From an optimization exercise on the open Yosys and OpenROAD flow, aimed at small area, a short achievable clock period and few clock cycles per item; shortcuts taken in it are not production practice.
At most, simulation tests tie the RTL to the original design; equivalence was not proved.
Some runs may be left out. An edit can pass the tests and still lose a function that they never use.
Only the layout flow was run in run 2; the RTL was not checked for function there.

### design/flow/config.mk
export PLATFORM = sky130hd
export DESIGN_NAME = mmm
export DESIGN_NICKNAME = mmm
export VERILOG_FILES = /design/flow/design.v
export SDC_FILE = /design/flow/constraint.sdc
export NUM_CORES = 4
export LEC_CHECK = 0
export CAP_MARGIN = 20
export CORE_MARGIN = 2
export CORE_UTILIZATION = 35
export SETUP_SLACK_MARGIN = 0.3
export SLEW_MARGIN = 20
### design/flow/design.v
module mmm_control #(
   parameter integer N = 32,
   parameter integer K = 1,
   parameter integer F = 4
) (
   input wire clk,
   input wire rn,
   input wire start,
   output wire iter,
   output wire fin,
   output wire sel,
   output wire [1:0] fcnt,
   output wire ready
);
localparam integer STEPS = N / K;
localparam integer CNT_SIZE = $clog2(STEPS);
reg [CNT_SIZE-1:0] cnt;
reg i_iter;
reg i_fin;
reg i_sel;
reg i_ready;
wire done_iter = i_iter & (cnt == (STEPS-1));
wire done_fin = i_fin & (cnt[1:0] == (F-1));
always @(posedge clk, negedge rn) begin
   if (!rn) cnt <= 0;
   else if (start | done_iter) cnt <= 0;
   else cnt <= cnt + 1;
end
assign fcnt = cnt[1:0];
always @(posedge clk, negedge rn) begin
   if (!rn) begin
      i_iter <= 1'b0;
      i_fin <= 1'b0;
      i_sel <= 1'b0;
      i_ready <= 1'b0;
   end else begin
      i_iter <= start | (i_iter & ~done_iter);
      i_fin <= ~start & (done_iter | (i_fin & ~done_fin));
      i_sel <= ~start & done_fin;
      i_ready <= ~start & i_sel;
   end
end
assign iter = i_iter;
assign fin = i_fin;
assign sel = i_sel;
assign ready = i_ready;
endmodule
module mmm_iteration #(
   parameter integer N = 32,
   parameter integer K = 4
) (
   input wire [K-1:0] a,
   input wire [N-1:0] b,
   input wire [N-1:0] n,
   input wire [N:0] s_ps,
   input wire [N:0] c_ps,
   input wire ci_ps,
   output wire [N:0] s_ns,
   output wire [N:0] c_ns,
   output wire ci_ns
);
localparam integer TW = N + 5;
wire [3:0] lo = s_ps[3:0] + c_ps[3:0] + ci_ps + (a[0] ? b[3:0] : 4'd0) + (a[1] ? {b[2:0], 1'b0} : 4'd0)
              + (a[2] ? {b[1:0], 2'b00} : 4'd0) + (a[3] ? {b[0], 3'b000} : 4'd0);
wire q0 = lo[0];
wire [3:0] lo1 = lo + (q0 ? n[3:0] : 4'd0);
wire q1 = lo1[1];
wire [3:0] lo2 = lo1 + (q1 ? {n[2:0], 1'b0} : 4'd0);
wire q2 = lo2[2];
wire [3:0] lo3 = lo2 + (q2 ? {n[1:0], 2'b00} : 4'd0);
wire q3 = lo3[3];
wire [TW-1:0] r0 = {{(TW-N-1){1'b0}}, s_ps};
wire [TW-1:0] r1 = {{(TW-N-1){1'b0}}, c_ps};
wire [TW-1:0] p0 = {{(TW-N){1'b0}}, b & {N{a[0]}}};
wire [TW-1:0] p1 = {{(TW-N-1){1'b0}}, b & {N{a[1]}}, ci_ps};
wire [TW-1:0] p2 = {{(TW-N-2){1'b0}}, b & {N{a[2]}}, 2'b0};
wire [TW-1:0] p3 = {{(TW-N-3){1'b0}}, b & {N{a[3]}}, 3'b0};
wire [TW-1:0] m0 = {{(TW-N){1'b0}}, n & {N{q0}}};
wire [TW-1:0] m1 = {{(TW-N-1){1'b0}}, n & {N{q1}}, 1'b0};
wire [TW-1:0] m2 = {{(TW-N-2){1'b0}}, n & {N{q2}}, 2'b0};
wire [TW-1:0] m3 = {{(TW-N-3){1'b0}}, n & {N{q3}}, 3'b0};
   wire [TW-1:0] s1 = r0 ^ r1 ^ p0; 
   wire [TW-1:0] c1 = {((r0 & r1) | (r0 & p0) | (r1 & p0)), 1'b0};
   wire [TW-1:0] s2 = p1 ^ p2 ^ p3; 
   wire [TW-1:0] c2 = {((p1 & p2) | (p1 & p3) | (p2 & p3)), 1'b0};
   wire [TW-1:0] s3 = s1 ^ c1 ^ s2; 
   wire [TW-1:0] c3 = {((s1 & c1) | (s1 & s2) | (c1 & s2)), 1'b0};
   wire [TW-1:0] s4 = s3 ^ c3 ^ c2; 
   wire [TW-1:0] c4 = {((s3 & c3) | (s3 & c2) | (c3 & c2)), 1'b0};
   wire [TW-1:0] s5 = m0 ^ m1 ^ m2; 
   wire [TW-1:0] c5 = {((m0 & m1) | (m0 & m2) | (m1 & m2)), 1'b0};
   wire [TW-1:0] s6 = s4 ^ c4 ^ m3; 
   wire [TW-1:0] c6 = {((s4 & c4) | (s4 & m3) | (c4 & m3)), 1'b0};
   wire [TW-1:0] s7 = s6 ^ c6 ^ s5; 
   wire [TW-1:0] c7 = {((s6 & c6) | (s6 & s5) | (c6 & s5)), 1'b0};
   wire [TW-1:0] s8 = s7 ^ c7 ^ c5; 
   wire [TW-1:0] c8 = {((s7 & c7) | (s7 & c5) | (c7 & c5)), 1'b0};
assign s_ns = s8[N+4:4];
assign c_ns = c8[N+4:4];
assign ci_ns = |{s8[3:0], c8[3:0]};
endmodule
module mmm #(
   parameter integer N = 256,
   parameter integer K = 4,
   parameter integer F = 4
) (
   input wire clk,
   input wire rn,
   input wire start,
   input wire [N-1:0] a,
   input wire [N-1:0] b,
   input wire [N-1:0] n,
   output wire ready,
   output wire [N-1:0] y
);
localparam integer W = (N + 1 + F - 1) / F;   
localparam integer SW = W * F;                
wire iter;
wire fin;
wire sel;
wire [1:0] fcnt;
reg [N-1:0] a_reg;
reg [N-1:0] b_reg;
reg [N-1:0] n_reg;
reg [SW-1:0] s_reg;
reg [SW-1:0] c_reg;
reg [W-1:0] nc_reg;
reg ct_reg;
reg cy_reg;
reg cd_reg;
wire ci_ns;
wire [N:0] s_ns;
wire [N:0] c_ns;
mmm_control #(
   .N(N),
   .K(K),
   .F(F)
) u_ctrl (
   .clk(clk),
   .rn(rn),
   .start(start),
   .iter(iter),
   .fin(fin),
   .sel(sel),
   .fcnt(fcnt),
   .ready(ready)
);
mmm_iteration #(
   .N(N),
   .K(K)
) u_it (
   .a(a_reg[K-1:0]),
   .b(b_reg),
   .n(n_reg),
   .s_ps(s_reg[N:0]),
   .c_ps(c_reg[N:0]),
   .ci_ps(ct_reg),
   .s_ns(s_ns),
   .c_ns(c_ns),
   .ci_ns(ci_ns)
);
always @(posedge clk) n_reg <= n;
always @(posedge clk) begin
   if (start) a_reg <= a;
   else a_reg <= a_reg >> K;
end
always @(posedge clk) begin
   if (start) b_reg <= b;
end
wire [SW-1:0] n_ext = {{(SW-N){1'b0}}, n_reg};
wire [W-1:0] n_chunk = n_ext[fcnt*W +: W];
wire [W:0] t_c = s_reg[W-1:0] + c_reg[W-1:0] + ct_reg;
wire [W-1:0] d_x = s_reg[W-1:0] ^ c_reg[W-1:0] ^ ~n_chunk;
wire [W-1:0] d_y = (s_reg[W-1:0] & c_reg[W-1:0]) | (s_reg[W-1:0] & ~n_chunk) | (c_reg[W-1:0] & ~n_chunk);
wire [W:0] d_c = {1'b0, d_x} + {1'b0, d_y[W-2:0], cy_reg} + cd_reg;
always @(posedge clk) begin
   if (start) begin
      ct_reg <= 1'b0;
      cy_reg <= 1'b0;
      cd_reg <= 1'b1;
   end else if (fin) begin
      ct_reg <= t_c[W];
      cy_reg <= d_y[W-1];
      cd_reg <= d_c[W];
   end else if (!sel) begin
      ct_reg <= ci_ns;
      cy_reg <= ci_ns;
      cd_reg <= 1'b1;
   end
end
always @(posedge clk) begin
   if (start) begin
      s_reg <= 0;
      c_reg <= 0;
   end else if (fin) begin
      s_reg <= {t_c[W-1:0], s_reg[SW-1:W]};
      c_reg <= {d_c[W-1:0], c_reg[SW-1:W]};
   end else if (sel) begin
      if (cd_reg | cy_reg) s_reg <= c_reg;
   end else begin
      s_reg <= {{(SW-N-1){1'b0}}, s_ns};
      c_reg <= {{(SW-N-1){1'b0}}, c_ns};
   end
end
assign y = s_reg[N-1:0];
endmodule
### design/flow/constraint.sdc
create_clock -name core_clock -period 12.0 [get_ports {clk}]
set_input_delay 2.4000 -clock core_clock [delete_from_list [all_inputs] [get_ports {clk}]]
set_output_delay 2.4000 -clock core_clock [all_outputs]
set_load 0.01 [all_outputs]
### design/flow/run.sh
#!/bin/bash
# synth_recipe.tcl (not shown) runs the flow's synth.tcl, then flattens the netlist and writes it again
# the make line also repeats each setting of config.mk as NAME=value (left out here)
make -C /OpenROAD-flow-scripts/flow DESIGN_CONFIG=/design/flow/config.mk WORK_HOME=/design/flow/orfs CLKGATE_MAP_FILE= SYNTH_SCRIPT=/design/flow/synth_recipe.tcl finish
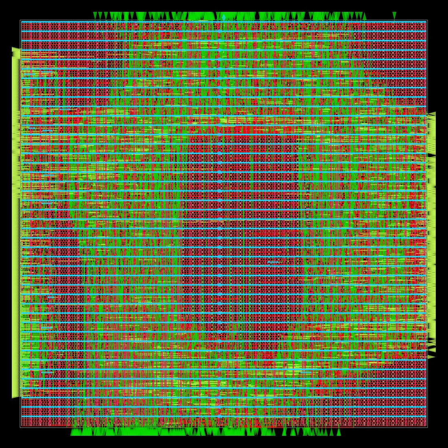
(run_1/final_all.png)
final wirelength: 439000 um
Die Area: 0.348 mm2

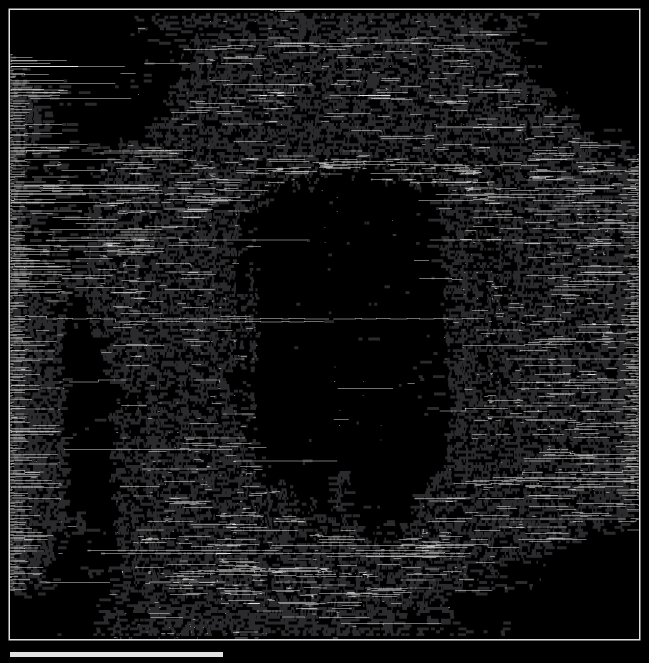
(run_1/met3.png)
Scale bar: 200 um.
wire length on this layer = 32.1 mm
nets with wire on the layer = 1381
longest straight run = 321 um
main direction = horizontal
share of all routed wire = 7.3%
met3 Usage GRT: 4.61%
Vias: 87600

==> run_results.csv, run 1 <==
group,metric,value,unit
yosys,yosys.cell_types.count,75,
setup_path,timing.rr.start,"b_reg[0]",
yosys,synth_top_family_by_area,"adder cells",
cts,hold_buffers,0,
setup_path,critPathMaxStageDelay,1.06,ns
yosys,synth_seq_cells,1301,
setup_path,slowest_stage,"fa_4",
outcome,outcome,"no timing/DRC/antenna violations",
setup_path,critical_path_depth,25,
hold_path,hold_path_end,"a_reg[94]",
timing,finClkSkew,0.0877,ns
hold_path,hold_class,"flop to flop",
final_layout,nNonClkInverters,1964,
final_layout,clock_cell_area_share,4.22,%
yosys,synth.mux.area_fraction,7.01,%
yosys,synthAdderAreaFrac,36.9,%
cts,clock-sinks,1301,
yosys,synth_top_area_share,35.2,%
yosys,syn_avg_cell_area,9.89,um2
final_layout,final_nets,15600,
detailed_routing,drt_pass1_iterations,5,
timing,grt_setup_unrepaired,"false",
final_layout,nMultiInputCombCells,8034,
timing,setup_violations,0,
yosys,synth_common_cells,"2117 x fa_1, 1964 x inv_1, 1521 x and2_1",
global_routing,gr-usage-met1,32.0,%
timing,tightestPinTransition,1.26,ns
cts,clockBufferDepth,4,
timing,max_clock_freq,0.114,GHz
timing,slew_violations,0,
setup_path,start_kind,"flop",
final_layout,design_area,0.139,mm2
yosys,synthMostInstantiatedCell,"fa_1",
setup_path,cp_top_family,"adder cells",
Testbench counts for the RTL of run 1, summed over its fixed seeds: cycles 17,944, items 256.
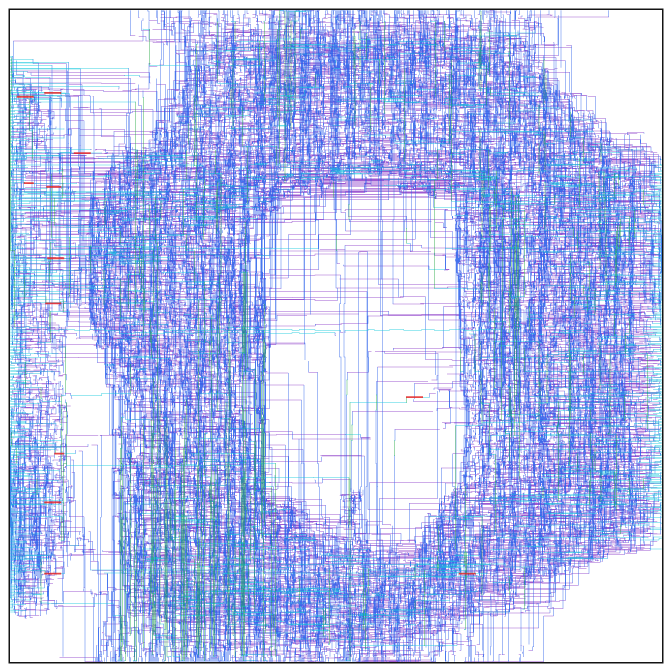
(run_1/metal_stack.png)
met1 -> purple  # wire length 177 mm
met2 -> blue  # wire length 210 mm
met3 -> cyan  # wire length 32.1 mm
met4 -> green  # wire length 19200 um
met5 -> red  # wire length 150 um
total track usage: 25.1%
drt wl/cell: 25.3 um

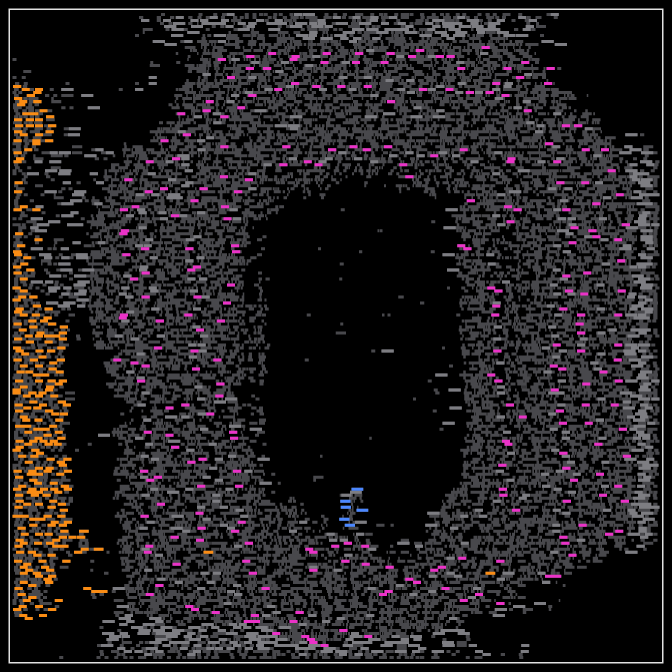
(run_1/registers.png)
a_reg -> orange  # flops 256, where a column on the left
u_ctrl.cnt -> blue  # flops 6, where south
s_reg -> magenta  # flops 260, where widely spread
Storage cell area: 0.0287 mm2
sequential cell area share: 20.6%
Final Core Density: 40.6%

--- run 2 (diff from run 1) ---
==> design/flow/design.v (replaced) <==
module mmm_control #(
   parameter integer N = 32
) (
   input wire clk,
   input wire rn,
   input wire start,
   output wire active,  
   output wire ready
);
localparam integer CNT_SIZE = $clog2(N);
reg [CNT_SIZE-1:0] cnt;
wire done;
reg i_active;
reg i_ready;
always @(posedge clk, negedge rn) begin
   if (!rn) cnt <= 0;
   else if (start) cnt <= 0;
   else if (active) cnt <= cnt + 1;
end
assign done = (cnt == (N-1));
always @(posedge clk, negedge rn) begin
   if (!rn) i_active <= 1'b0;
   else if (start) i_active <= 1'b1;
   else if (done) i_active <= 1'b0;
end
assign active = i_active;
always @(posedge clk, negedge rn) begin
   if (!rn) i_ready <= 1'b0;
   else i_ready <= done;
end
assign ready = i_ready;
endmodule
module mmm_iteration #(
   parameter integer N = 32
) (
   input wire [N-1:0] a,
   input wire [N-1:0] b,
   input wire [N-1:0] n,
   input wire [N:0] s_ps,
   output wire [N:0] s_ns,
   output wire [N-1:0] y
);
wire [N+1:0] p;
wire q;
wire [N+1:0] t;
wire [N:0] d;
assign p = (s_ps + a[0]*b) % 2;
assign q = p[0];
assign t = (s_ps + q*n + a[0]*b) / 2;
assign d = ((s_ps >= n) ? (s_ps - n) : s_ps);
assign s_ns = t[N:0];
assign y = d[N-1:0];
endmodule
module mmm #(
   parameter integer N = 256
) (
   input wire clk,
   input wire rn,
   input wire start,
   input wire [N-1:0] a,
   input wire [N-1:0] b,
   input wire [N-1:0] n,
   output wire ready,
   output wire [N-1:0] y
);
wire active;
reg [N-1:0] a_reg;
reg [N-1:0] b_reg;
reg [N:0] s_reg;
wire [N:0] mmm_s_ns;
mmm_control #(
   .N(N)
) u_ctrl (
   .clk(clk),
   .rn(rn),
   .start(start),
   .active(active),
   .ready(ready)
);
mmm_iteration #(
   .N(N)
) u_it (
   .a(a_reg),
   .b(b_reg),
   .n(n),
   .s_ps(s_reg),
   .s_ns(mmm_s_ns),
   .y(y)
);
always @(posedge clk, negedge rn) begin
   if (!rn) a_reg <= 0;
   else if (start) a_reg <= a;
   else if (active) a_reg <= a_reg >> 1;
end
always @(posedge clk, negedge rn) begin
   if (!rn) b_reg <= 0;
   else if (start) b_reg <= b;
end
always @(posedge clk, negedge rn) begin
   if (!rn) s_reg <= 0;
   else if (start) s_reg <= 0;
   else if (active) s_reg <= mmm_s_ns;
end
endmodule
==> run_results.csv, run 2 <==
group,metric,value,unit
final_layout,design_area,0.0994,mm2
yosys,synth_top_family_by_area,"compound AO/OA/AOI/OAI gates",
yosys,synth_top_area_share,23.7,%
global_routing,gr-usage-met1,48.7,%
yosys,synth_seq_cells,779,
yosys,syn_avg_cell_area,7.50,um2
cts,clock-sinks,779,
setup_path,critPathMaxStageDelay,0.59,ns
timing,slew_violations,0,
outcome,outcome,"no timing/DRC/antenna violations",
setup_path,startpoint,"n[2]",
yosys,synthMostInstantiatedCell,"nand2_1",
final_layout,register_area,0.0195,mm2
detailed_routing,wire_per_inst,31.9,um
cts,hold_buffers,0,
place,dp_hpwl,409000,um
timing,finClkSkew,0.0606,ns
final_layout,nNonClkInverters,1210,
setup_path,cp_top_family,"compound AO/OA/AOI/OAI gates",
floorplanning,dieArea,0.239,mm2
final_layout,nMultiInputCombCells,8392,
yosys,synthAdderAreaFrac,14.1,%
setup_path,critical_path_depth,21,
place,dp.cells,14800,
yosys,yosys.cell_types.count,104,
detailed_routing,wl_met1,195000,um
cts,clockBufferDepth,3,
yosys,synth.mux.area_fraction,8.08,%
final_layout,seq_area_share,19.6,%
detailed_routing,drt_pass1_iterations,8,
hold_path,hold_class,"flop to flop",
setup_path,timing.rr.start,"a_reg[0]",
timing,hold_viol_final,0,
setup_path,start_kind,"primary input",
timing,tightestPinTransition,1.23,ns
yosys,ys_top_cells_by_area,"dfrtp_1 24%, ha_1 7.8%, nand2_1 7.1%",
global_routing,met3_usage,6.95,%
floorplanning,ios,1028,
setup_path,slowest_stage,"clkdlybuf4s50_1",
timing,grt_setup_unrepaired,"true",
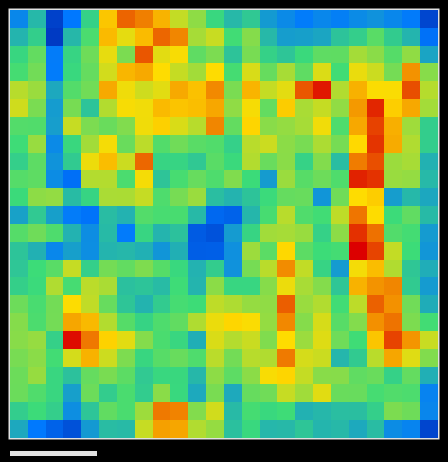
(run_2/wire_density.png)
Scale bar: 100 um. The die is cut into 24 by 24 equal tiles; dark blue is low, red is high, scaled to the fullest tile. Values are wire area over tile area, all layers added.
fullest tile = 0.60
tiles over half the peak = 66%
mean over tiles = 0.34
final wirelength: 478000 um
Vias: 87200
total track usage: 38.7%

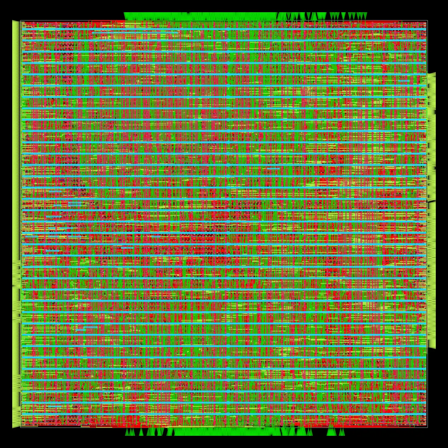
(run_2/final_all.png)
Die Wd: 489 um
num rows: 178
Non-Filler Instances: 15000
Final Core Density: 42.4%

## Run 3: files that changed since run 2, shown whole
==> design/flow/design.v <==
module mmm_control #(
   parameter integer N = 32,
   parameter integer K = 1,
   parameter integer F = 4
) (
   input wire clk,
   input wire rn,
   input wire start,
   output wire iter,
   output wire fin,
   output wire sel,
   output wire [1:0] fcnt,
   output wire ready
);
localparam integer STEPS = N / K;
localparam integer CNT_SIZE = $clog2(STEPS);
reg [CNT_SIZE-1:0] cnt;
reg i_iter;
reg i_fin;
reg i_sel;
reg i_ready;
wire done_iter = i_iter & (cnt == (STEPS-1));
wire done_fin = i_fin & (cnt[1:0] == (F-1));
always @(posedge clk, negedge rn) begin
   if (!rn) cnt <= 0;
   else if (start | done_iter) cnt <= 0;
   else cnt <= cnt + 1;
end
assign fcnt = cnt[1:0];
always @(posedge clk, negedge rn) begin
   if (!rn) begin
      i_iter <= 1'b0;
      i_fin <= 1'b0;
      i_sel <= 1'b0;
      i_ready <= 1'b0;
   end else begin
      i_iter <= start | (i_iter & ~done_iter);
      i_fin <= ~start & (done_iter | (i_fin & ~done_fin));
      i_sel <= ~start & done_fin;
      i_ready <= ~start & i_sel;
   end
end
assign iter = i_iter;
assign fin = i_fin;
assign sel = i_sel;
assign ready = i_ready;
endmodule
module mmm_iteration #(
   parameter integer N = 32
) (
   input wire [3:0] a,
   input wire [3:0] ab,
   input wire [N-1:0] b,
   input wire [N-1:0] n,
   input wire [N+1:0] s_ps,
   input wire [N+1:0] c_ps,
   input wire ci_ps,
   output wire [N+1:0] s_ns,
   output wire [N+1:0] c_ns,
   output wire ci_ns
);
localparam integer TW = N + 6;
wire [3:0] v = s_ps[3:0] + c_ps[3:0] + ci_ps + ab;
wire ni1 = ~n[1];
wire [1:0] m0 = {v[1] ^ (v[0] & ni1), v[0]};
wire e0_s1 = m0[0];                  
wire e0_s2 = m0[1] & ~m0[0];         
wire e0_ng = m0[1] & m0[0];          
wire [3:0] en0 = e0_s1 ? (e0_ng ? (4'd0 - n[3:0]) : n[3:0]) : (e0_s2 ? {n[2:0], 1'b0} : 4'd0);
wire [3:0] v1 = v + en0;
wire [1:0] m1 = {v1[3] ^ (v1[2] & ni1), v1[2]};
wire e1_s1 = m1[0];
wire e1_s2 = m1[1] & ~m1[0];
wire e1_ng = m1[1] & m1[0];
wire [N:0] m0v = ({(N+1){e0_s1}} & {1'b0, n}) | ({(N+1){e0_s2}} & {n, 1'b0});
wire [N:0] m1v = ({(N+1){e1_s1}} & {1'b0, n}) | ({(N+1){e1_s2}} & {n, 1'b0});
wire [TW-1:0] r0 = {{(TW-N-2){1'b0}}, s_ps};
wire [TW-1:0] r1 = {{(TW-N-2){1'b0}}, c_ps};
wire [TW-1:0] p0 = {{(TW-N){1'b0}}, b & {N{a[0]}}};
wire [TW-1:0] p1 = {{(TW-N-1){1'b0}}, b & {N{a[1]}}, ci_ps};
wire [TW-1:0] p2 = {{(TW-N-2){1'b0}}, b & {N{a[2]}}, 1'b0, e0_ng};
wire [TW-1:0] p3 = {{(TW-N-3){1'b0}}, b & {N{a[3]}}, e1_ng, 2'b00};
wire [TW-1:0] q0 = {{(TW-N-2){1'b0}}, ~e0_ng, m0v ^ {(N+1){e0_ng}}};
wire [TW-1:0] q1 = {{(TW-N-4){1'b0}}, ~e1_ng, m1v ^ {(N+1){e1_ng}}, 2'b00};
wire [TW-1:0] s1, c1, s2, c2, s3, c3, s4, c4, s5, c5, s6, c6;
mmm_csa #(.W(TW)) u_l1a (.x(r0), .y(r1), .z(p0), .s(s1), .c(c1));
mmm_csa #(.W(TW)) u_l1b (.x(p1), .y(p2), .z(p3), .s(s2), .c(c2));
mmm_csa #(.W(TW)) u_l2 (.x(s1), .y(c1), .z(s2), .s(s3), .c(c3));
mmm_csa #(.W(TW)) u_l3 (.x(s3), .y(c3), .z(q0), .s(s4), .c(c4));
mmm_csa #(.W(TW)) u_l4 (.x(s4), .y(c4), .z(c2), .s(s5), .c(c5));
mmm_csa #(.W(TW)) u_l5 (.x(s5), .y(c5), .z(q1), .s(s6), .c(c6));
assign s_ns = s6[N+5:4];
assign c_ns = c6[N+5:4];
assign ci_ns = |{s6[3:0], c6[3:0]};
endmodule
module mmm_csa #(
   parameter integer W = 8
) (
   input wire [W-1:0] x,
   input wire [W-1:0] y,
   input wire [W-1:0] z,
   output wire [W-1:0] s,
   output wire [W-1:0] c
);
assign s = x ^ y ^ z;
assign c = {((x[W-2:0] & y[W-2:0]) | (x[W-2:0] & z[W-2:0]) | (y[W-2:0] & z[W-2:0])), 1'b0};
endmodule
module mmm #(
   parameter integer N = 256
) (
   input wire clk,
   input wire rn,
   input wire start,
   input wire [N-1:0] a,
   input wire [N-1:0] b,
   input wire [N-1:0] n,
   output wire ready,
   output wire [N-1:0] y
);
localparam integer K = 4;                     
localparam integer F = 4;                     
localparam integer W = 65;                    
localparam integer SW = W * F;                
localparam integer PW = N + 2;                
localparam [SW-1:0] NEG_CB = 260'hf5555555555555555555555555555555555555555555555555555555555555556;
wire iter;
wire fin;
wire sel;
wire [1:0] fcnt;
reg [N-1:0] a_reg;
reg [SW-1:0] b_reg;
reg [N-1:0] n_reg;
reg [K-1:0] ab_reg;
reg [SW-1:0] s_reg;
reg [SW-1:0] c_reg;
reg yt_reg;    
reg ct_reg;    
reg y1_reg;    
reg c1_reg;    
reg y2_reg;    
reg c2_reg;    
wire [PW-1:0] s_ns;
wire [PW-1:0] c_ns;
wire ci_ns;
mmm_control #(
   .N(N),
   .K(K),
   .F(F)
) u_ctrl (
   .clk(clk),
   .rn(rn),
   .start(start),
   .iter(iter),
   .fin(fin),
   .sel(sel),
   .fcnt(fcnt),
   .ready(ready)
);
mmm_iteration #(
   .N(N)
) u_it (
   .a(a_reg[K-1:0]),
   .ab(ab_reg),
   .b(b_reg[N-1:0]),
   .n(n_reg),
   .s_ps(s_reg[PW-1:0]),
   .c_ps(c_reg[PW-1:0]),
   .ci_ps(yt_reg),
   .s_ns(s_ns),
   .c_ns(c_ns),
   .ci_ns(ci_ns)
);
always @(posedge clk) n_reg <= n;
wire [K-1:0] a_nx = start ? a[K-1:0] : a_reg[2*K-1:K];
wire [K-1:0] b_nx = start ? b[K-1:0] : b_reg[K-1:0];
wire [2*K-1:0] ab_full = a_nx * b_nx;
always @(posedge clk) begin
   if (start) a_reg <= a;
   else a_reg <= a_reg >> K;
end
always @(posedge clk) ab_reg <= ab_full[K-1:0];
wire [SW-1:0] n_ext = {{(SW-N){1'b0}}, n_reg};
wire [W-1:0] nc = n_ext[fcnt*W +: W];
wire [W-1:0] kc = NEG_CB[fcnt*W +: W];
wire [W-1:0] sc = s_reg[W-1:0];
wire [W-1:0] cc = c_reg[W-1:0];
wire [W-1:0] x0 = sc ^ cc ^ kc;
wire [W-1:0] y0 = (sc & cc) | (sc & kc) | (cc & kc);
wire [W-1:0] y0s = {y0[W-2:0], yt_reg};
wire [W:0] t_c = {1'b0, x0} + {1'b0, y0s} + ct_reg;
wire [W-1:0] x1 = x0 ^ y0s ^ ~nc;
wire [W-1:0] y1 = (x0 & y0s) | (x0 & ~nc) | (y0s & ~nc);
wire [W:0] d1_c = {1'b0, x1} + {1'b0, y1[W-2:0], y1_reg} + c1_reg;
wire [W-1:0] x2 = x0 ^ y0s ^ nc;
wire [W-1:0] y2 = (x0 & y0s) | (x0 & nc) | (y0s & nc);
wire [W:0] d2_c = {1'b0, x2} + {1'b0, y2[W-2:0], y2_reg} + c2_reg;
always @(posedge clk) begin
   if (iter) begin
      yt_reg <= ci_ns;
      ct_reg <= 1'b0;
      y1_reg <= 1'b0;
      c1_reg <= 1'b1;
      y2_reg <= 1'b0;
      c2_reg <= 1'b0;
   end else if (fin) begin
      yt_reg <= y0[W-1];
      ct_reg <= t_c[W];
      y1_reg <= y1[W-1];
      c1_reg <= d1_c[W];
      y2_reg <= y2[W-1];
      c2_reg <= d2_c[W];
   end else begin
      yt_reg <= 1'b0;
      ct_reg <= 1'b0;
      y1_reg <= 1'b0;
      c1_reg <= 1'b1;
      y2_reg <= 1'b0;
      c2_reg <= 1'b0;
   end
end
always @(posedge clk) begin
   if (start) b_reg <= {{(SW-N){1'b0}}, b};
   else if (fin) b_reg <= {d2_c[W-1:0], b_reg[SW-1:W]};
end
wire [SW-1:0] s_sel = s_reg[SW-1] ? b_reg : (c_reg[SW-1] ? s_reg : c_reg);
wire [SW-1:0] s_alt = fin ? {t_c[W-1:0], s_reg[SW-1:W]} : sel ? s_sel : {SW{1'b0}};
wire [SW-1:0] c_alt = fin ? {d1_c[W-1:0], c_reg[SW-1:W]} : {SW{1'b0}};
always @(posedge clk) begin
   s_reg <= iter ? {{(SW-PW){1'b0}}, s_ns} : s_alt;
   c_reg <= iter ? {{(SW-PW){1'b0}}, c_ns} : c_alt;
end
assign y = s_reg[N-1:0];
endmodule
==> design/flow/config.mk <==
export PLATFORM = sky130hd
export DESIGN_NAME = mmm
export DESIGN_NICKNAME = mmm
export VERILOG_FILES = /design/flow/design.v
export SDC_FILE = /design/flow/constraint.sdc
export NUM_CORES = 4
export LEC_CHECK = 0
export CAP_MARGIN = 20
export CORE_MARGIN = 2
export CORE_UTILIZATION = 35
export SETUP_SLACK_MARGIN = 0.3
export SLEW_MARGIN = 20
export SYNTH_HIERARCHICAL = 1
==> run_results.csv, run 3 <==
group,metric,value,unit
setup_path,slowest_stage,"nor4_1",
setup_path,startpoint,"u_ctrl.cnt[0]",
cts,hold_buffers,0,
detailed_routing,vias,92300,
floorplanning,dieArea,0.349,mm2
outcome,outcome,"no timing/DRC/antenna violations",
setup_path,cp_top_family,"compound AO/OA/AOI/OAI gates",
final_layout,register_area,0.0315,mm2
global_routing,gr-usage-met1,33.2,%
yosys,synth.mux.area_fraction,7.49,%
yosys,synthAdderAreaFrac,31.5,%
final_layout,seq_area_share,22.7,%
timing,slew_violations,0,
timing,grt_setup_unrepaired,"false",
yosys,synth_top_family_by_area,"adder cells",
yosys,synth_top_area_share,29.4,%
yosys,synth_seq_cells,1312,
cts,clock-sinks,1312,
hold_path,hold_class,"flop to flop",
final_layout,nNonClkInverters,720,
detailed_routing,drt_pass1_iterations,6,
setup_path,start_kind,"flop",
Testbench counts for the RTL of run 3, summed over its fixed seeds: cycles 17,944, items 256.
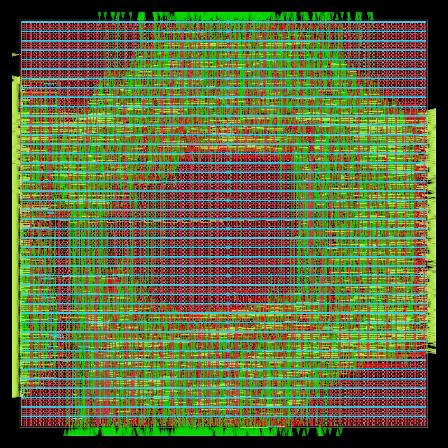
(run_3/final_all.png)
Die Wd: 591 um
num rows: 215
Final Core Density: 40.5%
Non-Filler Instances: 16700
io pins: 1028

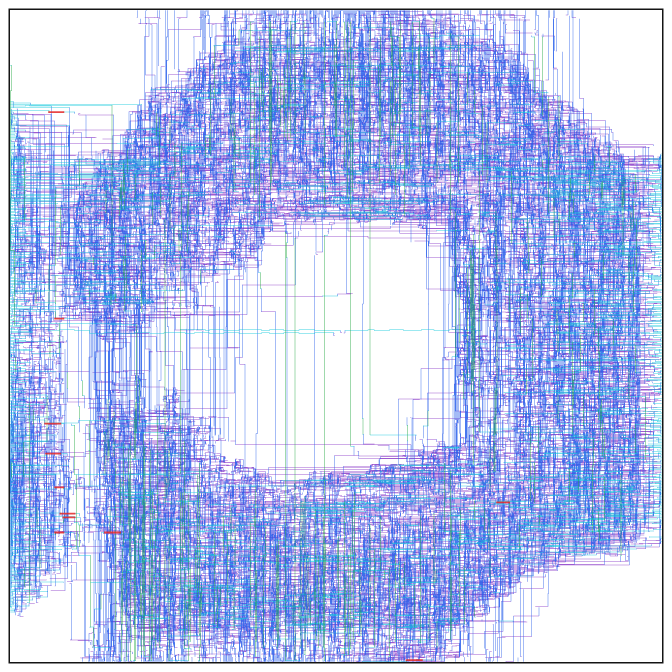
(run_3/metal_stack.png)
met4 -> green  # wire length 20.5 mm
met3 -> cyan  # wire length 41.2 mm
met1 -> purple  # wire length 181 mm
met5 -> red  # wire length 123 um
met2 -> blue  # wire length 218 mm
final wirelength: 460000 um
drt wl/cell: 27.6 um

--- run 4 (diff from run 3) ---
--- a/design/flow/design.v
+++ b/design/flow/design.v
@@ -82,28 +82,21 @@
 wire [TW-1:0] p3 = {{(TW-N-3){1'b0}}, b & {N{a[3]}}, e1_ng, 2'b00};
 wire [TW-1:0] q0 = {{(TW-N-2){1'b0}}, ~e0_ng, m0v ^ {(N+1){e0_ng}}};
 wire [TW-1:0] q1 = {{(TW-N-4){1'b0}}, ~e1_ng, m1v ^ {(N+1){e1_ng}}, 2'b00};
-wire [TW-1:0] s1, c1, s2, c2, s3, c3, s4, c4, s5, c5, s6, c6;
-mmm_csa #(.W(TW)) u_l1a (.x(r0), .y(r1), .z(p0), .s(s1), .c(c1));
-mmm_csa #(.W(TW)) u_l1b (.x(p1), .y(p2), .z(p3), .s(s2), .c(c2));
-mmm_csa #(.W(TW)) u_l2 (.x(s1), .y(c1), .z(s2), .s(s3), .c(c3));
-mmm_csa #(.W(TW)) u_l3 (.x(s3), .y(c3), .z(q0), .s(s4), .c(c4));
-mmm_csa #(.W(TW)) u_l4 (.x(s4), .y(c4), .z(c2), .s(s5), .c(c5));
-mmm_csa #(.W(TW)) u_l5 (.x(s5), .y(c5), .z(q1), .s(s6), .c(c6));
+   wire [TW-1:0] s1 = r0 ^ r1 ^ p0; 
+   wire [TW-1:0] c1 = {((r0 & r1) | (r0 & p0) | (r1 & p0)), 1'b0};
+   wire [TW-1:0] s2 = p1 ^ p2 ^ p3; 
+   wire [TW-1:0] c2 = {((p1 & p2) | (p1 & p3) | (p2 & p3)), 1'b0};
+   wire [TW-1:0] s3 = s1 ^ c1 ^ s2; 
+   wire [TW-1:0] c3 = {((s1 & c1) | (s1 & s2) | (c1 & s2)), 1'b0};
+   wire [TW-1:0] s4 = s3 ^ c3 ^ q0; 
+   wire [TW-1:0] c4 = {((s3 & c3) | (s3 & q0) | (c3 & q0)), 1'b0};
+   wire [TW-1:0] s5 = s4 ^ c4 ^ c2; 
+   wire [TW-1:0] c5 = {((s4 & c4) | (s4 & c2) | (c4 & c2)), 1'b0};
+   wire [TW-1:0] s6 = s5 ^ c5 ^ q1; 
+   wire [TW-1:0] c6 = {((s5 & c5) | (s5 & q1) | (c5 & q1)), 1'b0};
 assign s_ns = s6[N+5:4];
 assign c_ns = c6[N+5:4];
 assign ci_ns = |{s6[3:0], c6[3:0]};
-endmodule
-module mmm_csa #(
-   parameter integer W = 8
-) (
-   input wire [W-1:0] x,
-   input wire [W-1:0] y,
-   input wire [W-1:0] z,
-   output wire [W-1:0] s,
-   output wire [W-1:0] c
-);
-assign s = x ^ y ^ z;
-assign c = {((x[W-2:0] & y[W-2:0]) | (x[W-2:0] & z[W-2:0]) | (y[W-2:0] & z[W-2:0])), 1'b0};
 endmodule
 module mmm #(
    parameter integer N = 256
--- a/design/flow/config.mk
+++ b/design/flow/config.mk
@@ -10,4 +10,3 @@
 export CORE_UTILIZATION = 35
 export SETUP_SLACK_MARGIN = 0.3
 export SLEW_MARGIN = 20
-export SYNTH_HIERARCHICAL = 1
==> run_results.csv, run 4 <==
group,metric,value,unit
final_layout,nNonClkInverters,2214,
outcome,outcome,"no timing/DRC/antenna violations",
yosys,synth_top_area_cell,"fa_1",
detailed_routing,drt_pass1_iterations,6,
yosys,synth.mux.area_fraction,7.13,%
floorplanning,ios,1028,
hold_path,hold_class,"flop to flop",
timing,period_needed,9.28,ns
setup_path,critPathMaxStageDelay,1.23,ns
setup_path,cp_top_family,"adder cells",
setup_path,start_kind,"flop",
yosys,synthMostInstantiatedCell,"inv_1",
global_routing,gr-usage-met1,34.0,%
yosys,synth_top_family_by_area,"adder cells",
timing,grt_setup_unrepaired,"false",
final_layout,seq_area_share,22.4,%
yosys,ys_top_cells_by_area,"fa_1 29%, dfxtp_1 13%, edfxtp_1 13%",
setup_path,slowest_stage,"fa_2",
yosys,async_flop_share,0.762,%
setup_path,startpoint,"s_reg[0]",
timing,whs,0.442,ns
final_layout,multiInputGateArea,0.0775,mm2
cts,clock-sinks,1312,
yosys,synth_simple_gate_area_share,9.06,%
floorplanning,num_rows,216,
floorplanning,die_x,594,um
yosys,synth_seq_cells,1312,
timing,slew_violations,0,
setup_path,r2r-end,"yt_reg",
setup_path,cpMostUsedCell,"fa_1",
place,place_congestion,0.926,
floorplanning,well_tap_count,4578,
hold_path,hold_depth,1,
yosys,synth_top_area_share,28.7,%
detailed_routing,wl_met3,41100,um
Testbench counts for the RTL of run 4, summed over its fixed seeds: cycles 17,944, items 256.
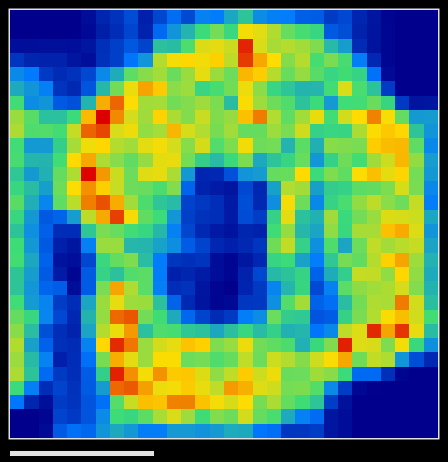
(run_4/wire_density.png)
Scale bar: 200 um. The die is cut into 30 by 30 equal tiles; dark blue is low, red is high, scaled to the fullest tile. Values are wire area over tile area, all layers added.
emptiest ninth of the die = centre
tiles over half the peak = 46%
mean over tiles = 0.22
fullest tile = 0.52
densest ninth of the die = north
nearly empty tiles = 8.0%
final wirelength: 467000 um
total track usage: 26.1%
Vias: 91200
drt wl/cell: 27.1 um

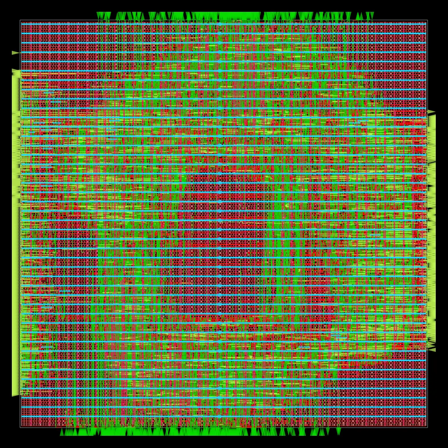
(run_4/final_all.png)
Final Core Density: 40.6%
Die Area: 0.352 mm2
fin area: 0.140 mm2
Non-Filler Instances: 17200

==> run 5: a larger rewrite; changed files in full <==
==> design/flow/design.v <==
module mmm_control #(
   parameter integer STEPS = 65,
   parameter integer F = 4
) (
   input wire clk,
   input wire rn,
   input wire start,
   output wire iter,
   output wire fin,
   output wire sel,
   output wire [1:0] fcnt,
   output wire ready
);
localparam integer CNT_SIZE = $clog2(STEPS);
reg [CNT_SIZE-1:0] cnt;
reg i_iter;
reg i_fin;
reg i_sel;
reg i_ready;
wire done_iter = i_iter & (cnt == (STEPS-1));
wire done_fin = i_fin & (cnt[1:0] == (F-1));
always @(posedge clk, negedge rn) begin
   if (!rn) cnt <= 0;
   else if (start | done_iter) cnt <= 0;
   else cnt <= cnt + 1;
end
assign fcnt = cnt[1:0];
always @(posedge clk, negedge rn) begin
   if (!rn) begin
      i_iter <= 1'b0;
      i_fin <= 1'b0;
      i_sel <= 1'b0;
      i_ready <= 1'b0;
   end else begin
      i_iter <= start | (i_iter & ~done_iter);
      i_fin <= ~start & (done_iter | (i_fin & ~done_fin));
      i_sel <= ~start & done_fin;
      i_ready <= ~start & i_sel;
   end
end
assign iter = i_iter;
assign fin = i_fin;
assign sel = i_sel;
assign ready = i_ready;
endmodule
module mmm_iteration #(
   parameter integer N = 32
) (
   input wire [3:0] a,
   input wire first,
   input wire [N-1:0] b,
   input wire [N-1:0] n,
   input wire [N+4:0] s_ps,
   input wire [N+4:0] c_ps,
   input wire ci_ps,
   output wire [N+4:0] s_ns,
   output wire [N+4:0] c_ns,
   output wire ci_ns
);
localparam integer TW = N + 10;
wire e0_s1, e0_s2, e0_ng, e1_s1, e1_s2, e1_ng;
mmm_qsel u_q (
   .s(s_ps[3:0]),
   .c(c_ps[3:0]),
   .ci(ci_ps),
   .n(n[3:1]),
   .d({e1_ng, e1_s2, e1_s1, e0_ng, e0_s2, e0_s1})
);
wire [N:0] m0v = ({(N+1){e0_s1}} & {1'b0, n}) | ({(N+1){e0_s2}} & {n, 1'b0});
wire [N:0] m1v = ({(N+1){e1_s1}} & {1'b0, n}) | ({(N+1){e1_s2}} & {n, 1'b0});
wire [TW-1:0] r0 = {{(TW-N-5){1'b0}}, s_ps};
wire [TW-1:0] r1 = {{(TW-N-5){1'b0}}, c_ps};
wire [TW-1:0] p0 = {{(TW-N-4){1'b0}}, b & {N{a[0]}}, 4'd0};
wire [TW-1:0] p1 = {{(TW-N-5){1'b0}}, b & {N{a[1]}}, 4'd0, ci_ps};
wire [TW-1:0] p2 = {{(TW-N-6){1'b0}}, b & {N{a[2]}}, 5'd0, e0_ng};
wire [TW-1:0] p3 = {{(TW-N-7){1'b0}}, b & {N{a[3]}}, 4'd0, e1_ng, 2'd0};
wire [TW-1:0] q0 = {{(TW-N-2){1'b0}}, ~e0_ng & ~first, m0v ^ {(N+1){e0_ng}}};
wire [TW-1:0] q1 = {{(TW-N-4){1'b0}}, ~e1_ng & ~first, m1v ^ {(N+1){e1_ng}}, 2'd0};
wire [TW-1:0] s1, c1, s2, c2, s3, c3, s4, c4, s5, c5, s6, c6;
mmm_csa #(.W(TW)) u_l1a (.x(r0), .y(r1), .z(p0), .s(s1), .c(c1));
mmm_csa #(.W(TW)) u_l1b (.x(p1), .y(p2), .z(p3), .s(s2), .c(c2));
mmm_csa #(.W(TW)) u_l2 (.x(s1), .y(c1), .z(s2), .s(s3), .c(c3));
mmm_csa #(.W(TW)) u_l3 (.x(s3), .y(c3), .z(c2), .s(s4), .c(c4));
mmm_csa #(.W(TW)) u_l4 (.x(s4), .y(c4), .z(q0), .s(s5), .c(c5));
mmm_csa #(.W(TW)) u_l5 (.x(s5), .y(c5), .z(q1), .s(s6), .c(c6));
assign s_ns = s6[N+8:4];
assign c_ns = c6[N+8:4];
assign ci_ns = |{s6[3:0], c6[3:0]};
endmodule
module mmm_qsel (
   input wire [3:0] s,
   input wire [3:0] c,
   input wire ci,
   input wire [3:1] n,
   output reg [5:0] d
);
wire [3:0] v = s + c + ci;
always @(*) begin
   case ({n, v})
      7'd0: d = 6'b000000;
      7'd1: d = 6'b000101;
      7'd2: d = 6'b101010;
      7'd3: d = 6'b101001;
      7'd4: d = 6'b101000;
      7'd5: d = 6'b101101;
      7'd6: d = 6'b010010;
      7'd7: d = 6'b010001;
      7'd8: d = 6'b010000;
      7'd9: d = 6'b010101;
      7'd10: d = 6'b001010;
      7'd11: d = 6'b001001;
      7'd12: d = 6'b001000;
      7'd13: d = 6'b001101;
      7'd14: d = 6'b000010;
      7'd15: d = 6'b000001;
      7'd16: d = 6'b000000;
      7'd17: d = 6'b001001;
      7'd18: d = 6'b010010;
      7'd19: d = 6'b000101;
      7'd20: d = 6'b001000;
      7'd21: d = 6'b010001;
      7'd22: d = 6'b101010;
      7'd23: d = 6'b001101;
      7'd24: d = 6'b010000;
      7'd25: d = 6'b101001;
      7'd26: d = 6'b000010;
      7'd27: d = 6'b010101;
      7'd28: d = 6'b101000;
      7'd29: d = 6'b000001;
      7'd30: d = 6'b001010;
      7'd31: d = 6'b101101;
      7'd32: d = 6'b000000;
      7'd33: d = 6'b001101;
      7'd34: d = 6'b001010;
      7'd35: d = 6'b010001;
      7'd36: d = 6'b101000;
      7'd37: d = 6'b000101;
      7'd38: d = 6'b000010;
      7'd39: d = 6'b001001;
      7'd40: d = 6'b010000;
      7'd41: d = 6'b101101;
      7'd42: d = 6'b101010;
      7'd43: d = 6'b000001;
      7'd44: d = 6'b001000;
      7'd45: d = 6'b010101;
      7'd46: d = 6'b010010;
      7'd47: d = 6'b101001;
      7'd48: d = 6'b000000;
      7'd49: d = 6'b010001;
      7'd50: d = 6'b000010;
      7'd51: d = 6'b101101;
      7'd52: d = 6'b001000;
      7'd53: d = 6'b101001;
      7'd54: d = 6'b001010;
      7'd55: d = 6'b000101;
      7'd56: d = 6'b010000;
      7'd57: d = 6'b000001;
      7'd58: d = 6'b010010;
      7'd59: d = 6'b001101;
      7'd60: d = 6'b101000;
      7'd61: d = 6'b001001;
      7'd62: d = 6'b101010;
      7'd63: d = 6'b010101;
      7'd64: d = 6'b000000;
      7'd65: d = 6'b010101;
      7'd66: d = 6'b101010;
      7'd67: d = 6'b001001;
      7'd68: d = 6'b101000;
      7'd69: d = 6'b001101;
      7'd70: d = 6'b010010;
      7'd71: d = 6'b000001;
      7'd72: d = 6'b010000;
      7'd73: d = 6'b000101;
      7'd74: d = 6'b001010;
      7'd75: d = 6'b101001;
      7'd76: d = 6'b001000;
      7'd77: d = 6'b101101;
      7'd78: d = 6'b000010;
      7'd79: d = 6'b010001;
      7'd80: d = 6'b000000;
      7'd81: d = 6'b101001;
      7'd82: d = 6'b010010;
      7'd83: d = 6'b010101;
      7'd84: d = 6'b001000;
      7'd85: d = 6'b000001;
      7'd86: d = 6'b101010;
      7'd87: d = 6'b101101;
      7'd88: d = 6'b010000;
      7'd89: d = 6'b001001;
      7'd90: d = 6'b000010;
      7'd91: d = 6'b000101;
      7'd92: d = 6'b101000;
      7'd93: d = 6'b010001;
      7'd94: d = 6'b001010;
      7'd95: d = 6'b001101;
      7'd96: d = 6'b000000;
      7'd97: d = 6'b101101;
      7'd98: d = 6'b001010;
      7'd99: d = 6'b000001;
      7'd100: d = 6'b101000;
      7'd101: d = 6'b010101;
      7'd102: d = 6'b000010;
      7'd103: d = 6'b101001;
      7'd104: d = 6'b010000;
      7'd105: d = 6'b001101;
      7'd106: d = 6'b101010;
      7'd107: d = 6'b010001;
      7'd108: d = 6'b001000;
      7'd109: d = 6'b000101;
      7'd110: d = 6'b010010;
      7'd111: d = 6'b001001;
      7'd112: d = 6'b000000;
      7'd113: d = 6'b000001;
      7'd114: d = 6'b000010;
      7'd115: d = 6'b001101;
      7'd116: d = 6'b001000;
      7'd117: d = 6'b001001;
      7'd118: d = 6'b001010;
      7'd119: d = 6'b010101;
      7'd120: d = 6'b010000;
      7'd121: d = 6'b010001;
      7'd122: d = 6'b010010;
      7'd123: d = 6'b101101;
      7'd124: d = 6'b101000;
      7'd125: d = 6'b101001;
      7'd126: d = 6'b101010;
      7'd127: d = 6'b000101;      default: d = 6'd0;
   endcase
end
endmodule
module mmm_csa #(
   parameter integer W = 8
) (
   input wire [W-1:0] x,
   input wire [W-1:0] y,
   input wire [W-1:0] z,
   output wire [W-1:0] s,
   output wire [W-1:0] c
);
assign s = x ^ y ^ z;
assign c = {((x[W-2:0] & y[W-2:0]) | (x[W-2:0] & z[W-2:0]) | (y[W-2:0] & z[W-2:0])), 1'b0};
endmodule
module mmm #(
   parameter integer N = 256
) (
   input wire clk,
   input wire rn,
   input wire start,
   input wire [N-1:0] a,
   input wire [N-1:0] b,
   input wire [N-1:0] n,
   output wire ready,
   output wire [N-1:0] y
);
localparam integer K = 4;                     
localparam integer F = 4;                     
localparam integer W = 66;                    
localparam integer SW = W * F;                
localparam integer PW = N + 5;                
localparam [SW-1:0] NEG_CB = 264'hff5555555555555555555555555555555555555555555555555555555555555556;
wire iter;
wire fin;
wire sel;
wire [1:0] fcnt;
reg [N-1:0] a_reg;
reg [SW-1:0] b_reg;
reg [N-1:0] n_reg;
reg [SW-1:0] s_reg;
reg [SW-1:0] c_reg;
reg first;     
reg yt_reg;    
reg ct_reg;    
reg y1_reg;    
reg c1_reg;    
reg y2_reg;    
reg c2_reg;    
wire [PW-1:0] s_ns;
wire [PW-1:0] c_ns;
wire ci_ns;
mmm_control #(
   .STEPS(N/K+1),
   .F(F)
) u_ctrl (
   .clk(clk),
   .rn(rn),
   .start(start),
   .iter(iter),
   .fin(fin),
   .sel(sel),
   .fcnt(fcnt),
   .ready(ready)
);
mmm_iteration #(
   .N(N)
) u_it (
   .a(a_reg[K-1:0]),
   .first(first),
   .b(b_reg[N-1:0]),
   .n(n_reg),
   .s_ps(s_reg[PW-1:0]),
   .c_ps(c_reg[PW-1:0]),
   .ci_ps(yt_reg),
   .s_ns(s_ns),
   .c_ns(c_ns),
   .ci_ns(ci_ns)
);
always @(posedge clk) n_reg <= n;
always @(posedge clk) first <= start;
wire [SW-1:0] n_ext = {{(SW-N){1'b0}}, n_reg};
wire [W-1:0] nc = n_ext[fcnt*W +: W];
wire [W-1:0] kc = NEG_CB[fcnt*W +: W];
wire [W-1:0] sc = s_reg[W-1:0];
wire [W-1:0] cc = c_reg[W-1:0];
wire [W-1:0] x0 = sc ^ cc ^ kc;
wire [W-1:0] y0 = (sc & cc) | (sc & kc) | (cc & kc);
wire [W-1:0] y0s = {y0[W-2:0], yt_reg};
wire [W:0] t_c = {1'b0, x0} + {1'b0, y0s} + ct_reg;
wire [W-1:0] x1 = x0 ^ y0s ^ ~nc;
wire [W-1:0] y1 = (x0 & y0s) | (x0 & ~nc) | (y0s & ~nc);
wire [W:0] d1_c = {1'b0, x1} + {1'b0, y1[W-2:0], y1_reg} + c1_reg;
wire [W-1:0] x2 = x0 ^ y0s ^ nc;
wire [W-1:0] y2 = (x0 & y0s) | (x0 & nc) | (y0s & nc);
wire [W:0] d2_c = {1'b0, x2} + {1'b0, y2[W-2:0], y2_reg} + c2_reg;
always @(posedge clk) begin
   if (iter) begin
      yt_reg <= ci_ns;
      ct_reg <= 1'b0;
      y1_reg <= 1'b0;
      c1_reg <= 1'b1;
      y2_reg <= 1'b0;
      c2_reg <= 1'b0;
   end else if (fin) begin
      yt_reg <= y0[W-1];
      ct_reg <= t_c[W];
      y1_reg <= y1[W-1];
      c1_reg <= d1_c[W];
      y2_reg <= y2[W-1];
      c2_reg <= d2_c[W];
   end else begin
      yt_reg <= 1'b0;
      ct_reg <= 1'b0;
      y1_reg <= 1'b0;
      c1_reg <= 1'b1;
      y2_reg <= 1'b0;
      c2_reg <= 1'b0;
   end
end
wire [N-1:0] result = s_reg[SW-1] ? b_reg[N-1:0] : (c_reg[SW-1] ? s_reg[N-1:0] : c_reg[N-1:0]);
always @(posedge clk) begin
   if (start) a_reg <= a;
   else if (sel) a_reg <= result;
   else a_reg <= a_reg >> K;
end
always @(posedge clk) begin
   if (start) b_reg <= {{(SW-N){1'b0}}, b};
   else if (fin) b_reg <= {d2_c[W-1:0], b_reg[SW-1:W]};
end
wire [SW-1:0] s_alt = fin ? {t_c[W-1:0], s_reg[SW-1:W]} : {SW{1'b0}};
wire [SW-1:0] c_alt = fin ? {d1_c[W-1:0], c_reg[SW-1:W]} : {SW{1'b0}};
always @(posedge clk) begin
   s_reg <= iter ? {{(SW-PW){1'b0}}, s_ns} : s_alt;
   c_reg <= iter ? {{(SW-PW){1'b0}}, c_ns} : c_alt;
end
assign y = a_reg;
endmodule
==> design/flow/config.mk <==
export PLATFORM = sky130hd
export DESIGN_NAME = mmm
export DESIGN_NICKNAME = mmm
export VERILOG_FILES = /design/flow/design.v
export SDC_FILE = /design/flow/constraint.sdc
export NUM_CORES = 4
export LEC_CHECK = 0
export CAP_MARGIN = 20
export CORE_MARGIN = 2
export CORE_UTILIZATION = 35
export SETUP_SLACK_MARGIN = 0.3
export SLEW_MARGIN = 20
export SYNTH_HIERARCHICAL = 1
==> run_results.csv, run 5 <==
group,metric,value,unit
outcome,outcome,"no timing/DRC/antenna violations",
floorplanning,die_x,581,um
hold_path,hold_depth,2,
detailed_routing,wl_met3,39700,um
setup_path,critPathMaxStageDelay,1.05,ns
cts,numCtsBuffers,180,
setup_path,startpoint,"u_ctrl.cnt[0]",
cts,clock-sinks,1322,
timing,period_needed,7.30,ns
floorplanning,ios,1028,
place,place_congestion,0.946,
setup_path,cpMostUsedCell,"fa_1",
detailed_routing,drt_pass1_iterations,7,
floorplanning,dieArea,0.337,mm2
setup_path,r2r-end,"c_reg[252]",
final_layout,multiInputGateArea,0.0822,mm2
setup_path,cp_top_family,"compound AO/OA/AOI/OAI gates",
floorplanning,num_rows,211,
timing,slew_violations,0,
setup_path,slowest_stage,"dfrtp_4",
hold_path,hold_class,"flop to flop",
global_routing,gr-usage-met1,38.1,%
final_layout,finalNonFillerCells,16600,
global_routing,grt_usage,28.1,%
detailed_routing,wire_per_inst,29.1,um
final_layout,design_area,0.136,mm2
floorplanning,well_tap_count,4366,
cts,post_cts_resize_count,0,
Testbench counts for the RTL of run 5, summed over its fixed seeds: cycles 18,200, items 256.
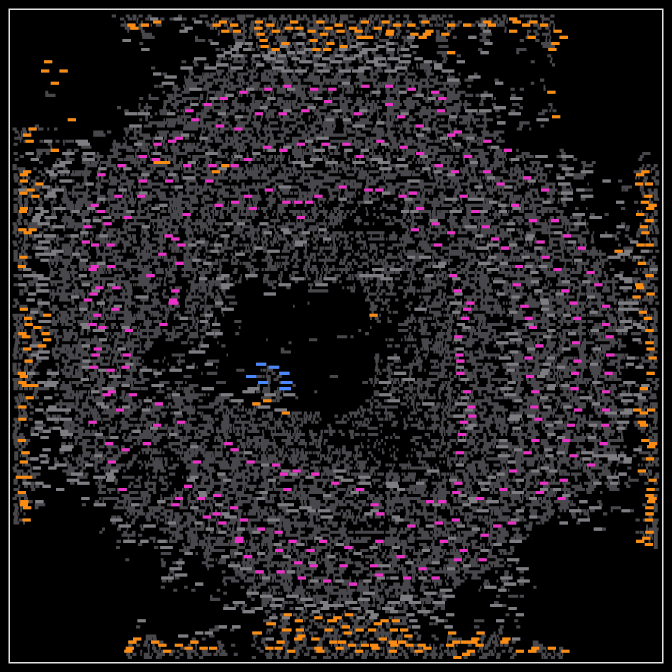
(run_5/registers.png)
a_reg -> orange  # flops 256, where widely spread
s_reg -> magenta  # flops 264, where widely spread
u_ctrl.cnt -> blue  # flops 7, where centre
Final Core Density: 41.3%
sequential cell area share: 21.3%

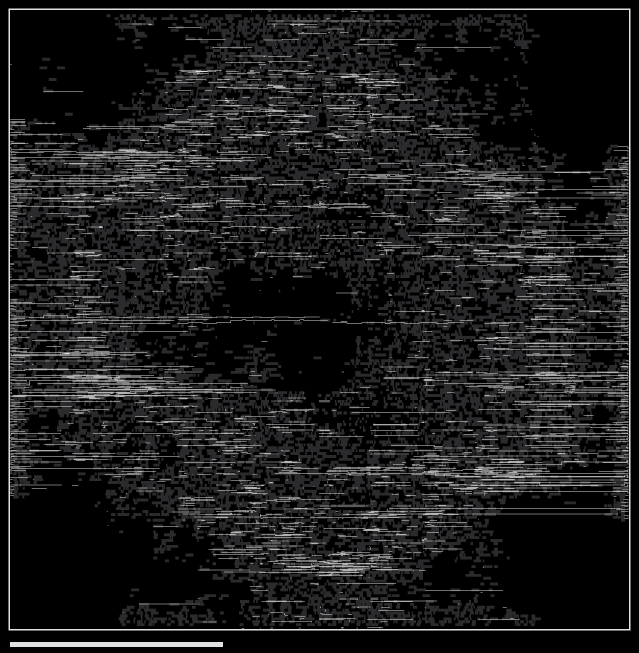
(run_5/met3.png)
Scale bar: 200 um.
longest straight run = 221 um
wire length on this layer = 39.7 mm
met3 Usage GRT: 5.90%
final wirelength: 483000 um
Vias: 90700

--- run 6 (diff from run 5) ---
==> design/flow/flow/run.sh (new file) <==
#!/bin/bash
# The standard layout (its SDC, config and settings), with the timing
# repair steps aiming at 8 ns of setup slack instead of config.mk's margin.
set -euo pipefail
bash standard.sh SETUP_SLACK_MARGIN=8 finish > standard.log 2>&1
==> design/flow/standard.sh (new file) <==
#!/bin/bash
# synth_recipe.tcl (not shown) runs the flow's synth.tcl, then flattens the netlist and writes it again
# the make line also repeats each setting of config.mk as NAME=value (left out here)
make -C /OpenROAD-flow-scripts/flow DESIGN_CONFIG=/design/flow/config.mk WORK_HOME=/design/flow/orfs CLKGATE_MAP_FILE= SYNTH_SCRIPT=/design/flow/synth_recipe.tcl "${@:-finish}"
removed: design/flow/run.sh
==> run_results.csv, run 6 <==
group,metric,value,unit
detailed_routing,postRouteAntennaNets,0,
global_routing,grt_overflow,0,
place,place_congestion,0.924,
cts,path_clk_slew,0.06,ns
detailed_routing,wl_met3,52700,um
setup_path,cp.arrival,6.43,ns
global_routing,grt_pass1_vias,97800,
global_routing,met3_usage,7.85,%
setup_path,critical_path_depth,19,
cts,clock-sinks,1322,
setup_path,cpMostUsedCell,"fa_2",
final_layout,finalNonFillerCells,17100,
outcome,outcome,"no timing/DRC/antenna violations",
cts,post_cts_resize_count,2305,
final_layout,design_area,0.151,mm2
setup_path,r2r-end,"yt_reg",
floorplanning,ios,1028,
timing,tightestPinTransition,1.20,ns
detailed_routing,top_layer,"met5",
detailed_routing,drt_pass1_iterations,6,
detailed_routing,met2_length,233000,um
floorplanning,well_tap_count,4366,
final_layout,final_layout_size_suffix_gt1_share,18.6,%
setup_path,slowest_stage,"fa_2",
floorplanning,die_x,581,um
timing,slew_violations,0,
final_layout,multiInputGateArea,0.0892,mm2
final_layout,seq_area_share,19.5,%
cts,numCtsBuffers,182,
final_layout,final_nets,15300,
timing,period_needed,5.65,ns
final_layout,clock_cell_area_share,4.26,%
floorplanning,num_rows,211,
floorplanning,dieArea,0.337,mm2
yosys,syn_avg_cell_area,10.2,um2
floorplanning,start_util,35.2,%
setup_path,critPathMaxStageDelay,0.59,ns
cts,h-tree-depth,4,
cts,cts_tree,"yes",
final_layout,antenna_cells,79,
setup_path,cp_top_family,"adder cells",
hold_path,hold_class,"flop to flop",
hold_path,hold_depth,2,
final_layout,final_util,45.6,%
global_routing,gr-usage-met1,40.0,%
setup_path,startpoint,"c_reg[0]",
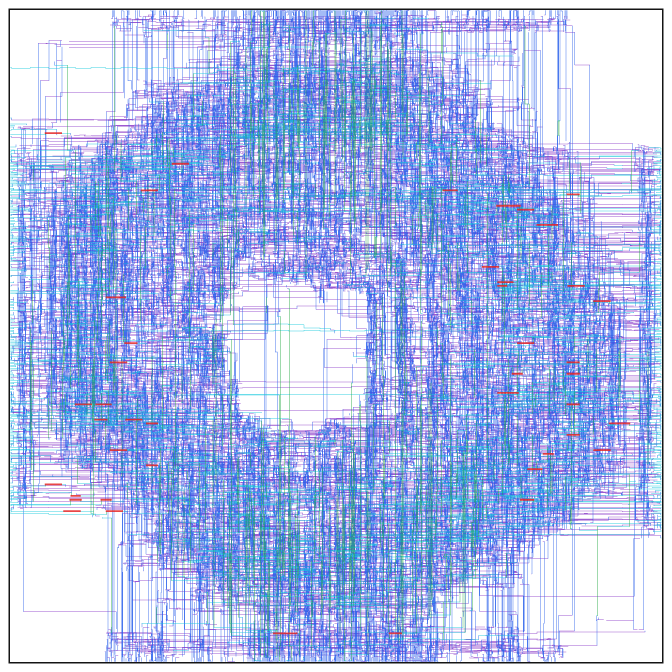
(run_6/metal_stack.png)
met1 -> purple  # wire length 209 mm
met2 -> blue  # wire length 233 mm
met4 -> green  # wire length 29.1 mm
met5 -> red  # wire length 539 um
met3 -> cyan  # wire length 52.7 mm
final wirelength: 525000 um
total track usage: 30.5%

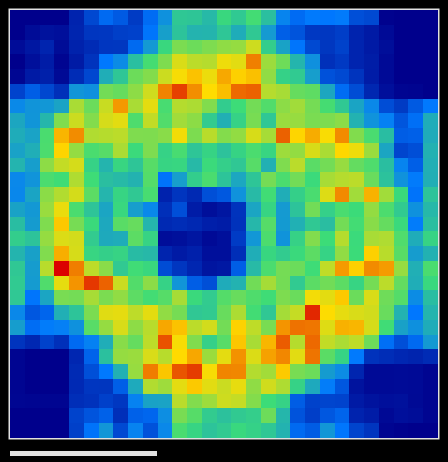
(run_6/wire_density.png)
Scale bar: 200 um. The die is cut into 29 by 29 equal tiles; dark blue is low, red is high, scaled to the fullest tile. Values are wire area over tile area, all layers added.
mean over tiles = 0.27
tiles over half the peak = 41%
fullest tile = 0.65
drt wl/cell: 30.7 um
Vias: 95700

--- run 7 (changed files replaced; the others as in run 6) ---
==> design/flow/design.v <==
module mmm_control #(
   parameter integer STEPS = 65,
   parameter integer F = 4
) (
   input wire clk,
   input wire rn,
   input wire start,
   output wire iter,
   output wire fin,
   output wire sel,
   output wire [2:0] fcnt,
   output wire ready
);
localparam integer CNT_SIZE = $clog2(STEPS);
reg [CNT_SIZE-1:0] cnt;
reg i_iter;
reg i_fin;
reg i_sel;
reg i_ready;
wire done_iter = i_iter & (cnt == (STEPS-1));
wire done_fin = i_fin & (cnt[2:0] == F);
always @(posedge clk, negedge rn) begin
   if (!rn) cnt <= 0;
   else if (start | done_iter) cnt <= 0;
   else cnt <= cnt + 1;
end
assign fcnt = cnt[2:0];
always @(posedge clk, negedge rn) begin
   if (!rn) begin
      i_iter <= 1'b0;
      i_fin <= 1'b0;
      i_sel <= 1'b0;
      i_ready <= 1'b0;
   end else begin
      i_iter <= start | (i_iter & ~done_iter);
      i_fin <= ~start & (done_iter | (i_fin & ~done_fin));
      i_sel <= ~start & done_fin;
      i_ready <= ~start & i_sel;
   end
end
assign iter = i_iter;
assign fin = i_fin;
assign sel = i_sel;
assign ready = i_ready;
endmodule
module mmm_iteration #(
   parameter integer N = 32
) (
   input wire [3:0] a,
   input wire first,
   input wire [N-1:0] b,
   input wire [N-1:0] n,
   input wire [3:1] nq,
   input wire [N+4:0] s_ps,
   input wire [N+4:0] c_ps,
   input wire ca_ps,
   output wire [N+4:0] s_ns,
   output wire [N+4:0] c_ns,
   output wire ca_ns
);
localparam integer TW = N + 10;
localparam integer QC = 4;                    
localparam integer QW = (N + 1 + QC - 1) / QC;
wire [N:0] q0v;
wire [N:0] q1v;
wire e0_ng;
wire e1_ng;
genvar i;
generate
   for (i = 0; i < QC; i = i + 1) begin : g_q
      localparam integer LO = i * QW;
      localparam integer HI = (LO + QW > N + 1) ? N : LO + QW - 1;
      wire [5:0] d;
      mmm_qsel u_q (
         .s(s_ps[3:0]),
         .c(c_ps[3:0]),
         .ci(ca_ps),
         .n(nq),
         .d(d)
      );
      wire [N+1:0] nx = {1'b0, n, 1'b0};
      genvar j;
      for (j = LO; j <= HI; j = j + 1) begin : g_b
         if (j == 0) begin : g_lsb
            assign q0v[j] = d[0];
            assign q1v[j] = d[3];
         end else begin : g_bit
            assign q0v[j] = ((d[0] & nx[j+1]) | (d[1] & nx[j])) ^ d[2];
            assign q1v[j] = ((d[3] & nx[j+1]) | (d[4] & nx[j])) ^ d[5];
         end
      end
      if (i == 0) begin : g_ng
         assign e0_ng = d[2];
         assign e1_ng = d[5];
      end
   end
endgenerate
wire [TW-1:0] r0 = {{(TW-N-5){1'b0}}, s_ps};
wire [TW-1:0] r1 = {{(TW-N-5){1'b0}}, c_ps};
wire [TW-1:0] p0 = {{(TW-N-4){1'b0}}, b & {N{a[0]}}, 4'd0};
wire [TW-1:0] p1 = {{(TW-N-5){1'b0}}, b & {N{a[1]}}, 4'd0, ca_ps};
wire [TW-1:0] p2 = {{(TW-N-6){1'b0}}, b & {N{a[2]}}, 6'd0};
wire [TW-1:0] p3 = {{(TW-N-7){1'b0}}, b & {N{a[3]}}, 7'd0};
wire [TW-1:0] q0 = {{(TW-N-2){1'b0}}, ~e0_ng & ~first, q0v};
wire [TW-1:0] q1 = {{(TW-N-4){1'b0}}, ~e1_ng & ~first, q1v, 2'd0};
wire [TW-1:0] s1, c1, s2, c2, s3, c3, s4, c4, s5, c5, s6, c6;
mmm_csa #(.W(TW)) u_l1a (.x(r0), .y(r1), .z(p0), .s(s1), .c(c1));
mmm_csa #(.W(TW)) u_l1b (.x(p1), .y(p2), .z(p3), .s(s2), .c(c2));
mmm_csa #(.W(TW)) u_l2 (.x(s1), .y(c1), .z(s2), .s(s3), .c(c3));
mmm_csa #(.W(TW)) u_l3 (.x(s3), .y(c3), .z(c2), .s(s4), .c(c4));
mmm_csa #(.W(TW)) u_l4 (.x(s4), .y(c4), .z(q0), .s(s5), .c(c5));
mmm_csa #(.W(TW)) u_l5 (.x(s5), .y(c5), .z(q1), .s(s6), .c(c6));
assign ca_ns = |{s6[3:0], c6[3:0]};
assign s_ns = s6[N+8:4];
assign c_ns = c6[N+8:4];
endmodule
module mmm_qsel (
   input wire [3:0] s,
   input wire [3:0] c,
   input wire ci,
   input wire [3:1] n,
   output reg [5:0] d
);
wire [3:0] g = s & c;
wire [3:0] p = s ^ c;
wire [3:0] k;
assign k[0] = ci;
assign k[1] = g[0] | (p[0] & ci);
assign k[2] = g[1] | (p[1] & g[0]) | (p[1] & p[0] & ci);
assign k[3] = g[2] | (p[2] & g[1]) | (p[2] & p[1] & g[0]) | (p[2] & p[1] & p[0] & ci);
wire [3:0] v = p ^ k;
always @(*) begin
   case ({n, v})
      7'd0: d = 6'b000000;
      7'd1: d = 6'b000101;
      7'd2: d = 6'b101010;
      7'd3: d = 6'b101001;
      7'd4: d = 6'b101000;
      7'd5: d = 6'b101101;
      7'd6: d = 6'b010010;
      7'd7: d = 6'b010001;
      7'd8: d = 6'b010000;
      7'd9: d = 6'b010101;
      7'd10: d = 6'b001010;
      7'd11: d = 6'b001001;
      7'd12: d = 6'b001000;
      7'd13: d = 6'b001101;
      7'd14: d = 6'b000010;
      7'd15: d = 6'b000001;
      7'd16: d = 6'b000000;
      7'd17: d = 6'b001001;
      7'd18: d = 6'b010010;
      7'd19: d = 6'b000101;
      7'd20: d = 6'b001000;
      7'd21: d = 6'b010001;
      7'd22: d = 6'b101010;
      7'd23: d = 6'b001101;
      7'd24: d = 6'b010000;
      7'd25: d = 6'b101001;
      7'd26: d = 6'b000010;
      7'd27: d = 6'b010101;
      7'd28: d = 6'b101000;
      7'd29: d = 6'b000001;
      7'd30: d = 6'b001010;
      7'd31: d = 6'b101101;
      7'd32: d = 6'b000000;
      7'd33: d = 6'b001101;
      7'd34: d = 6'b001010;
      7'd35: d = 6'b010001;
      7'd36: d = 6'b101000;
      7'd37: d = 6'b000101;
      7'd38: d = 6'b000010;
      7'd39: d = 6'b001001;
      7'd40: d = 6'b010000;
      7'd41: d = 6'b101101;
      7'd42: d = 6'b101010;
      7'd43: d = 6'b000001;
      7'd44: d = 6'b001000;
      7'd45: d = 6'b010101;
      7'd46: d = 6'b010010;
      7'd47: d = 6'b101001;
      7'd48: d = 6'b000000;
      7'd49: d = 6'b010001;
      7'd50: d = 6'b000010;
      7'd51: d = 6'b101101;
      7'd52: d = 6'b001000;
      7'd53: d = 6'b101001;
      7'd54: d = 6'b001010;
      7'd55: d = 6'b000101;
      7'd56: d = 6'b010000;
      7'd57: d = 6'b000001;
      7'd58: d = 6'b010010;
      7'd59: d = 6'b001101;
      7'd60: d = 6'b101000;
      7'd61: d = 6'b001001;
      7'd62: d = 6'b101010;
      7'd63: d = 6'b010101;
      7'd64: d = 6'b000000;
      7'd65: d = 6'b010101;
      7'd66: d = 6'b101010;
      7'd67: d = 6'b001001;
      7'd68: d = 6'b101000;
      7'd69: d = 6'b001101;
      7'd70: d = 6'b010010;
      7'd71: d = 6'b000001;
      7'd72: d = 6'b010000;
      7'd73: d = 6'b000101;
      7'd74: d = 6'b001010;
      7'd75: d = 6'b101001;
      7'd76: d = 6'b001000;
      7'd77: d = 6'b101101;
      7'd78: d = 6'b000010;
      7'd79: d = 6'b010001;
      7'd80: d = 6'b000000;
      7'd81: d = 6'b101001;
      7'd82: d = 6'b010010;
      7'd83: d = 6'b010101;
      7'd84: d = 6'b001000;
      7'd85: d = 6'b000001;
      7'd86: d = 6'b101010;
      7'd87: d = 6'b101101;
      7'd88: d = 6'b010000;
      7'd89: d = 6'b001001;
      7'd90: d = 6'b000010;
      7'd91: d = 6'b000101;
      7'd92: d = 6'b101000;
      7'd93: d = 6'b010001;
      7'd94: d = 6'b001010;
      7'd95: d = 6'b001101;
      7'd96: d = 6'b000000;
      7'd97: d = 6'b101101;
      7'd98: d = 6'b001010;
      7'd99: d = 6'b000001;
      7'd100: d = 6'b101000;
      7'd101: d = 6'b010101;
      7'd102: d = 6'b000010;
      7'd103: d = 6'b101001;
      7'd104: d = 6'b010000;
      7'd105: d = 6'b001101;
      7'd106: d = 6'b101010;
      7'd107: d = 6'b010001;
      7'd108: d = 6'b001000;
      7'd109: d = 6'b000101;
      7'd110: d = 6'b010010;
      7'd111: d = 6'b001001;
      7'd112: d = 6'b000000;
      7'd113: d = 6'b000001;
      7'd114: d = 6'b000010;
      7'd115: d = 6'b001101;
      7'd116: d = 6'b001000;
      7'd117: d = 6'b001001;
      7'd118: d = 6'b001010;
      7'd119: d = 6'b010101;
      7'd120: d = 6'b010000;
      7'd121: d = 6'b010001;
      7'd122: d = 6'b010010;
      7'd123: d = 6'b101101;
      7'd124: d = 6'b101000;
      7'd125: d = 6'b101001;
      7'd126: d = 6'b101010;
      7'd127: d = 6'b000101;      default: d = 6'd0;
   endcase
end
endmodule
module mmm_csa #(
   parameter integer W = 8
) (
   input wire [W-1:0] x,
   input wire [W-1:0] y,
   input wire [W-1:0] z,
   output wire [W-1:0] s,
   output wire [W-1:0] c
);
assign s = x ^ y ^ z;
assign c = {((x[W-2:0] & y[W-2:0]) | (x[W-2:0] & z[W-2:0]) | (y[W-2:0] & z[W-2:0])), 1'b0};
endmodule
module mmm #(
   parameter integer N = 256
) (
   input wire clk,
   input wire rn,
   input wire start,
   input wire [N-1:0] a,
   input wire [N-1:0] b,
   input wire [N-1:0] n,
   output wire ready,
   output wire [N-1:0] y
);
localparam integer K = 4;                     
localparam integer F = 4;                     
localparam integer W = 66;                    
localparam integer SW = W * F;                
localparam integer PW = N + 5;                
localparam [SW-1:0] NEG_CB = 264'hff5555555555555555555555555555555555555555555555555555555555555556;
wire iter;
wire fin;
wire sel;
wire [2:0] fcnt;
reg [N-1:0] a_reg;
reg [K-1:0] ad_reg;    
reg [SW-1:0] b_reg;
reg [3:1] nq_reg;
reg [W-1:0] nc_reg;
reg [SW-1:0] s_reg;
reg [SW-1:0] c_reg;
reg first;     
reg yt_reg;    
reg ct_reg;    
reg c1_reg;    
reg c2_reg;    
wire [PW-1:0] s_ns;
wire [PW-1:0] c_ns;
wire ca_ns;
mmm_control #(
   .STEPS(N/K+1),
   .F(F)
) u_ctrl (
   .clk(clk),
   .rn(rn),
   .start(start),
   .iter(iter),
   .fin(fin),
   .sel(sel),
   .fcnt(fcnt),
   .ready(ready)
);
mmm_iteration #(
   .N(N)
) u_it (
   .a(ad_reg),
   .first(first),
   .b(b_reg[N-1:0]),
   .n(n),
   .nq(nq_reg),
   .s_ps(s_reg[PW-1:0]),
   .c_ps(c_reg[PW-1:0]),
   .ca_ps(yt_reg),
   .s_ns(s_ns),
   .c_ns(c_ns),
   .ca_ns(ca_ns)
);
wire [SW-1:0] n_ext = {{(SW-N){1'b0}}, n};
always @(posedge clk) begin
   nq_reg <= n[3:1];
   nc_reg <= n_ext[fcnt[1:0]*W +: W];
end
always @(posedge clk) first <= start;
wire t_on = fin & (fcnt != F);
reg kf_reg;
reg kl_reg;
always @(posedge clk) begin
   kf_reg <= ~fin;
   kl_reg <= fin & (fcnt == 3'd2);
end
wire [W-1:0] kc = {kl_reg, 1'b1, kl_reg, 1'b1, kl_reg, 1'b1, kl_reg, 1'b1, {28{2'b01}}, kf_reg, ~kf_reg};
wire [W-1:0] sc = s_reg[W-1:0];
wire [W-1:0] cc = c_reg[W-1:0];
wire [W-1:0] x0 = sc ^ cc ^ kc;
wire [W-1:0] y0 = (sc & cc) | (sc & kc) | (cc & kc);
wire [W-1:0] y0s = {y0[W-2:0], yt_reg};
wire [W+1:0] t_f = {1'b0, x0, 1'b1} + {1'b0, y0s, ct_reg};
wire [W-1:0] tp = s_reg[SW-1:SW-W];
wire [W+1:0] d1_f = {1'b0, tp, 1'b1} + {1'b0, ~nc_reg, c1_reg};
wire [W+1:0] d2_f = {1'b0, tp, 1'b1} + {1'b0, nc_reg, c2_reg};
wire [W:0] t_c = t_f[W+1:1];
wire [W:0] d1_c = d1_f[W+1:1];
wire [W:0] d2_c = d2_f[W+1:1];
always @(posedge clk) begin
   if (fin) begin
      yt_reg <= y0[W-1];
      ct_reg <= t_c[W];
      c1_reg <= (fcnt == 3'd0) | d1_c[W];
      c2_reg <= (fcnt != 3'd0) & d2_c[W];
   end else begin
      yt_reg <= iter & ca_ns;
      ct_reg <= 1'b0;
      c1_reg <= 1'b1;
      c2_reg <= 1'b0;
   end
end
wire [N-1:0] result = s_reg[SW-1] ? b_reg[N-1:0] : (c_reg[SW-1] ? s_reg[N-1:0] : c_reg[N-1:0]);
always @(posedge clk) begin
   if (start) a_reg <= a;
   else if (sel) a_reg <= result;
   else a_reg <= a_reg >> K;
end
always @(posedge clk) begin
   if (start) ad_reg <= a[K-1:0];
   else ad_reg <= a_reg[2*K-1:K];
end
always @(posedge clk) begin
   if (start) b_reg <= {{(SW-N){1'b0}}, b};
   else if (fin) b_reg <= {d2_c[W-1:0], b_reg[SW-1:W]};
end
wire [SW-1:0] s_alt = t_on ? {t_c[W-1:0], s_reg[SW-1:W]} : (fin ? s_reg : {SW{1'b0}});
wire [SW-1:0] c_alt = fin ? {d1_c[W-1:0], c_reg[SW-1:W]} : {SW{1'b0}};
always @(posedge clk) begin
   s_reg <= iter ? {{(SW-PW){1'b0}}, s_ns} : s_alt;
   c_reg <= iter ? {{(SW-PW){1'b0}}, c_ns} : c_alt;
end
assign y = a_reg;
endmodule
==> design/flow/flow/run.sh <==
#!/bin/bash
# The standard layout (its SDC, config and settings) with two changes:
# the timing repair steps aim at 7.8 ns of setup slack instead of config.mk's
# margin, and the port buffers are buf_1 cells.
set -euo pipefail
bash standard.sh SETUP_SLACK_MARGIN=7.8 "BUFFER_PORTS_ARGS=-buffer_cell sky130_fd_sc_hd__buf_1" finish > standard.log 2>&1
==> design/flow/config.mk <==
export PLATFORM = sky130hd
export DESIGN_NAME = mmm
export DESIGN_NICKNAME = mmm
export VERILOG_FILES = /design/flow/design.v
export SDC_FILE = /design/flow/constraint.sdc
export NUM_CORES = 4
export LEC_CHECK = 0
export CAP_MARGIN = 20
export CORE_MARGIN = 2
export CORE_UTILIZATION = 45
export SETUP_SLACK_MARGIN = 5
export SLEW_MARGIN = 20
export SYNTH_HIERARCHICAL = 1
==> run_results.csv, run 7 <==
group,metric,value,unit
detailed_routing,top_layer,"met5",
timing,period_needed,4.61,ns
global_routing,gr-usage-met1,54.1,%
final_layout,final_util,54.0,%
hold_path,hold_class,"flop to flop",
floorplanning,die_x,512,um
cts,cts_tree,"yes",
cts,numCtsBuffers,153,
cts,path_clk_slew,0.06,ns
place,place_congestion,0.984,
cts,clock-sinks,1139,
setup_path,cp.arrival,5.17,ns
setup_path,r2r-end,"s_reg[228]",
outcome,outcome,"no timing/DRC/antenna violations",
hold_path,hold_depth,1,
final_layout,antenna_cells,80,
detailed_routing,wl_met3,67900,um
final_layout,seq_area_share,20.3,%
final_layout,final_layout_size_suffix_gt1_share,17.0,%
setup_path,cp_top_family,"compound AO/OA/AOI/OAI gates",
final_layout,final_nets,14800,
final_layout,clock_cell_area_share,3.77,%
timing,tightestPinTransition,1.32,ns
setup_path,slowest_stage,"fa_1",
detailed_routing,met2_length,247000,um
yosys,syn_avg_cell_area,10.4,um2
final_layout,multiInputGateArea,0.0881,mm2
floorplanning,well_tap_count,3384,
timing,slew_violations,0,
cts,h-tree-depth,4,
floorplanning,start_util,45.3,%
setup_path,critPathMaxStageDelay,0.55,ns
detailed_routing,postRouteAntennaNets,0,
Testbench counts for the RTL of run 7, summed over its fixed seeds: cycles 18,456, items 256.
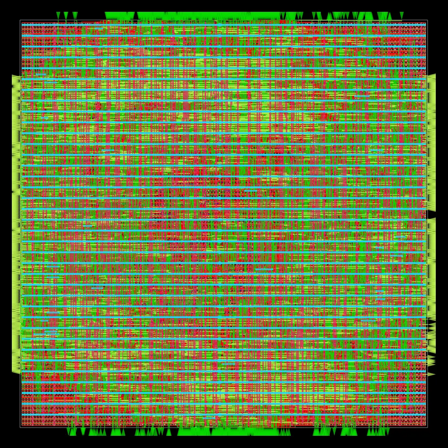
(run_7/final_all.png)
Die Span Y: 512 um
fin area: 0.139 mm2
Die Area: 0.262 mm2
Non-Filler Instances: 15700
num rows: 186

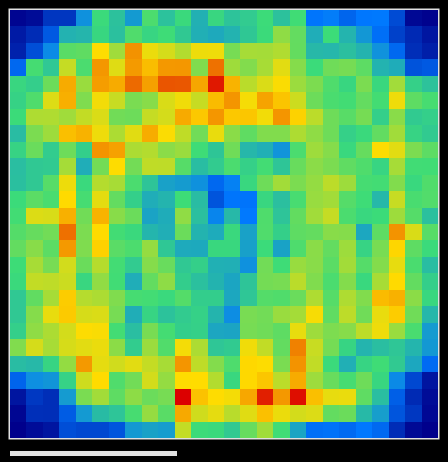
(run_7/wire_density.png)
Scale bar: 200 um. The die is cut into 26 by 26 equal tiles; dark blue is low, red is high, scaled to the fullest tile. Values are wire area over tile area, all layers added.
nearly empty tiles = 1.0%
mean over tiles = 0.39
tiles over half the peak = 62%
fullest tile = 0.73
total track usage: 42.6%
final wirelength: 575000 um
drt wl/cell: 36.6 um
Vias: 100000

--- run 8 (diff from run 7) ---
--- a/design/flow/design.v
+++ b/design/flow/design.v
@@ -378,7 +378,8 @@
       c2_reg <= 1'b0;
    end
 end
-wire [N-1:0] result = s_reg[SW-1] ? b_reg[N-1:0] : (c_reg[SW-1] ? s_reg[N-1:0] : c_reg[N-1:0]);
+wire [SW-1:0] t_fin = {s_reg[SW-W-1:0], s_reg[SW-1:SW-W]};
+wire [N-1:0] result = t_fin[SW-1] ? b_reg[N-1:0] : (c_reg[SW-1] ? t_fin[N-1:0] : c_reg[N-1:0]);
 always @(posedge clk) begin
    if (start) a_reg <= a;
    else if (sel) a_reg <= result;
@@ -392,7 +393,7 @@
    if (start) b_reg <= {{(SW-N){1'b0}}, b};
    else if (fin) b_reg <= {d2_c[W-1:0], b_reg[SW-1:W]};
 end
-wire [SW-1:0] s_alt = t_on ? {t_c[W-1:0], s_reg[SW-1:W]} : (fin ? s_reg : {SW{1'b0}});
+wire [SW-1:0] s_alt = fin ? {(t_on ? t_c[W-1:0] : s_reg[W-1:0]), s_reg[SW-1:W]} : {SW{1'b0}};
 wire [SW-1:0] c_alt = fin ? {d1_c[W-1:0], c_reg[SW-1:W]} : {SW{1'b0}};
 always @(posedge clk) begin
    s_reg <= iter ? {{(SW-PW){1'b0}}, s_ns} : s_alt;
==> run_results.csv, run 8 <==
group,metric,value,unit
detailed_routing,top_layer,"met5",
final_layout,clock_cell_area_share,3.70,%
final_layout,final_util,52.9,%
place,dp.cells,15300,
final_layout,multiInputGateArea,0.0881,mm2
setup_path,reg2reg_slack,7.57,ns
floorplanning,well_tap_count,3366,
setup_path,cp-endpoint,"s_reg[234]",
floorplanning,start_util,45.2,%
hold_path,hold_depth,1,
cts,clock-sinks,1139,
setup_path,slowest_stage,"fa_2",
final_layout,design_area,0.134,mm2
timing,period_needed,4.43,ns
place,place.port_buffers,1027,
setup_path,cp_top_family,"adder cells",
cts,cts_tree,"yes",
yosys,syn_avg_cell_area,9.89,um2
floorplanning,ios,1028,
final_layout,final_layout_size_suffix_gt1_share,13.9,%
floorplanning,fp.dieH,509,um
final_layout,seq_area_share,19.0,%
outcome,outcome,"no timing/DRC/antenna violations",
timing,tightestPinTransition,1.31,ns
global_routing,gr-usage-met1,52.5,%
global_routing,antenna_found_initial,90,
cts,numCtsBuffers,150,
detailed_routing,vias,100000,
hold_path,hold_class,"flop to flop",
cts,path_clk_slew,0.07,ns
final_layout,final_nets,15100,
final_layout,nMultiInputCombCells,9359,
cts,h-tree-depth,4,
setup_path,critPathMaxStageDelay,0.59,ns
setup_path,cp.arrival,5.14,ns
setup_path,r2r-end,"s_reg[234]",
detailed_routing,wl_met3,60400,um
yosys,synth_cells,11600,
floorplanning,die_x,509,um
timing,slew_headroom,12.0,%
detailed_routing,postRouteAntennaNets,0,
final_layout,most-common-layout-cells,"1627 x nand2_1, 1526 x fa_1, 1037 x and2_1, 1024 x buf_1, 997 x o21ai_0",
place,place_congestion,1.01,
detailed_routing,met2_length,237000,um
final_layout,antenna_cells,114,
timing,slew_violations,0,
Testbench counts for the RTL of run 8, summed over its fixed seeds: cycles 18,456, items 256.
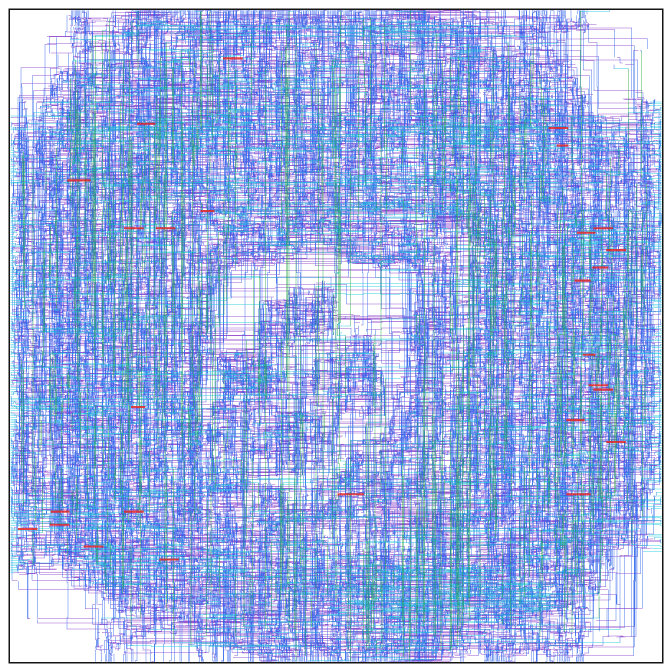
(run_8/metal_stack.png)
met4 -> green  # wire length 38.8 mm
met5 -> red  # wire length 354 um
met1 -> purple  # wire length 209 mm
met3 -> cyan  # wire length 60.4 mm
met2 -> blue  # wire length 237 mm
drt wl/cell: 34.0 um
total track usage: 40.1%

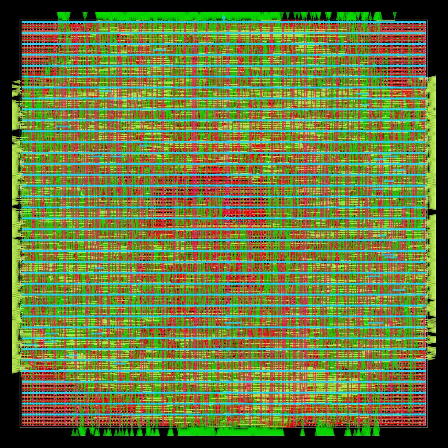
(run_8/final_all.png)
Non-Filler Instances: 16000
num rows: 185
final wirelength: 546000 um
Die Area: 0.259 mm2

--- run 9 (diff from run 8) ---
--- a/design/flow/design.v
+++ b/design/flow/design.v
@@ -7,7 +7,7 @@
    input wire start,
    output wire iter,
    output wire fin,
-   output wire sel,
+   output wire last,
    output wire [2:0] fcnt,
    output wire ready
 );
@@ -15,7 +15,6 @@
 reg [CNT_SIZE-1:0] cnt;
 reg i_iter;
 reg i_fin;
-reg i_sel;
 reg i_ready;
 wire done_iter = i_iter & (cnt == (STEPS-1));
 wire done_fin = i_fin & (cnt[2:0] == F);
@@ -29,18 +28,16 @@
    if (!rn) begin
       i_iter <= 1'b0;
       i_fin <= 1'b0;
-      i_sel <= 1'b0;
       i_ready <= 1'b0;
    end else begin
       i_iter <= start | (i_iter & ~done_iter);
       i_fin <= ~start & (done_iter | (i_fin & ~done_fin));
-      i_sel <= ~start & done_fin;
-      i_ready <= ~start & i_sel;
+      i_ready <= ~start & done_fin;
    end
 end
 assign iter = i_iter;
 assign fin = i_fin;
-assign sel = i_sel;
+assign last = done_fin;
 assign ready = i_ready;
 endmodule
 module mmm_iteration #(
@@ -258,7 +255,8 @@
       7'd124: d = 6'b101000;
       7'd125: d = 6'b101001;
       7'd126: d = 6'b101010;
-      7'd127: d = 6'b000101;      default: d = 6'd0;
+      7'd127: d = 6'b000101;
+      default: d = 6'd0;
    endcase
 end
 endmodule
@@ -294,7 +292,7 @@
 localparam [SW-1:0] NEG_CB = 264'hff5555555555555555555555555555555555555555555555555555555555555556;
 wire iter;
 wire fin;
-wire sel;
+wire last;
 wire [2:0] fcnt;
 reg [N-1:0] a_reg;
 reg [K-1:0] ad_reg;    
@@ -320,7 +318,7 @@
    .start(start),
    .iter(iter),
    .fin(fin),
-   .sel(sel),
+   .last(last),
    .fcnt(fcnt),
    .ready(ready)
 );
@@ -378,11 +376,12 @@
       c2_reg <= 1'b0;
    end
 end
-wire [SW-1:0] t_fin = {s_reg[SW-W-1:0], s_reg[SW-1:SW-W]};
-wire [N-1:0] result = t_fin[SW-1] ? b_reg[N-1:0] : (c_reg[SW-1] ? t_fin[N-1:0] : c_reg[N-1:0]);
+wire [SW-1:0] d1_fin = {d1_c[W-1:0], c_reg[SW-1:W]};
+wire [SW-1:0] d2_fin = {d2_c[W-1:0], b_reg[SW-1:W]};
+wire [N-1:0] result = s_reg[SW-1] ? d2_fin[N-1:0] : (d1_fin[SW-1] ? s_reg[N-1:0] : d1_fin[N-1:0]);
 always @(posedge clk) begin
    if (start) a_reg <= a;
-   else if (sel) a_reg <= result;
+   else if (last) a_reg <= result;
    else a_reg <= a_reg >> K;
 end
 always @(posedge clk) begin
@@ -393,7 +392,7 @@
    if (start) b_reg <= {{(SW-N){1'b0}}, b};
    else if (fin) b_reg <= {d2_c[W-1:0], b_reg[SW-1:W]};
 end
-wire [SW-1:0] s_alt = fin ? {(t_on ? t_c[W-1:0] : s_reg[W-1:0]), s_reg[SW-1:W]} : {SW{1'b0}};
+wire [SW-1:0] s_alt = t_on ? {t_c[W-1:0], s_reg[SW-1:W]} : {SW{1'b0}};
 wire [SW-1:0] c_alt = fin ? {d1_c[W-1:0], c_reg[SW-1:W]} : {SW{1'b0}};
 always @(posedge clk) begin
    s_reg <= iter ? {{(SW-PW){1'b0}}, s_ns} : s_alt;
==> run_results.csv, run 9 <==
group,metric,value,unit
cts,h-tree-depth,4,
detailed_routing,met2_length,242000,um
hold_path,hold_class,"flop to flop",
timing,finClkSkew,0.0386,ns
outcome,outcome,"no timing/DRC/antenna violations",
final_layout,multiInputGateArea,0.0857,mm2
cts,path_clk_slew,0.06,ns
setup_path,r2r-end,"s_reg[223]",
final_layout,clock_cell_area_share,3.77,%
timing,tightestPinTransition,1.38,ns
timing,slew_headroom,8.26,%
place,place.port_buffers,1027,
cts,clock-sinks,1138,
yosys,syn_avg_cell_area,10.5,um2
yosys,synth_cells,10600,
floorplanning,start_util,45.3,%
setup_path,cp_top_family,"compound AO/OA/AOI/OAI gates",
final_layout,final_layout_size_suffix_gt1_share,16.4,%
floorplanning,well_tap_count,3312,
setup_path,cp.arrival,5.19,ns
floorplanning,num_rows,182,
floorplanning,ios,1028,
final_layout,antenna_cells,59,
cts,numCtsBuffers,153,
setup_path,critPathMaxStageDelay,0.56,ns
global_routing,gr-usage-met1,52.3,%
global_routing,grt_usage,41.5,%
floorplanning,fp.dieH,502,um
cts,cts_tree,"yes",
final_layout,most-common-layout-cells,"1507 x fa_1, 1040 x and2_1, 1025 x buf_1, 826 x dfxtp_1, 705 x nand2_1",
global_routing,antenna_found_initial,84,
timing,period_needed,4.45,ns
place,dp.cells,14300,
final_layout,seq_area_share,19.3,%
detailed_routing,postRouteAntennaNets,0,
timing,postLayoutSetupSlackWorst,7.55,ns
place,dp_hpwl,379000,um
final_layout,nMultiInputCombCells,8415,
detailed_routing,top_layer,"met5",
setup_path,start_kind,"flop",
detailed_routing,wl_met3,65200,um
place,place_congestion,0.993,
final_layout,final_nets,14200,
setup_path,cp-endpoint,"s_reg[223]",
cts,root_buffer,"clkbuf_16",
final_layout,design_area,0.132,mm2
Testbench counts for the RTL of run 9, summed over its fixed seeds: cycles 18,200, items 256.
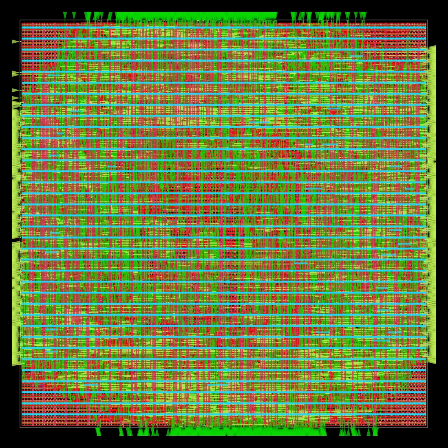
(run_9/final_all.png)
Final Core Density: 53.7%
Die Area: 0.252 mm2

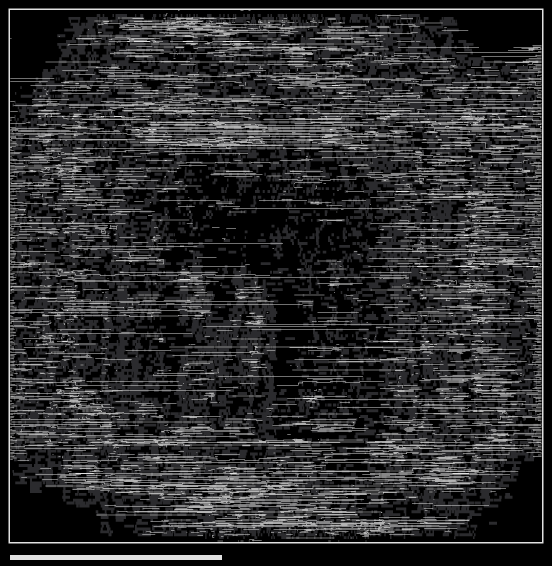
(run_9/met3.png)
Scale bar: 200 um.
main direction = horizontal
share of all routed wire = 12%
wire length on this layer = 65.2 mm
Vias: 97600
met3 Usage GRT: 11.6%
final wirelength: 558000 um

--- run 10 (diff from run 9) ---
--- a/design/flow/config.mk
+++ b/design/flow/config.mk
@@ -7,7 +7,8 @@
 export LEC_CHECK = 0
 export CAP_MARGIN = 20
 export CORE_MARGIN = 2
-export CORE_UTILIZATION = 45
+export CORE_UTILIZATION = 55
+export PLACE_DENSITY = 0.78
 export SETUP_SLACK_MARGIN = 5
 export SLEW_MARGIN = 20
 export SYNTH_HIERARCHICAL = 1
==> run_results.csv, run 10 <==
group,metric,value,unit
setup_path,cp-endpoint,"ct_reg",
detailed_routing,vias,100000,
final_layout,nMultiInputCombCells,8416,
cts,cts_tree,"yes",
global_routing,gr-usage-met1,57.3,%
setup_path,cp_top_family,"compound AO/OA/AOI/OAI gates",
global_routing,grt_usage,47.9,%
final_layout,most-common-layout-cells,"1564 x fa_1, 1041 x and2_1, 1023 x buf_1, 834 x dfxtp_1, 703 x nand2_1",
detailed_routing,top_layer,"met5",
yosys,synth_cells,10600,
detailed_routing,met2_length,220000,um
global_routing,met3_usage,17.3,%
place,dp.cells,13700,
detailed_routing,wire_per_inst,36.7,um
final_layout,final_layout_size_suffix_gt1_share,15.9,%
outcome,outcome,"no timing/DRC/antenna violations",
floorplanning,dieArea,0.206,mm2
cts,root_buffer,"clkbuf_16",
cts,h-tree-depth,4,
floorplanning,well_tap_count,2672,
timing,tightestPinTransition,1.17,ns
cts,numCtsBuffers,142,
setup_path,start_kind,"flop",
setup_path,r2r-end,"ct_reg",
final_layout,final_nets,14200,
timing,period_needed,4.48,ns
place,dp_hpwl,361000,um
place,place_congestion,1.05,
final_layout,clock_cell_area_share,3.80,%
timing,whs,0.489,ns
detailed_routing,wl_met3,74500,um
timing,postLayoutSetupSlackWorst,7.52,ns
detailed_routing,wirelength,526000,um
cts,path_clk_slew,0.07,ns
hold_path,hold_class,"flop to flop",
floorplanning,ios,1028,
detailed_routing,postRouteAntennaNets,0,
final_layout,fillers,15500,
final_layout,largest_class,"multi-input gates",
final_layout,design.seq.count,1138,
global_routing,antenna_found_initial,77,
yosys,syn_avg_cell_area,10.5,um2
timing,finClkSkew,0.0545,ns
place,place.port_buffers,1027,
setup_path,cp.arrival,5.23,ns
final_layout,multiInputGateArea,0.0856,mm2
floorplanning,start_util,55.2,%
cts,post_cts_resize_count,576,
cts,clock-sinks,1138,
global_routing,grt_overflow,0,
setup_path,critPathMaxStageDelay,0.56,ns
timing,slew_headroom,22.0,%
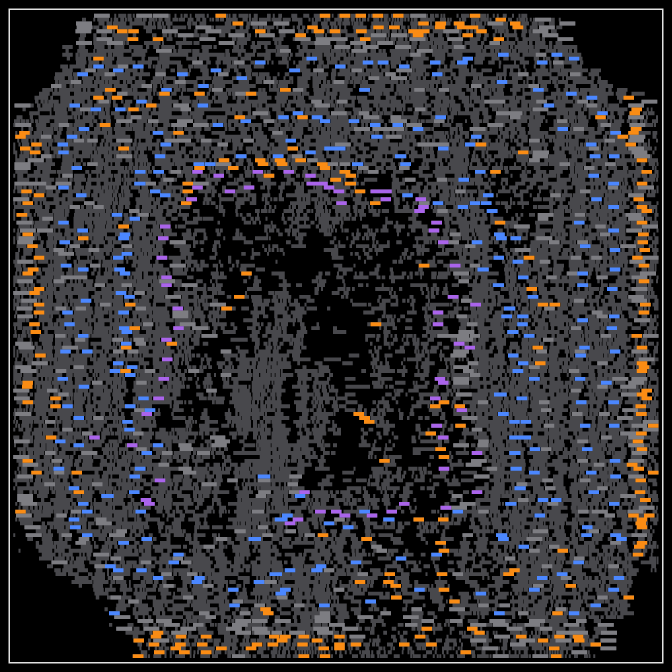
(run_10/registers.png)
s_reg -> blue  # flops 264, where widely spread
nc_reg -> purple  # flops 66
a_reg -> orange  # flops 256, where widely spread
sequential cell area share: 19.5%
Storage cell area: 0.0255 mm2
Final Core Density: 64.9%

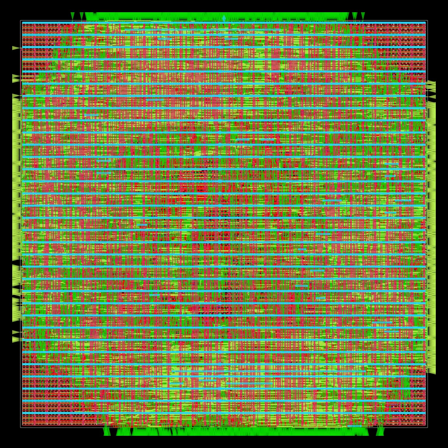
(run_10/final_all.png)
fin area: 0.131 mm2
Die Span Y: 454 um

--- run 11: outline of the changes from run 10 ---
design/flow/design.v: 402 -> 782 lines; modules unchanged: 1
  mmm_control: edited, 42 -> 45 lines
  mmm_iteration: edited, 71 -> 335 lines
  mmm_qsel: edited, 149 -> 268 lines
  mmm: edited, 128 -> 122 lines
==> module mmm as of run 11 <==
module mmm #(
   parameter integer N = 256
) (
   input wire clk,
   input wire rn,
   input wire start,
   input wire [N-1:0] a,
   input wire [N-1:0] b,
   input wire [N-1:0] n,
   output wire ready,
   output wire [N-1:0] y
);
localparam integer K = 4;                     
localparam integer F = 4;                     
localparam integer W = 66;                    
localparam integer SW = W * F;                
localparam integer PW = N + 5;                
localparam [SW-1:0] NEG_CB = 264'hff5555555555555555555555555555555555555555555555555555555555555556;
wire iter;
wire fin;
wire sel;
wire [2:0] fcnt;
reg [N-1:0] a_reg;
reg [SW-1:0] b_reg;
reg [3:1] nq_reg;
reg [W-1:0] nc_reg;
reg [SW-1:0] s_reg;
reg [SW-1:0] c_reg;
reg first;     
reg yt_reg;    
reg ct_reg;    
reg cc_reg;    
reg c1_reg;    
reg c2_reg;    
wire [PW-1:0] s_ns;
wire [PW-1:0] c_ns;
wire ca_ns;
wire cc_ns;
mmm_control #(
   .STEPS(N/K+1),
   .F(F)
) u_ctrl (
   .clk(clk),
   .rn(rn),
   .start(start),
   .iter(iter),
   .fin(fin),
   .sel(sel),
   .fcnt(fcnt),
   .ready(ready)
);
mmm_iteration #(
   .N(N)
) u_it (
   .a(a_reg[K-1:0]),
   .first(first),
   .b(b_reg[N-1:0]),
   .n(n),
   .nq(nq_reg),
   .s_ps(s_reg[PW-1:0]),
   .c_ps(c_reg[PW-1:0]),
   .ca_ps(yt_reg),
   .cc_ps(cc_reg),
   .s_ns(s_ns),
   .c_ns(c_ns),
   .ca_ns(ca_ns),
   .cc_ns(cc_ns)
);
wire [SW-1:0] n_ext = {{(SW-N){1'b0}}, n};
always @(posedge clk) begin
   nq_reg <= n[3:1];
   nc_reg <= n_ext[fcnt[1:0]*W +: W];
end
always @(posedge clk) first <= start;
wire t_on = fin & (fcnt != F);
wire [W-1:0] kb = NEG_CB[fcnt[1:0]*W +: W];
wire [W-1:0] kc = (fcnt == 3'd0) ? {kb[W-1:6], cc_reg, ~cc_reg, kb[3:0]} : kb;
wire [W-1:0] sc = s_reg[W-1:0];
wire [W-1:0] cc = c_reg[W-1:0];
wire [W-1:0] x0 = sc ^ cc ^ kc;
wire [W-1:0] y0 = (sc & cc) | (sc & kc) | (cc & kc);
wire [W-1:0] y0s = {y0[W-2:0], yt_reg};
wire [W+1:0] t_f = {1'b0, x0, 1'b1} + {1'b0, y0s, ct_reg};
wire [W-1:0] tp = s_reg[SW-1:SW-W];
wire [W+1:0] d1_f = {1'b0, tp, 1'b1} + {1'b0, ~nc_reg, c1_reg};
wire [W+1:0] d2_f = {1'b0, tp, 1'b1} + {1'b0, nc_reg, c2_reg};
wire [W:0] t_c = t_f[W+1:1];
wire [W:0] d1_c = d1_f[W+1:1];
wire [W:0] d2_c = d2_f[W+1:1];
always @(posedge clk) begin
   if (fin) begin
      cc_reg <= cc_reg;
      yt_reg <= y0[W-1];
      ct_reg <= t_c[W];
      c1_reg <= (fcnt == 3'd0) | d1_c[W];
      c2_reg <= (fcnt != 3'd0) & d2_c[W];
   end else begin
      yt_reg <= iter & ca_ns;
      cc_reg <= iter & cc_ns;
      ct_reg <= 1'b0;
      c1_reg <= 1'b1;
      c2_reg <= 1'b0;
   end
end
wire [N-1:0] result = s_reg[SW-1] ? b_reg[N-1:0] : (c_reg[SW-1] ? s_reg[N-1:0] : c_reg[N-1:0]);
always @(posedge clk) begin
   if (start) a_reg <= a;
   else if (sel) a_reg <= result;
   else a_reg <= a_reg >> K;
end
always @(posedge clk) begin
   if (start) b_reg <= {{(SW-N){1'b0}}, b};
   else if (fin) b_reg <= {d2_c[W-1:0], b_reg[SW-1:W]};
end
wire [SW-1:0] s_alt = t_on ? {t_c[W-1:0], s_reg[SW-1:W]} : (fin ? s_reg : {SW{1'b0}});
wire [SW-1:0] c_alt = fin ? {d1_c[W-1:0], c_reg[SW-1:W]} : {SW{1'b0}};
always @(posedge clk) begin
   s_reg <= iter ? {{(SW-PW){1'b0}}, s_ns} : s_alt;
   c_reg <= iter ? {{(SW-PW){1'b0}}, c_ns} : c_alt;
end
assign y = a_reg;
endmodule
==> module mmm_control as of run 11 <==
module mmm_control #(
   parameter integer STEPS = 65,
   parameter integer F = 4
) (
   input wire clk,
   input wire rn,
   input wire start,
   output wire iter,
   output wire fin,
   output wire sel,
   output wire [2:0] fcnt,
   output wire ready
);
localparam integer CNT_SIZE = $clog2(STEPS);
reg [CNT_SIZE-1:0] cnt;
reg i_iter;
reg i_fin;
reg i_sel;
reg i_ready;
wire done_iter = i_iter & (cnt == (STEPS-1));
wire done_fin = i_fin & (cnt[2:0] == F);
always @(posedge clk, negedge rn) begin
   if (!rn) cnt <= 0;
   else if (start | done_iter) cnt <= 0;
   else cnt <= cnt + 1;
end
assign fcnt = cnt[2:0];
always @(posedge clk, negedge rn) begin
   if (!rn) begin
      i_iter <= 1'b0;
      i_fin <= 1'b0;
      i_sel <= 1'b0;
      i_ready <= 1'b0;
   end else begin
      i_iter <= start | (i_iter & ~done_iter);
      i_fin <= ~start & (done_iter | (i_fin & ~done_fin));
      i_sel <= ~start & done_fin;
      i_ready <= ~start & i_sel;
   end
end
assign iter = i_iter;
assign fin = i_fin;
assign sel = i_sel;
assign ready = i_ready;
endmodule
==> design/flow/flow/run.sh (replaced) <==
#!/bin/bash
# The standard layout (its SDC, config and settings) with two changes:
# the timing repair steps aim at 7.8 ns of setup slack instead of config.mk's
# margin, and the port buffers are buf_2 cells.
set -euo pipefail
bash standard.sh SETUP_SLACK_MARGIN=7.8 "BUFFER_PORTS_ARGS=-buffer_cell sky130_fd_sc_hd__buf_2" finish > standard.log 2>&1
--- a/design/flow/config.mk
+++ b/design/flow/config.mk
@@ -8,6 +8,5 @@
 export CAP_MARGIN = 20
 export CORE_MARGIN = 2
-export CORE_UTILIZATION = 55
-export PLACE_DENSITY = 0.78
+export CORE_UTILIZATION = 45
 export SETUP_SLACK_MARGIN = 5
 export SLEW_MARGIN = 20
==> run_results.csv, run 11 <==
group,metric,value,unit
detailed_routing,met2_length,251000,um
place,place.port_buffers,1027,
global_routing,antenna_found_initial,114,
cts,h-tree-depth,4,
timing,tightestPinTransition,1.32,ns
floorplanning,well_tap_count,3366,
place,dp_hpwl,390000,um
floorplanning,fp.dieH,509,um
yosys,synth_cells,11100,
cts,numCtsBuffers,155,
cts,path_clk_slew,0.06,ns
outcome,outcome,"no timing/DRC/antenna violations",
final_layout,final_layout_size_suffix_gt1_share,28.6,%
final_layout,most-common-layout-cells,"1204 x nand2_1, 1027 x buf_2, 813 x fa_1, 788 x fa_2, 786 x and2_1",
final_layout,final_nets,14800,
detailed_routing,postRouteAntennaNets,0,
yosys,syn_avg_cell_area,10.3,um2
final_layout,fillers,22400,
hold_path,hold_class,"flop to flop",
final_layout,multiInputGateArea,0.0868,mm2
final_layout,design.seq.count,1134,
detailed_routing,wl_met3,68600,um
setup_path,critPathMaxStageDelay,0.59,ns
setup_path,cp-endpoint,"s_reg[259]",
timing,slew_headroom,9.38,%
cts,root_buffer,"clkbuf_16",
final_layout,design_area,0.140,mm2
setup_path,start_kind,"flop",
floorplanning,start_util,45.2,%
detailed_routing,top_layer,"met5",
timing,postLayoutSetupSlackWorst,7.05,ns
timing,whs,0.477,ns
Testbench counts for the RTL of run 11, summed over its fixed seeds: cycles 18,456, items 256.
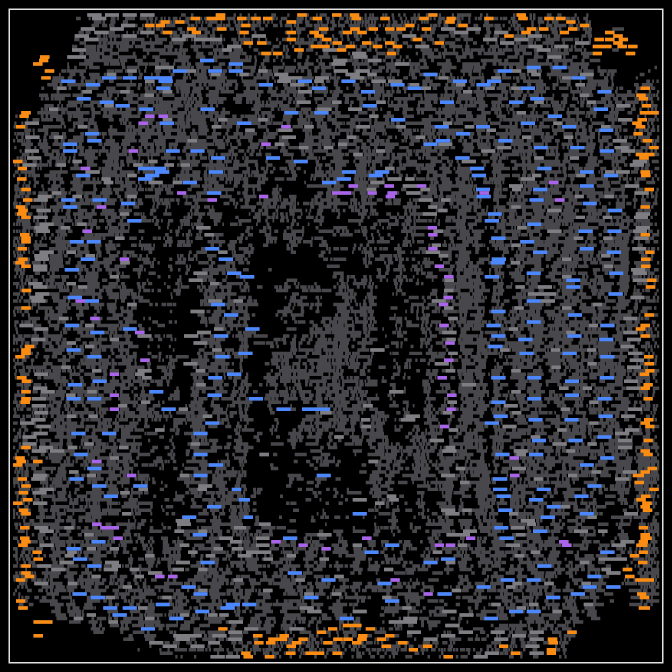
(run_11/registers.png)
s_reg -> blue  # flops 264, where widely spread
a_reg -> orange  # flops 256, where widely spread
nc_reg -> purple  # flops 66
Storage cell area: 0.0280 mm2
sequential cell area share: 20.0%
Final Core Density: 55.0%

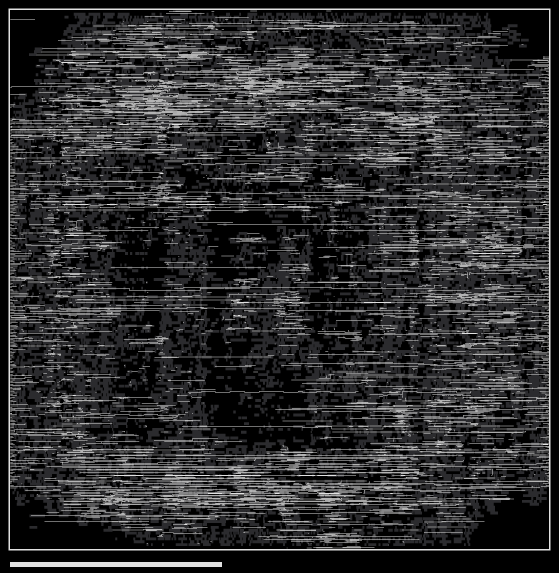
(run_11/met3.png)
Scale bar: 200 um.
nets with wire on the layer = 2565
longest straight run = 344 um
wire length on this layer = 68.6 mm
main direction = horizontal
share of all routed wire = 12%
final wirelength: 577000 um
Vias: 101000
met3 Usage GRT: 12.4%

--- run 12: outline of the changes from run 11 ---
design/flow/design.v: 782 -> 765 lines; modules unchanged: 1
  mmm_control: edited, 45 -> 45 lines
  mmm_iteration: edited, 335 -> 49 lines
  mmm_qsel: edited, 268 -> 528 lines
  mmm: edited, 122 -> 131 lines
==> module mmm_control as of run 12 <==
module mmm_control #(
   parameter integer STEPS = 65,
   parameter integer F = 4
) (
   input wire clk,
   input wire rn,
   input wire start,
   output wire iter,
   output wire fin,
   output wire sel,
   output wire [1:0] fcnt,
   output wire ready
);
localparam integer CNT_SIZE = $clog2(STEPS);
reg [CNT_SIZE-1:0] cnt;
reg i_iter;
reg i_fin;
reg i_sel;
reg i_ready;
wire done_iter = i_iter & (cnt == (STEPS-1));
wire done_fin = i_fin & (cnt[1:0] == (F-1));
always @(posedge clk, negedge rn) begin
   if (!rn) cnt <= 0;
   else if (start | done_iter) cnt <= 0;
   else cnt <= cnt + 1;
end
assign fcnt = cnt[1:0];
always @(posedge clk, negedge rn) begin
   if (!rn) begin
      i_iter <= 1'b0;
      i_fin <= 1'b0;
      i_sel <= 1'b0;
      i_ready <= 1'b0;
   end else begin
      i_iter <= start | (i_iter & ~done_iter);
      i_fin <= ~start & (done_iter | (i_fin & ~done_fin));
      i_sel <= ~start & done_fin;
      i_ready <= ~start & i_sel;
   end
end
assign iter = i_iter;
assign fin = i_fin;
assign sel = i_sel;
assign ready = i_ready;
endmodule
==> design/flow/run.sh (new file) <==
#!/bin/bash
# synth_recipe.tcl (not shown) runs the flow's synth.tcl, then flattens the netlist and writes it again
# the make line also repeats each setting of config.mk as NAME=value (left out here)
make -C /OpenROAD-flow-scripts/flow DESIGN_CONFIG=/design/flow/config.mk WORK_HOME=/design/flow/orfs CLKGATE_MAP_FILE= SYNTH_SCRIPT=/design/flow/synth_recipe.tcl finish
--- a/design/flow/config.mk
+++ b/design/flow/config.mk
@@ -8,6 +8,6 @@
 export CAP_MARGIN = 20
 export CORE_MARGIN = 2
-export CORE_UTILIZATION = 45
-export SETUP_SLACK_MARGIN = 5
+export CORE_UTILIZATION = 35
+export SETUP_SLACK_MARGIN = 0.3
 export SLEW_MARGIN = 20
 export SYNTH_HIERARCHICAL = 1
removed: design/flow/flow/run.sh
removed: design/flow/standard.sh
==> run_results.csv, run 12 <==
group,metric,value,unit
outcome,outcome,"no timing/DRC/antenna violations",
yosys,synth_cells,11800,
final_layout,most-common-layout-cells,"1732 x fa_1, 1647 x nand2_1, 1173 x o21ai_0, 1057 x dfxtp_1, 1033 x and2_1",
setup_path,critPathMaxStageDelay,0.88,ns
final_layout,final_layout_size_suffix_gt1_share,7.31,%
floorplanning,well_tap_count,4515,
setup_path,required,12.78,ns
cts,numCtsBuffers,176,
global_routing,grt_pass1_wl,706000,um
cts,path_clk_slew,0.06,ns
timing,tightestPinTransition,1.17,ns
detailed_routing,postRouteAntennaNets,0,
setup_path,cp-endpoint,"c_reg[238]",
hold_path,hold_class,"flop to flop",
final_layout,final_nets,15200,
timing,slew_headroom,19.9,%
setup_path,path_buf_inv,4,
final_layout,register_area,0.0293,mm2
final_layout,seq_area_share,21.1,%
detailed_routing,drc,0,
yosys,syn_avg_cell_area,10.1,um2
global_routing,antenna_found_initial,143,
timing,postLayoutSetupSlackWorst,5.81,ns
floorplanning,start_util,35.2,%
timing,grt_setup_unrepaired,"false",
cts,h-tree-depth,4,
final_layout,fillers,33400,
global_routing,grt_overflow,0,
timing,whs,0.457,ns
timing,finClkSkew,0.0455,ns
place,dp_hpwl,377000,um
place,place.port_buffers,1027,
place,dp.cells,16700,
detailed_routing,met2_length,222000,um
final_layout,design.seq.count,1330,
global_routing,gr-usage-met1,38.2,%
detailed_routing,top_layer,"met5",
setup_path,start_kind,"flop",
Testbench counts for the RTL of run 12, summed over its fixed seeds: cycles 18,200, items 256.
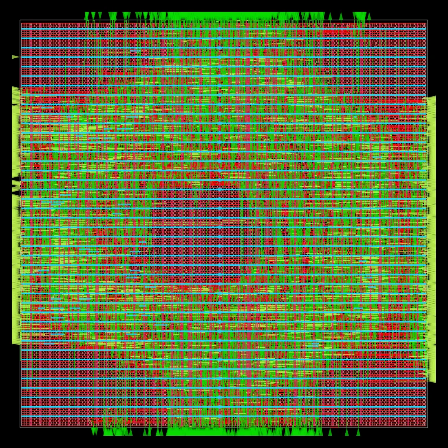
(run_12/final_all.png)
num rows: 213
Die Span Y: 587 um
Final Core Density: 41.2%
fin area: 0.139 mm2

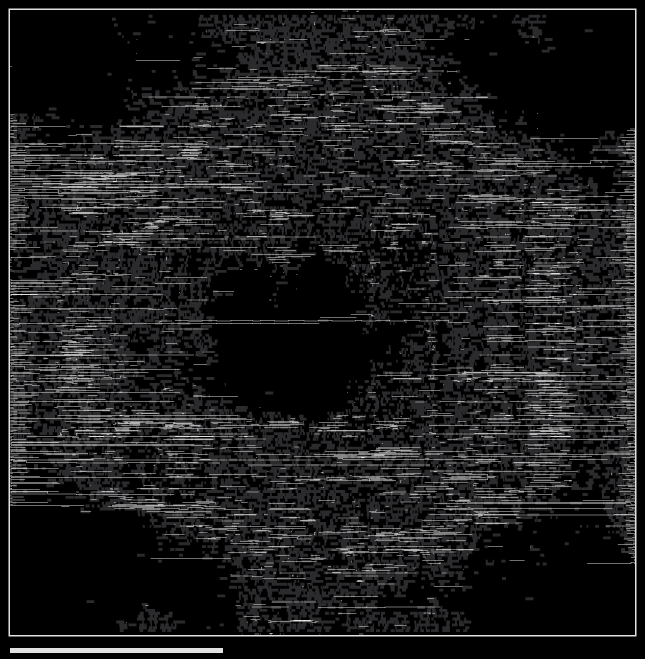
(run_12/met3.png)
Scale bar: 200 um.
share of all routed wire = 8.6%
wire length on this layer = 42.6 mm
main direction = horizontal
longest straight run = 193 um
Vias: 94200
met3 Usage GRT: 6.00%
final wirelength: 494000 um


==> gallery <==
Sequential cells coloured by netlist name.
picture 1
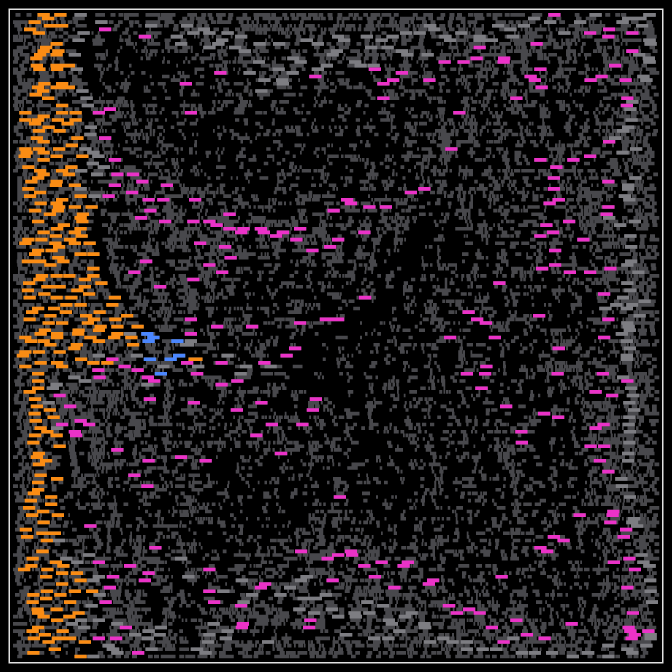
picture 2
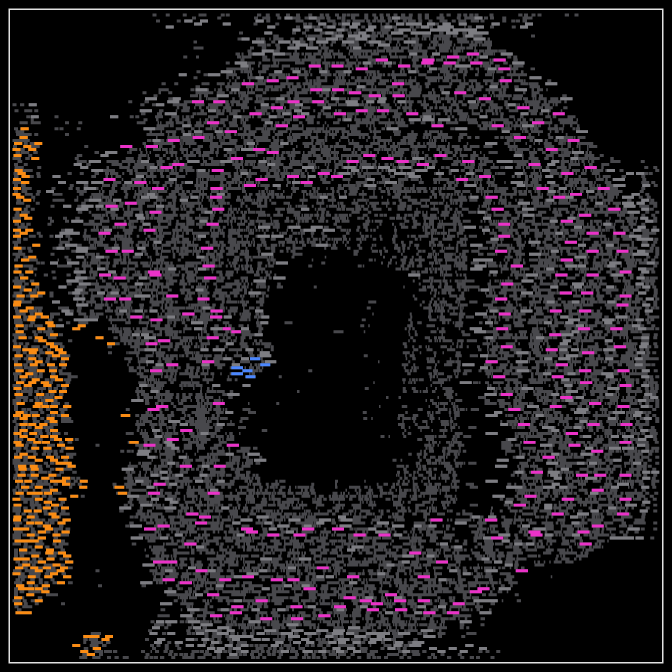
picture 3
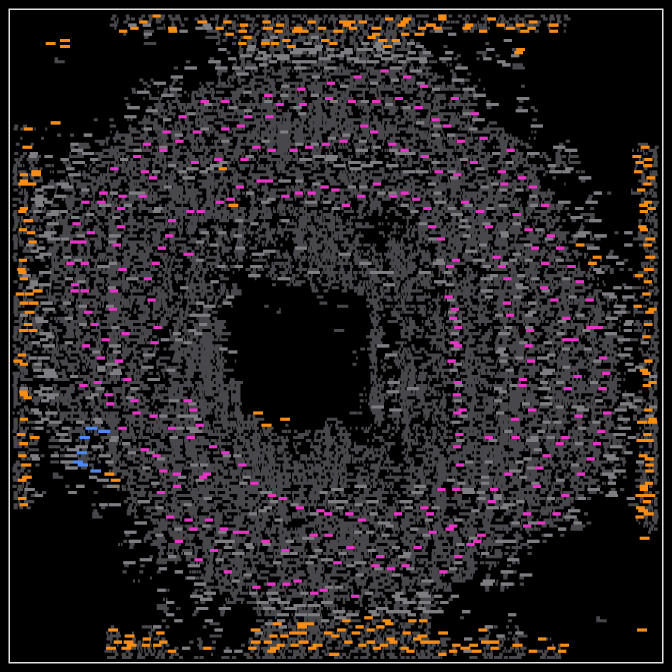
picture 4
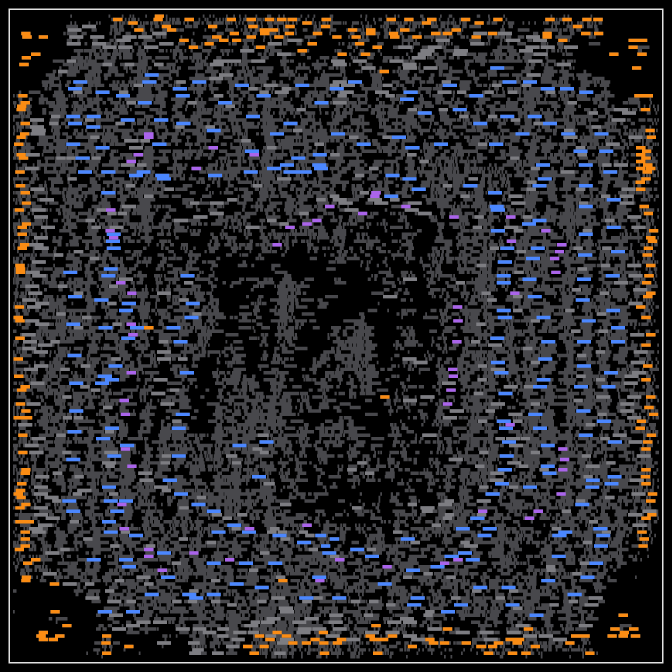
picture 5
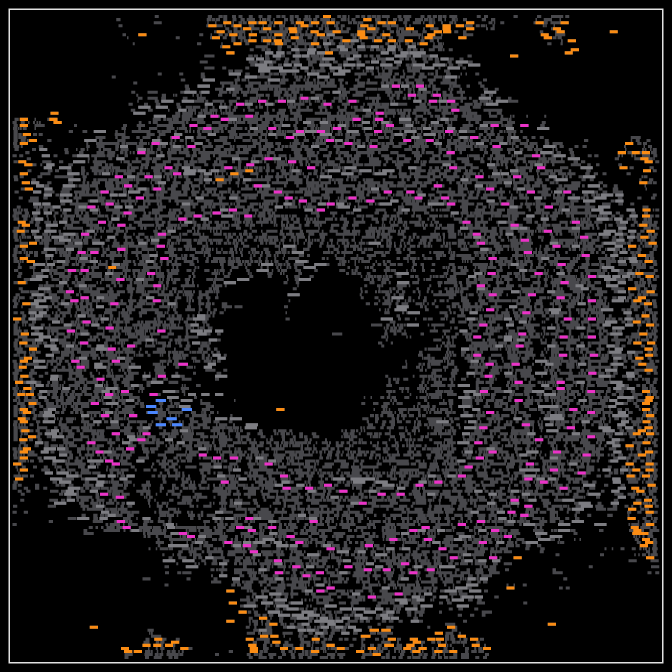
picture 6
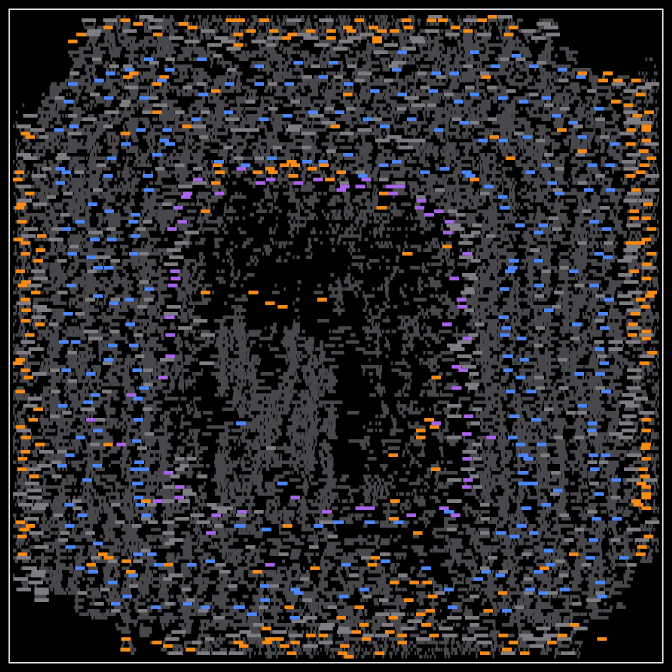
The one with the fewest sequential cells is picture 1.
picture 1 -> run 2
picture 2 -> run 4
picture 5 -> run 12
picture 3 -> run 6
picture 4 -> run 7
picture 6 -> run 9

Key to picture 4:
nc_reg -> purple  # flops 66
a_reg -> orange  # flops 256, where widely spread
s_reg -> blue  # flops 264, where widely spread
not coloured = 553


==> screenshots <==
The whole layout, all layers.
panel A
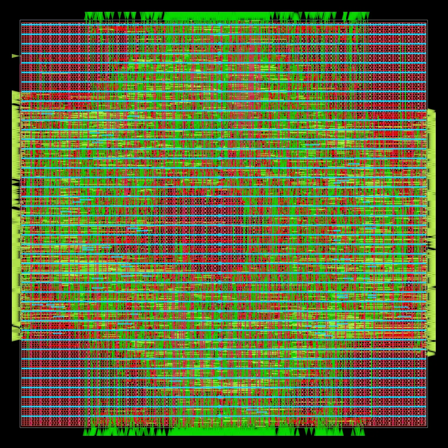
panel B
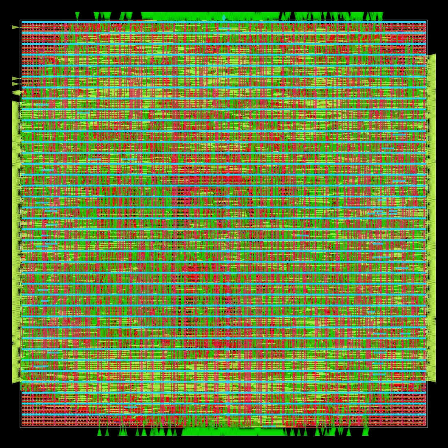
run 11 -> panel B
run 5 -> panel A
The one with the highest utilization is panel B.
The one with the largest die is panel A.

-- port drivers added, routing unchanged --
The results above use ideal ports. As a check the final layouts listed here were re-extracted and re-timed, cells and wires unchanged. Step 1 sets driving cells, clkbuf_16 on the clock port and buf_2 on the other inputs (assumed; they add their load-dependent delay and slew). Step 2 moves the port delays by t, midway between the first and last clock arrival at a register: inputs arrive t later, outputs are due t later. That takes back most of the time a late clock gives input paths. Slacks: no drivers / after step 1 / after step 2; pairs: no drivers / after step 1.
run | t (ns) | setup slack, ns | worst setup path at the end | worst register clock-pin slew, ns
run 1 | 0.991 | 3.207 / 3.207 / 3.207 | register to register | 0.07 / 0.07
run 2 | 0.880 | 0.428 / 0.388 / 0.388 | input to output | 0.07 / 0.07
run 3 | 0.969 | 4.087 / 4.087 / 4.087 | register to register | 0.07 / 0.07
run 4 | 0.993 | 2.717 / 2.717 / 2.717 | register to register | 0.07 / 0.07
run 5 | 1.008 | 4.698 / 4.698 / 4.698 | register to register | 0.07 / 0.07
run 6 | 1.012 | 6.345 / 6.345 / 6.345 | register to register | 0.07 / 0.07
run 7 | 0.934 | 7.392 / 7.392 / 7.027 | input to register | 0.07 / 0.07
run 8 | 0.940 | 7.568 / 7.568 / 6.905 | input to register | 0.07 / 0.07
run 9 | 0.964 | 7.548 / 7.548 / 6.848 | input to register | 0.07 / 0.07
run 10 | 0.936 | 7.518 / 7.518 / 6.850 | input to register | 0.07 / 0.07
run 11 | 0.942 | 7.052 / 7.052 / 6.306 | input to register | 0.07 / 0.07
run 12 | 0.989 | 5.806 / 5.806 / 5.806 | register to register | 0.08 / 0.08
After both steps setup and hold are still met in every run listed. For run 11, which loses most, drivers alone change the setup slack by 0.000 ns; drivers and shift together by -0.746 ns.
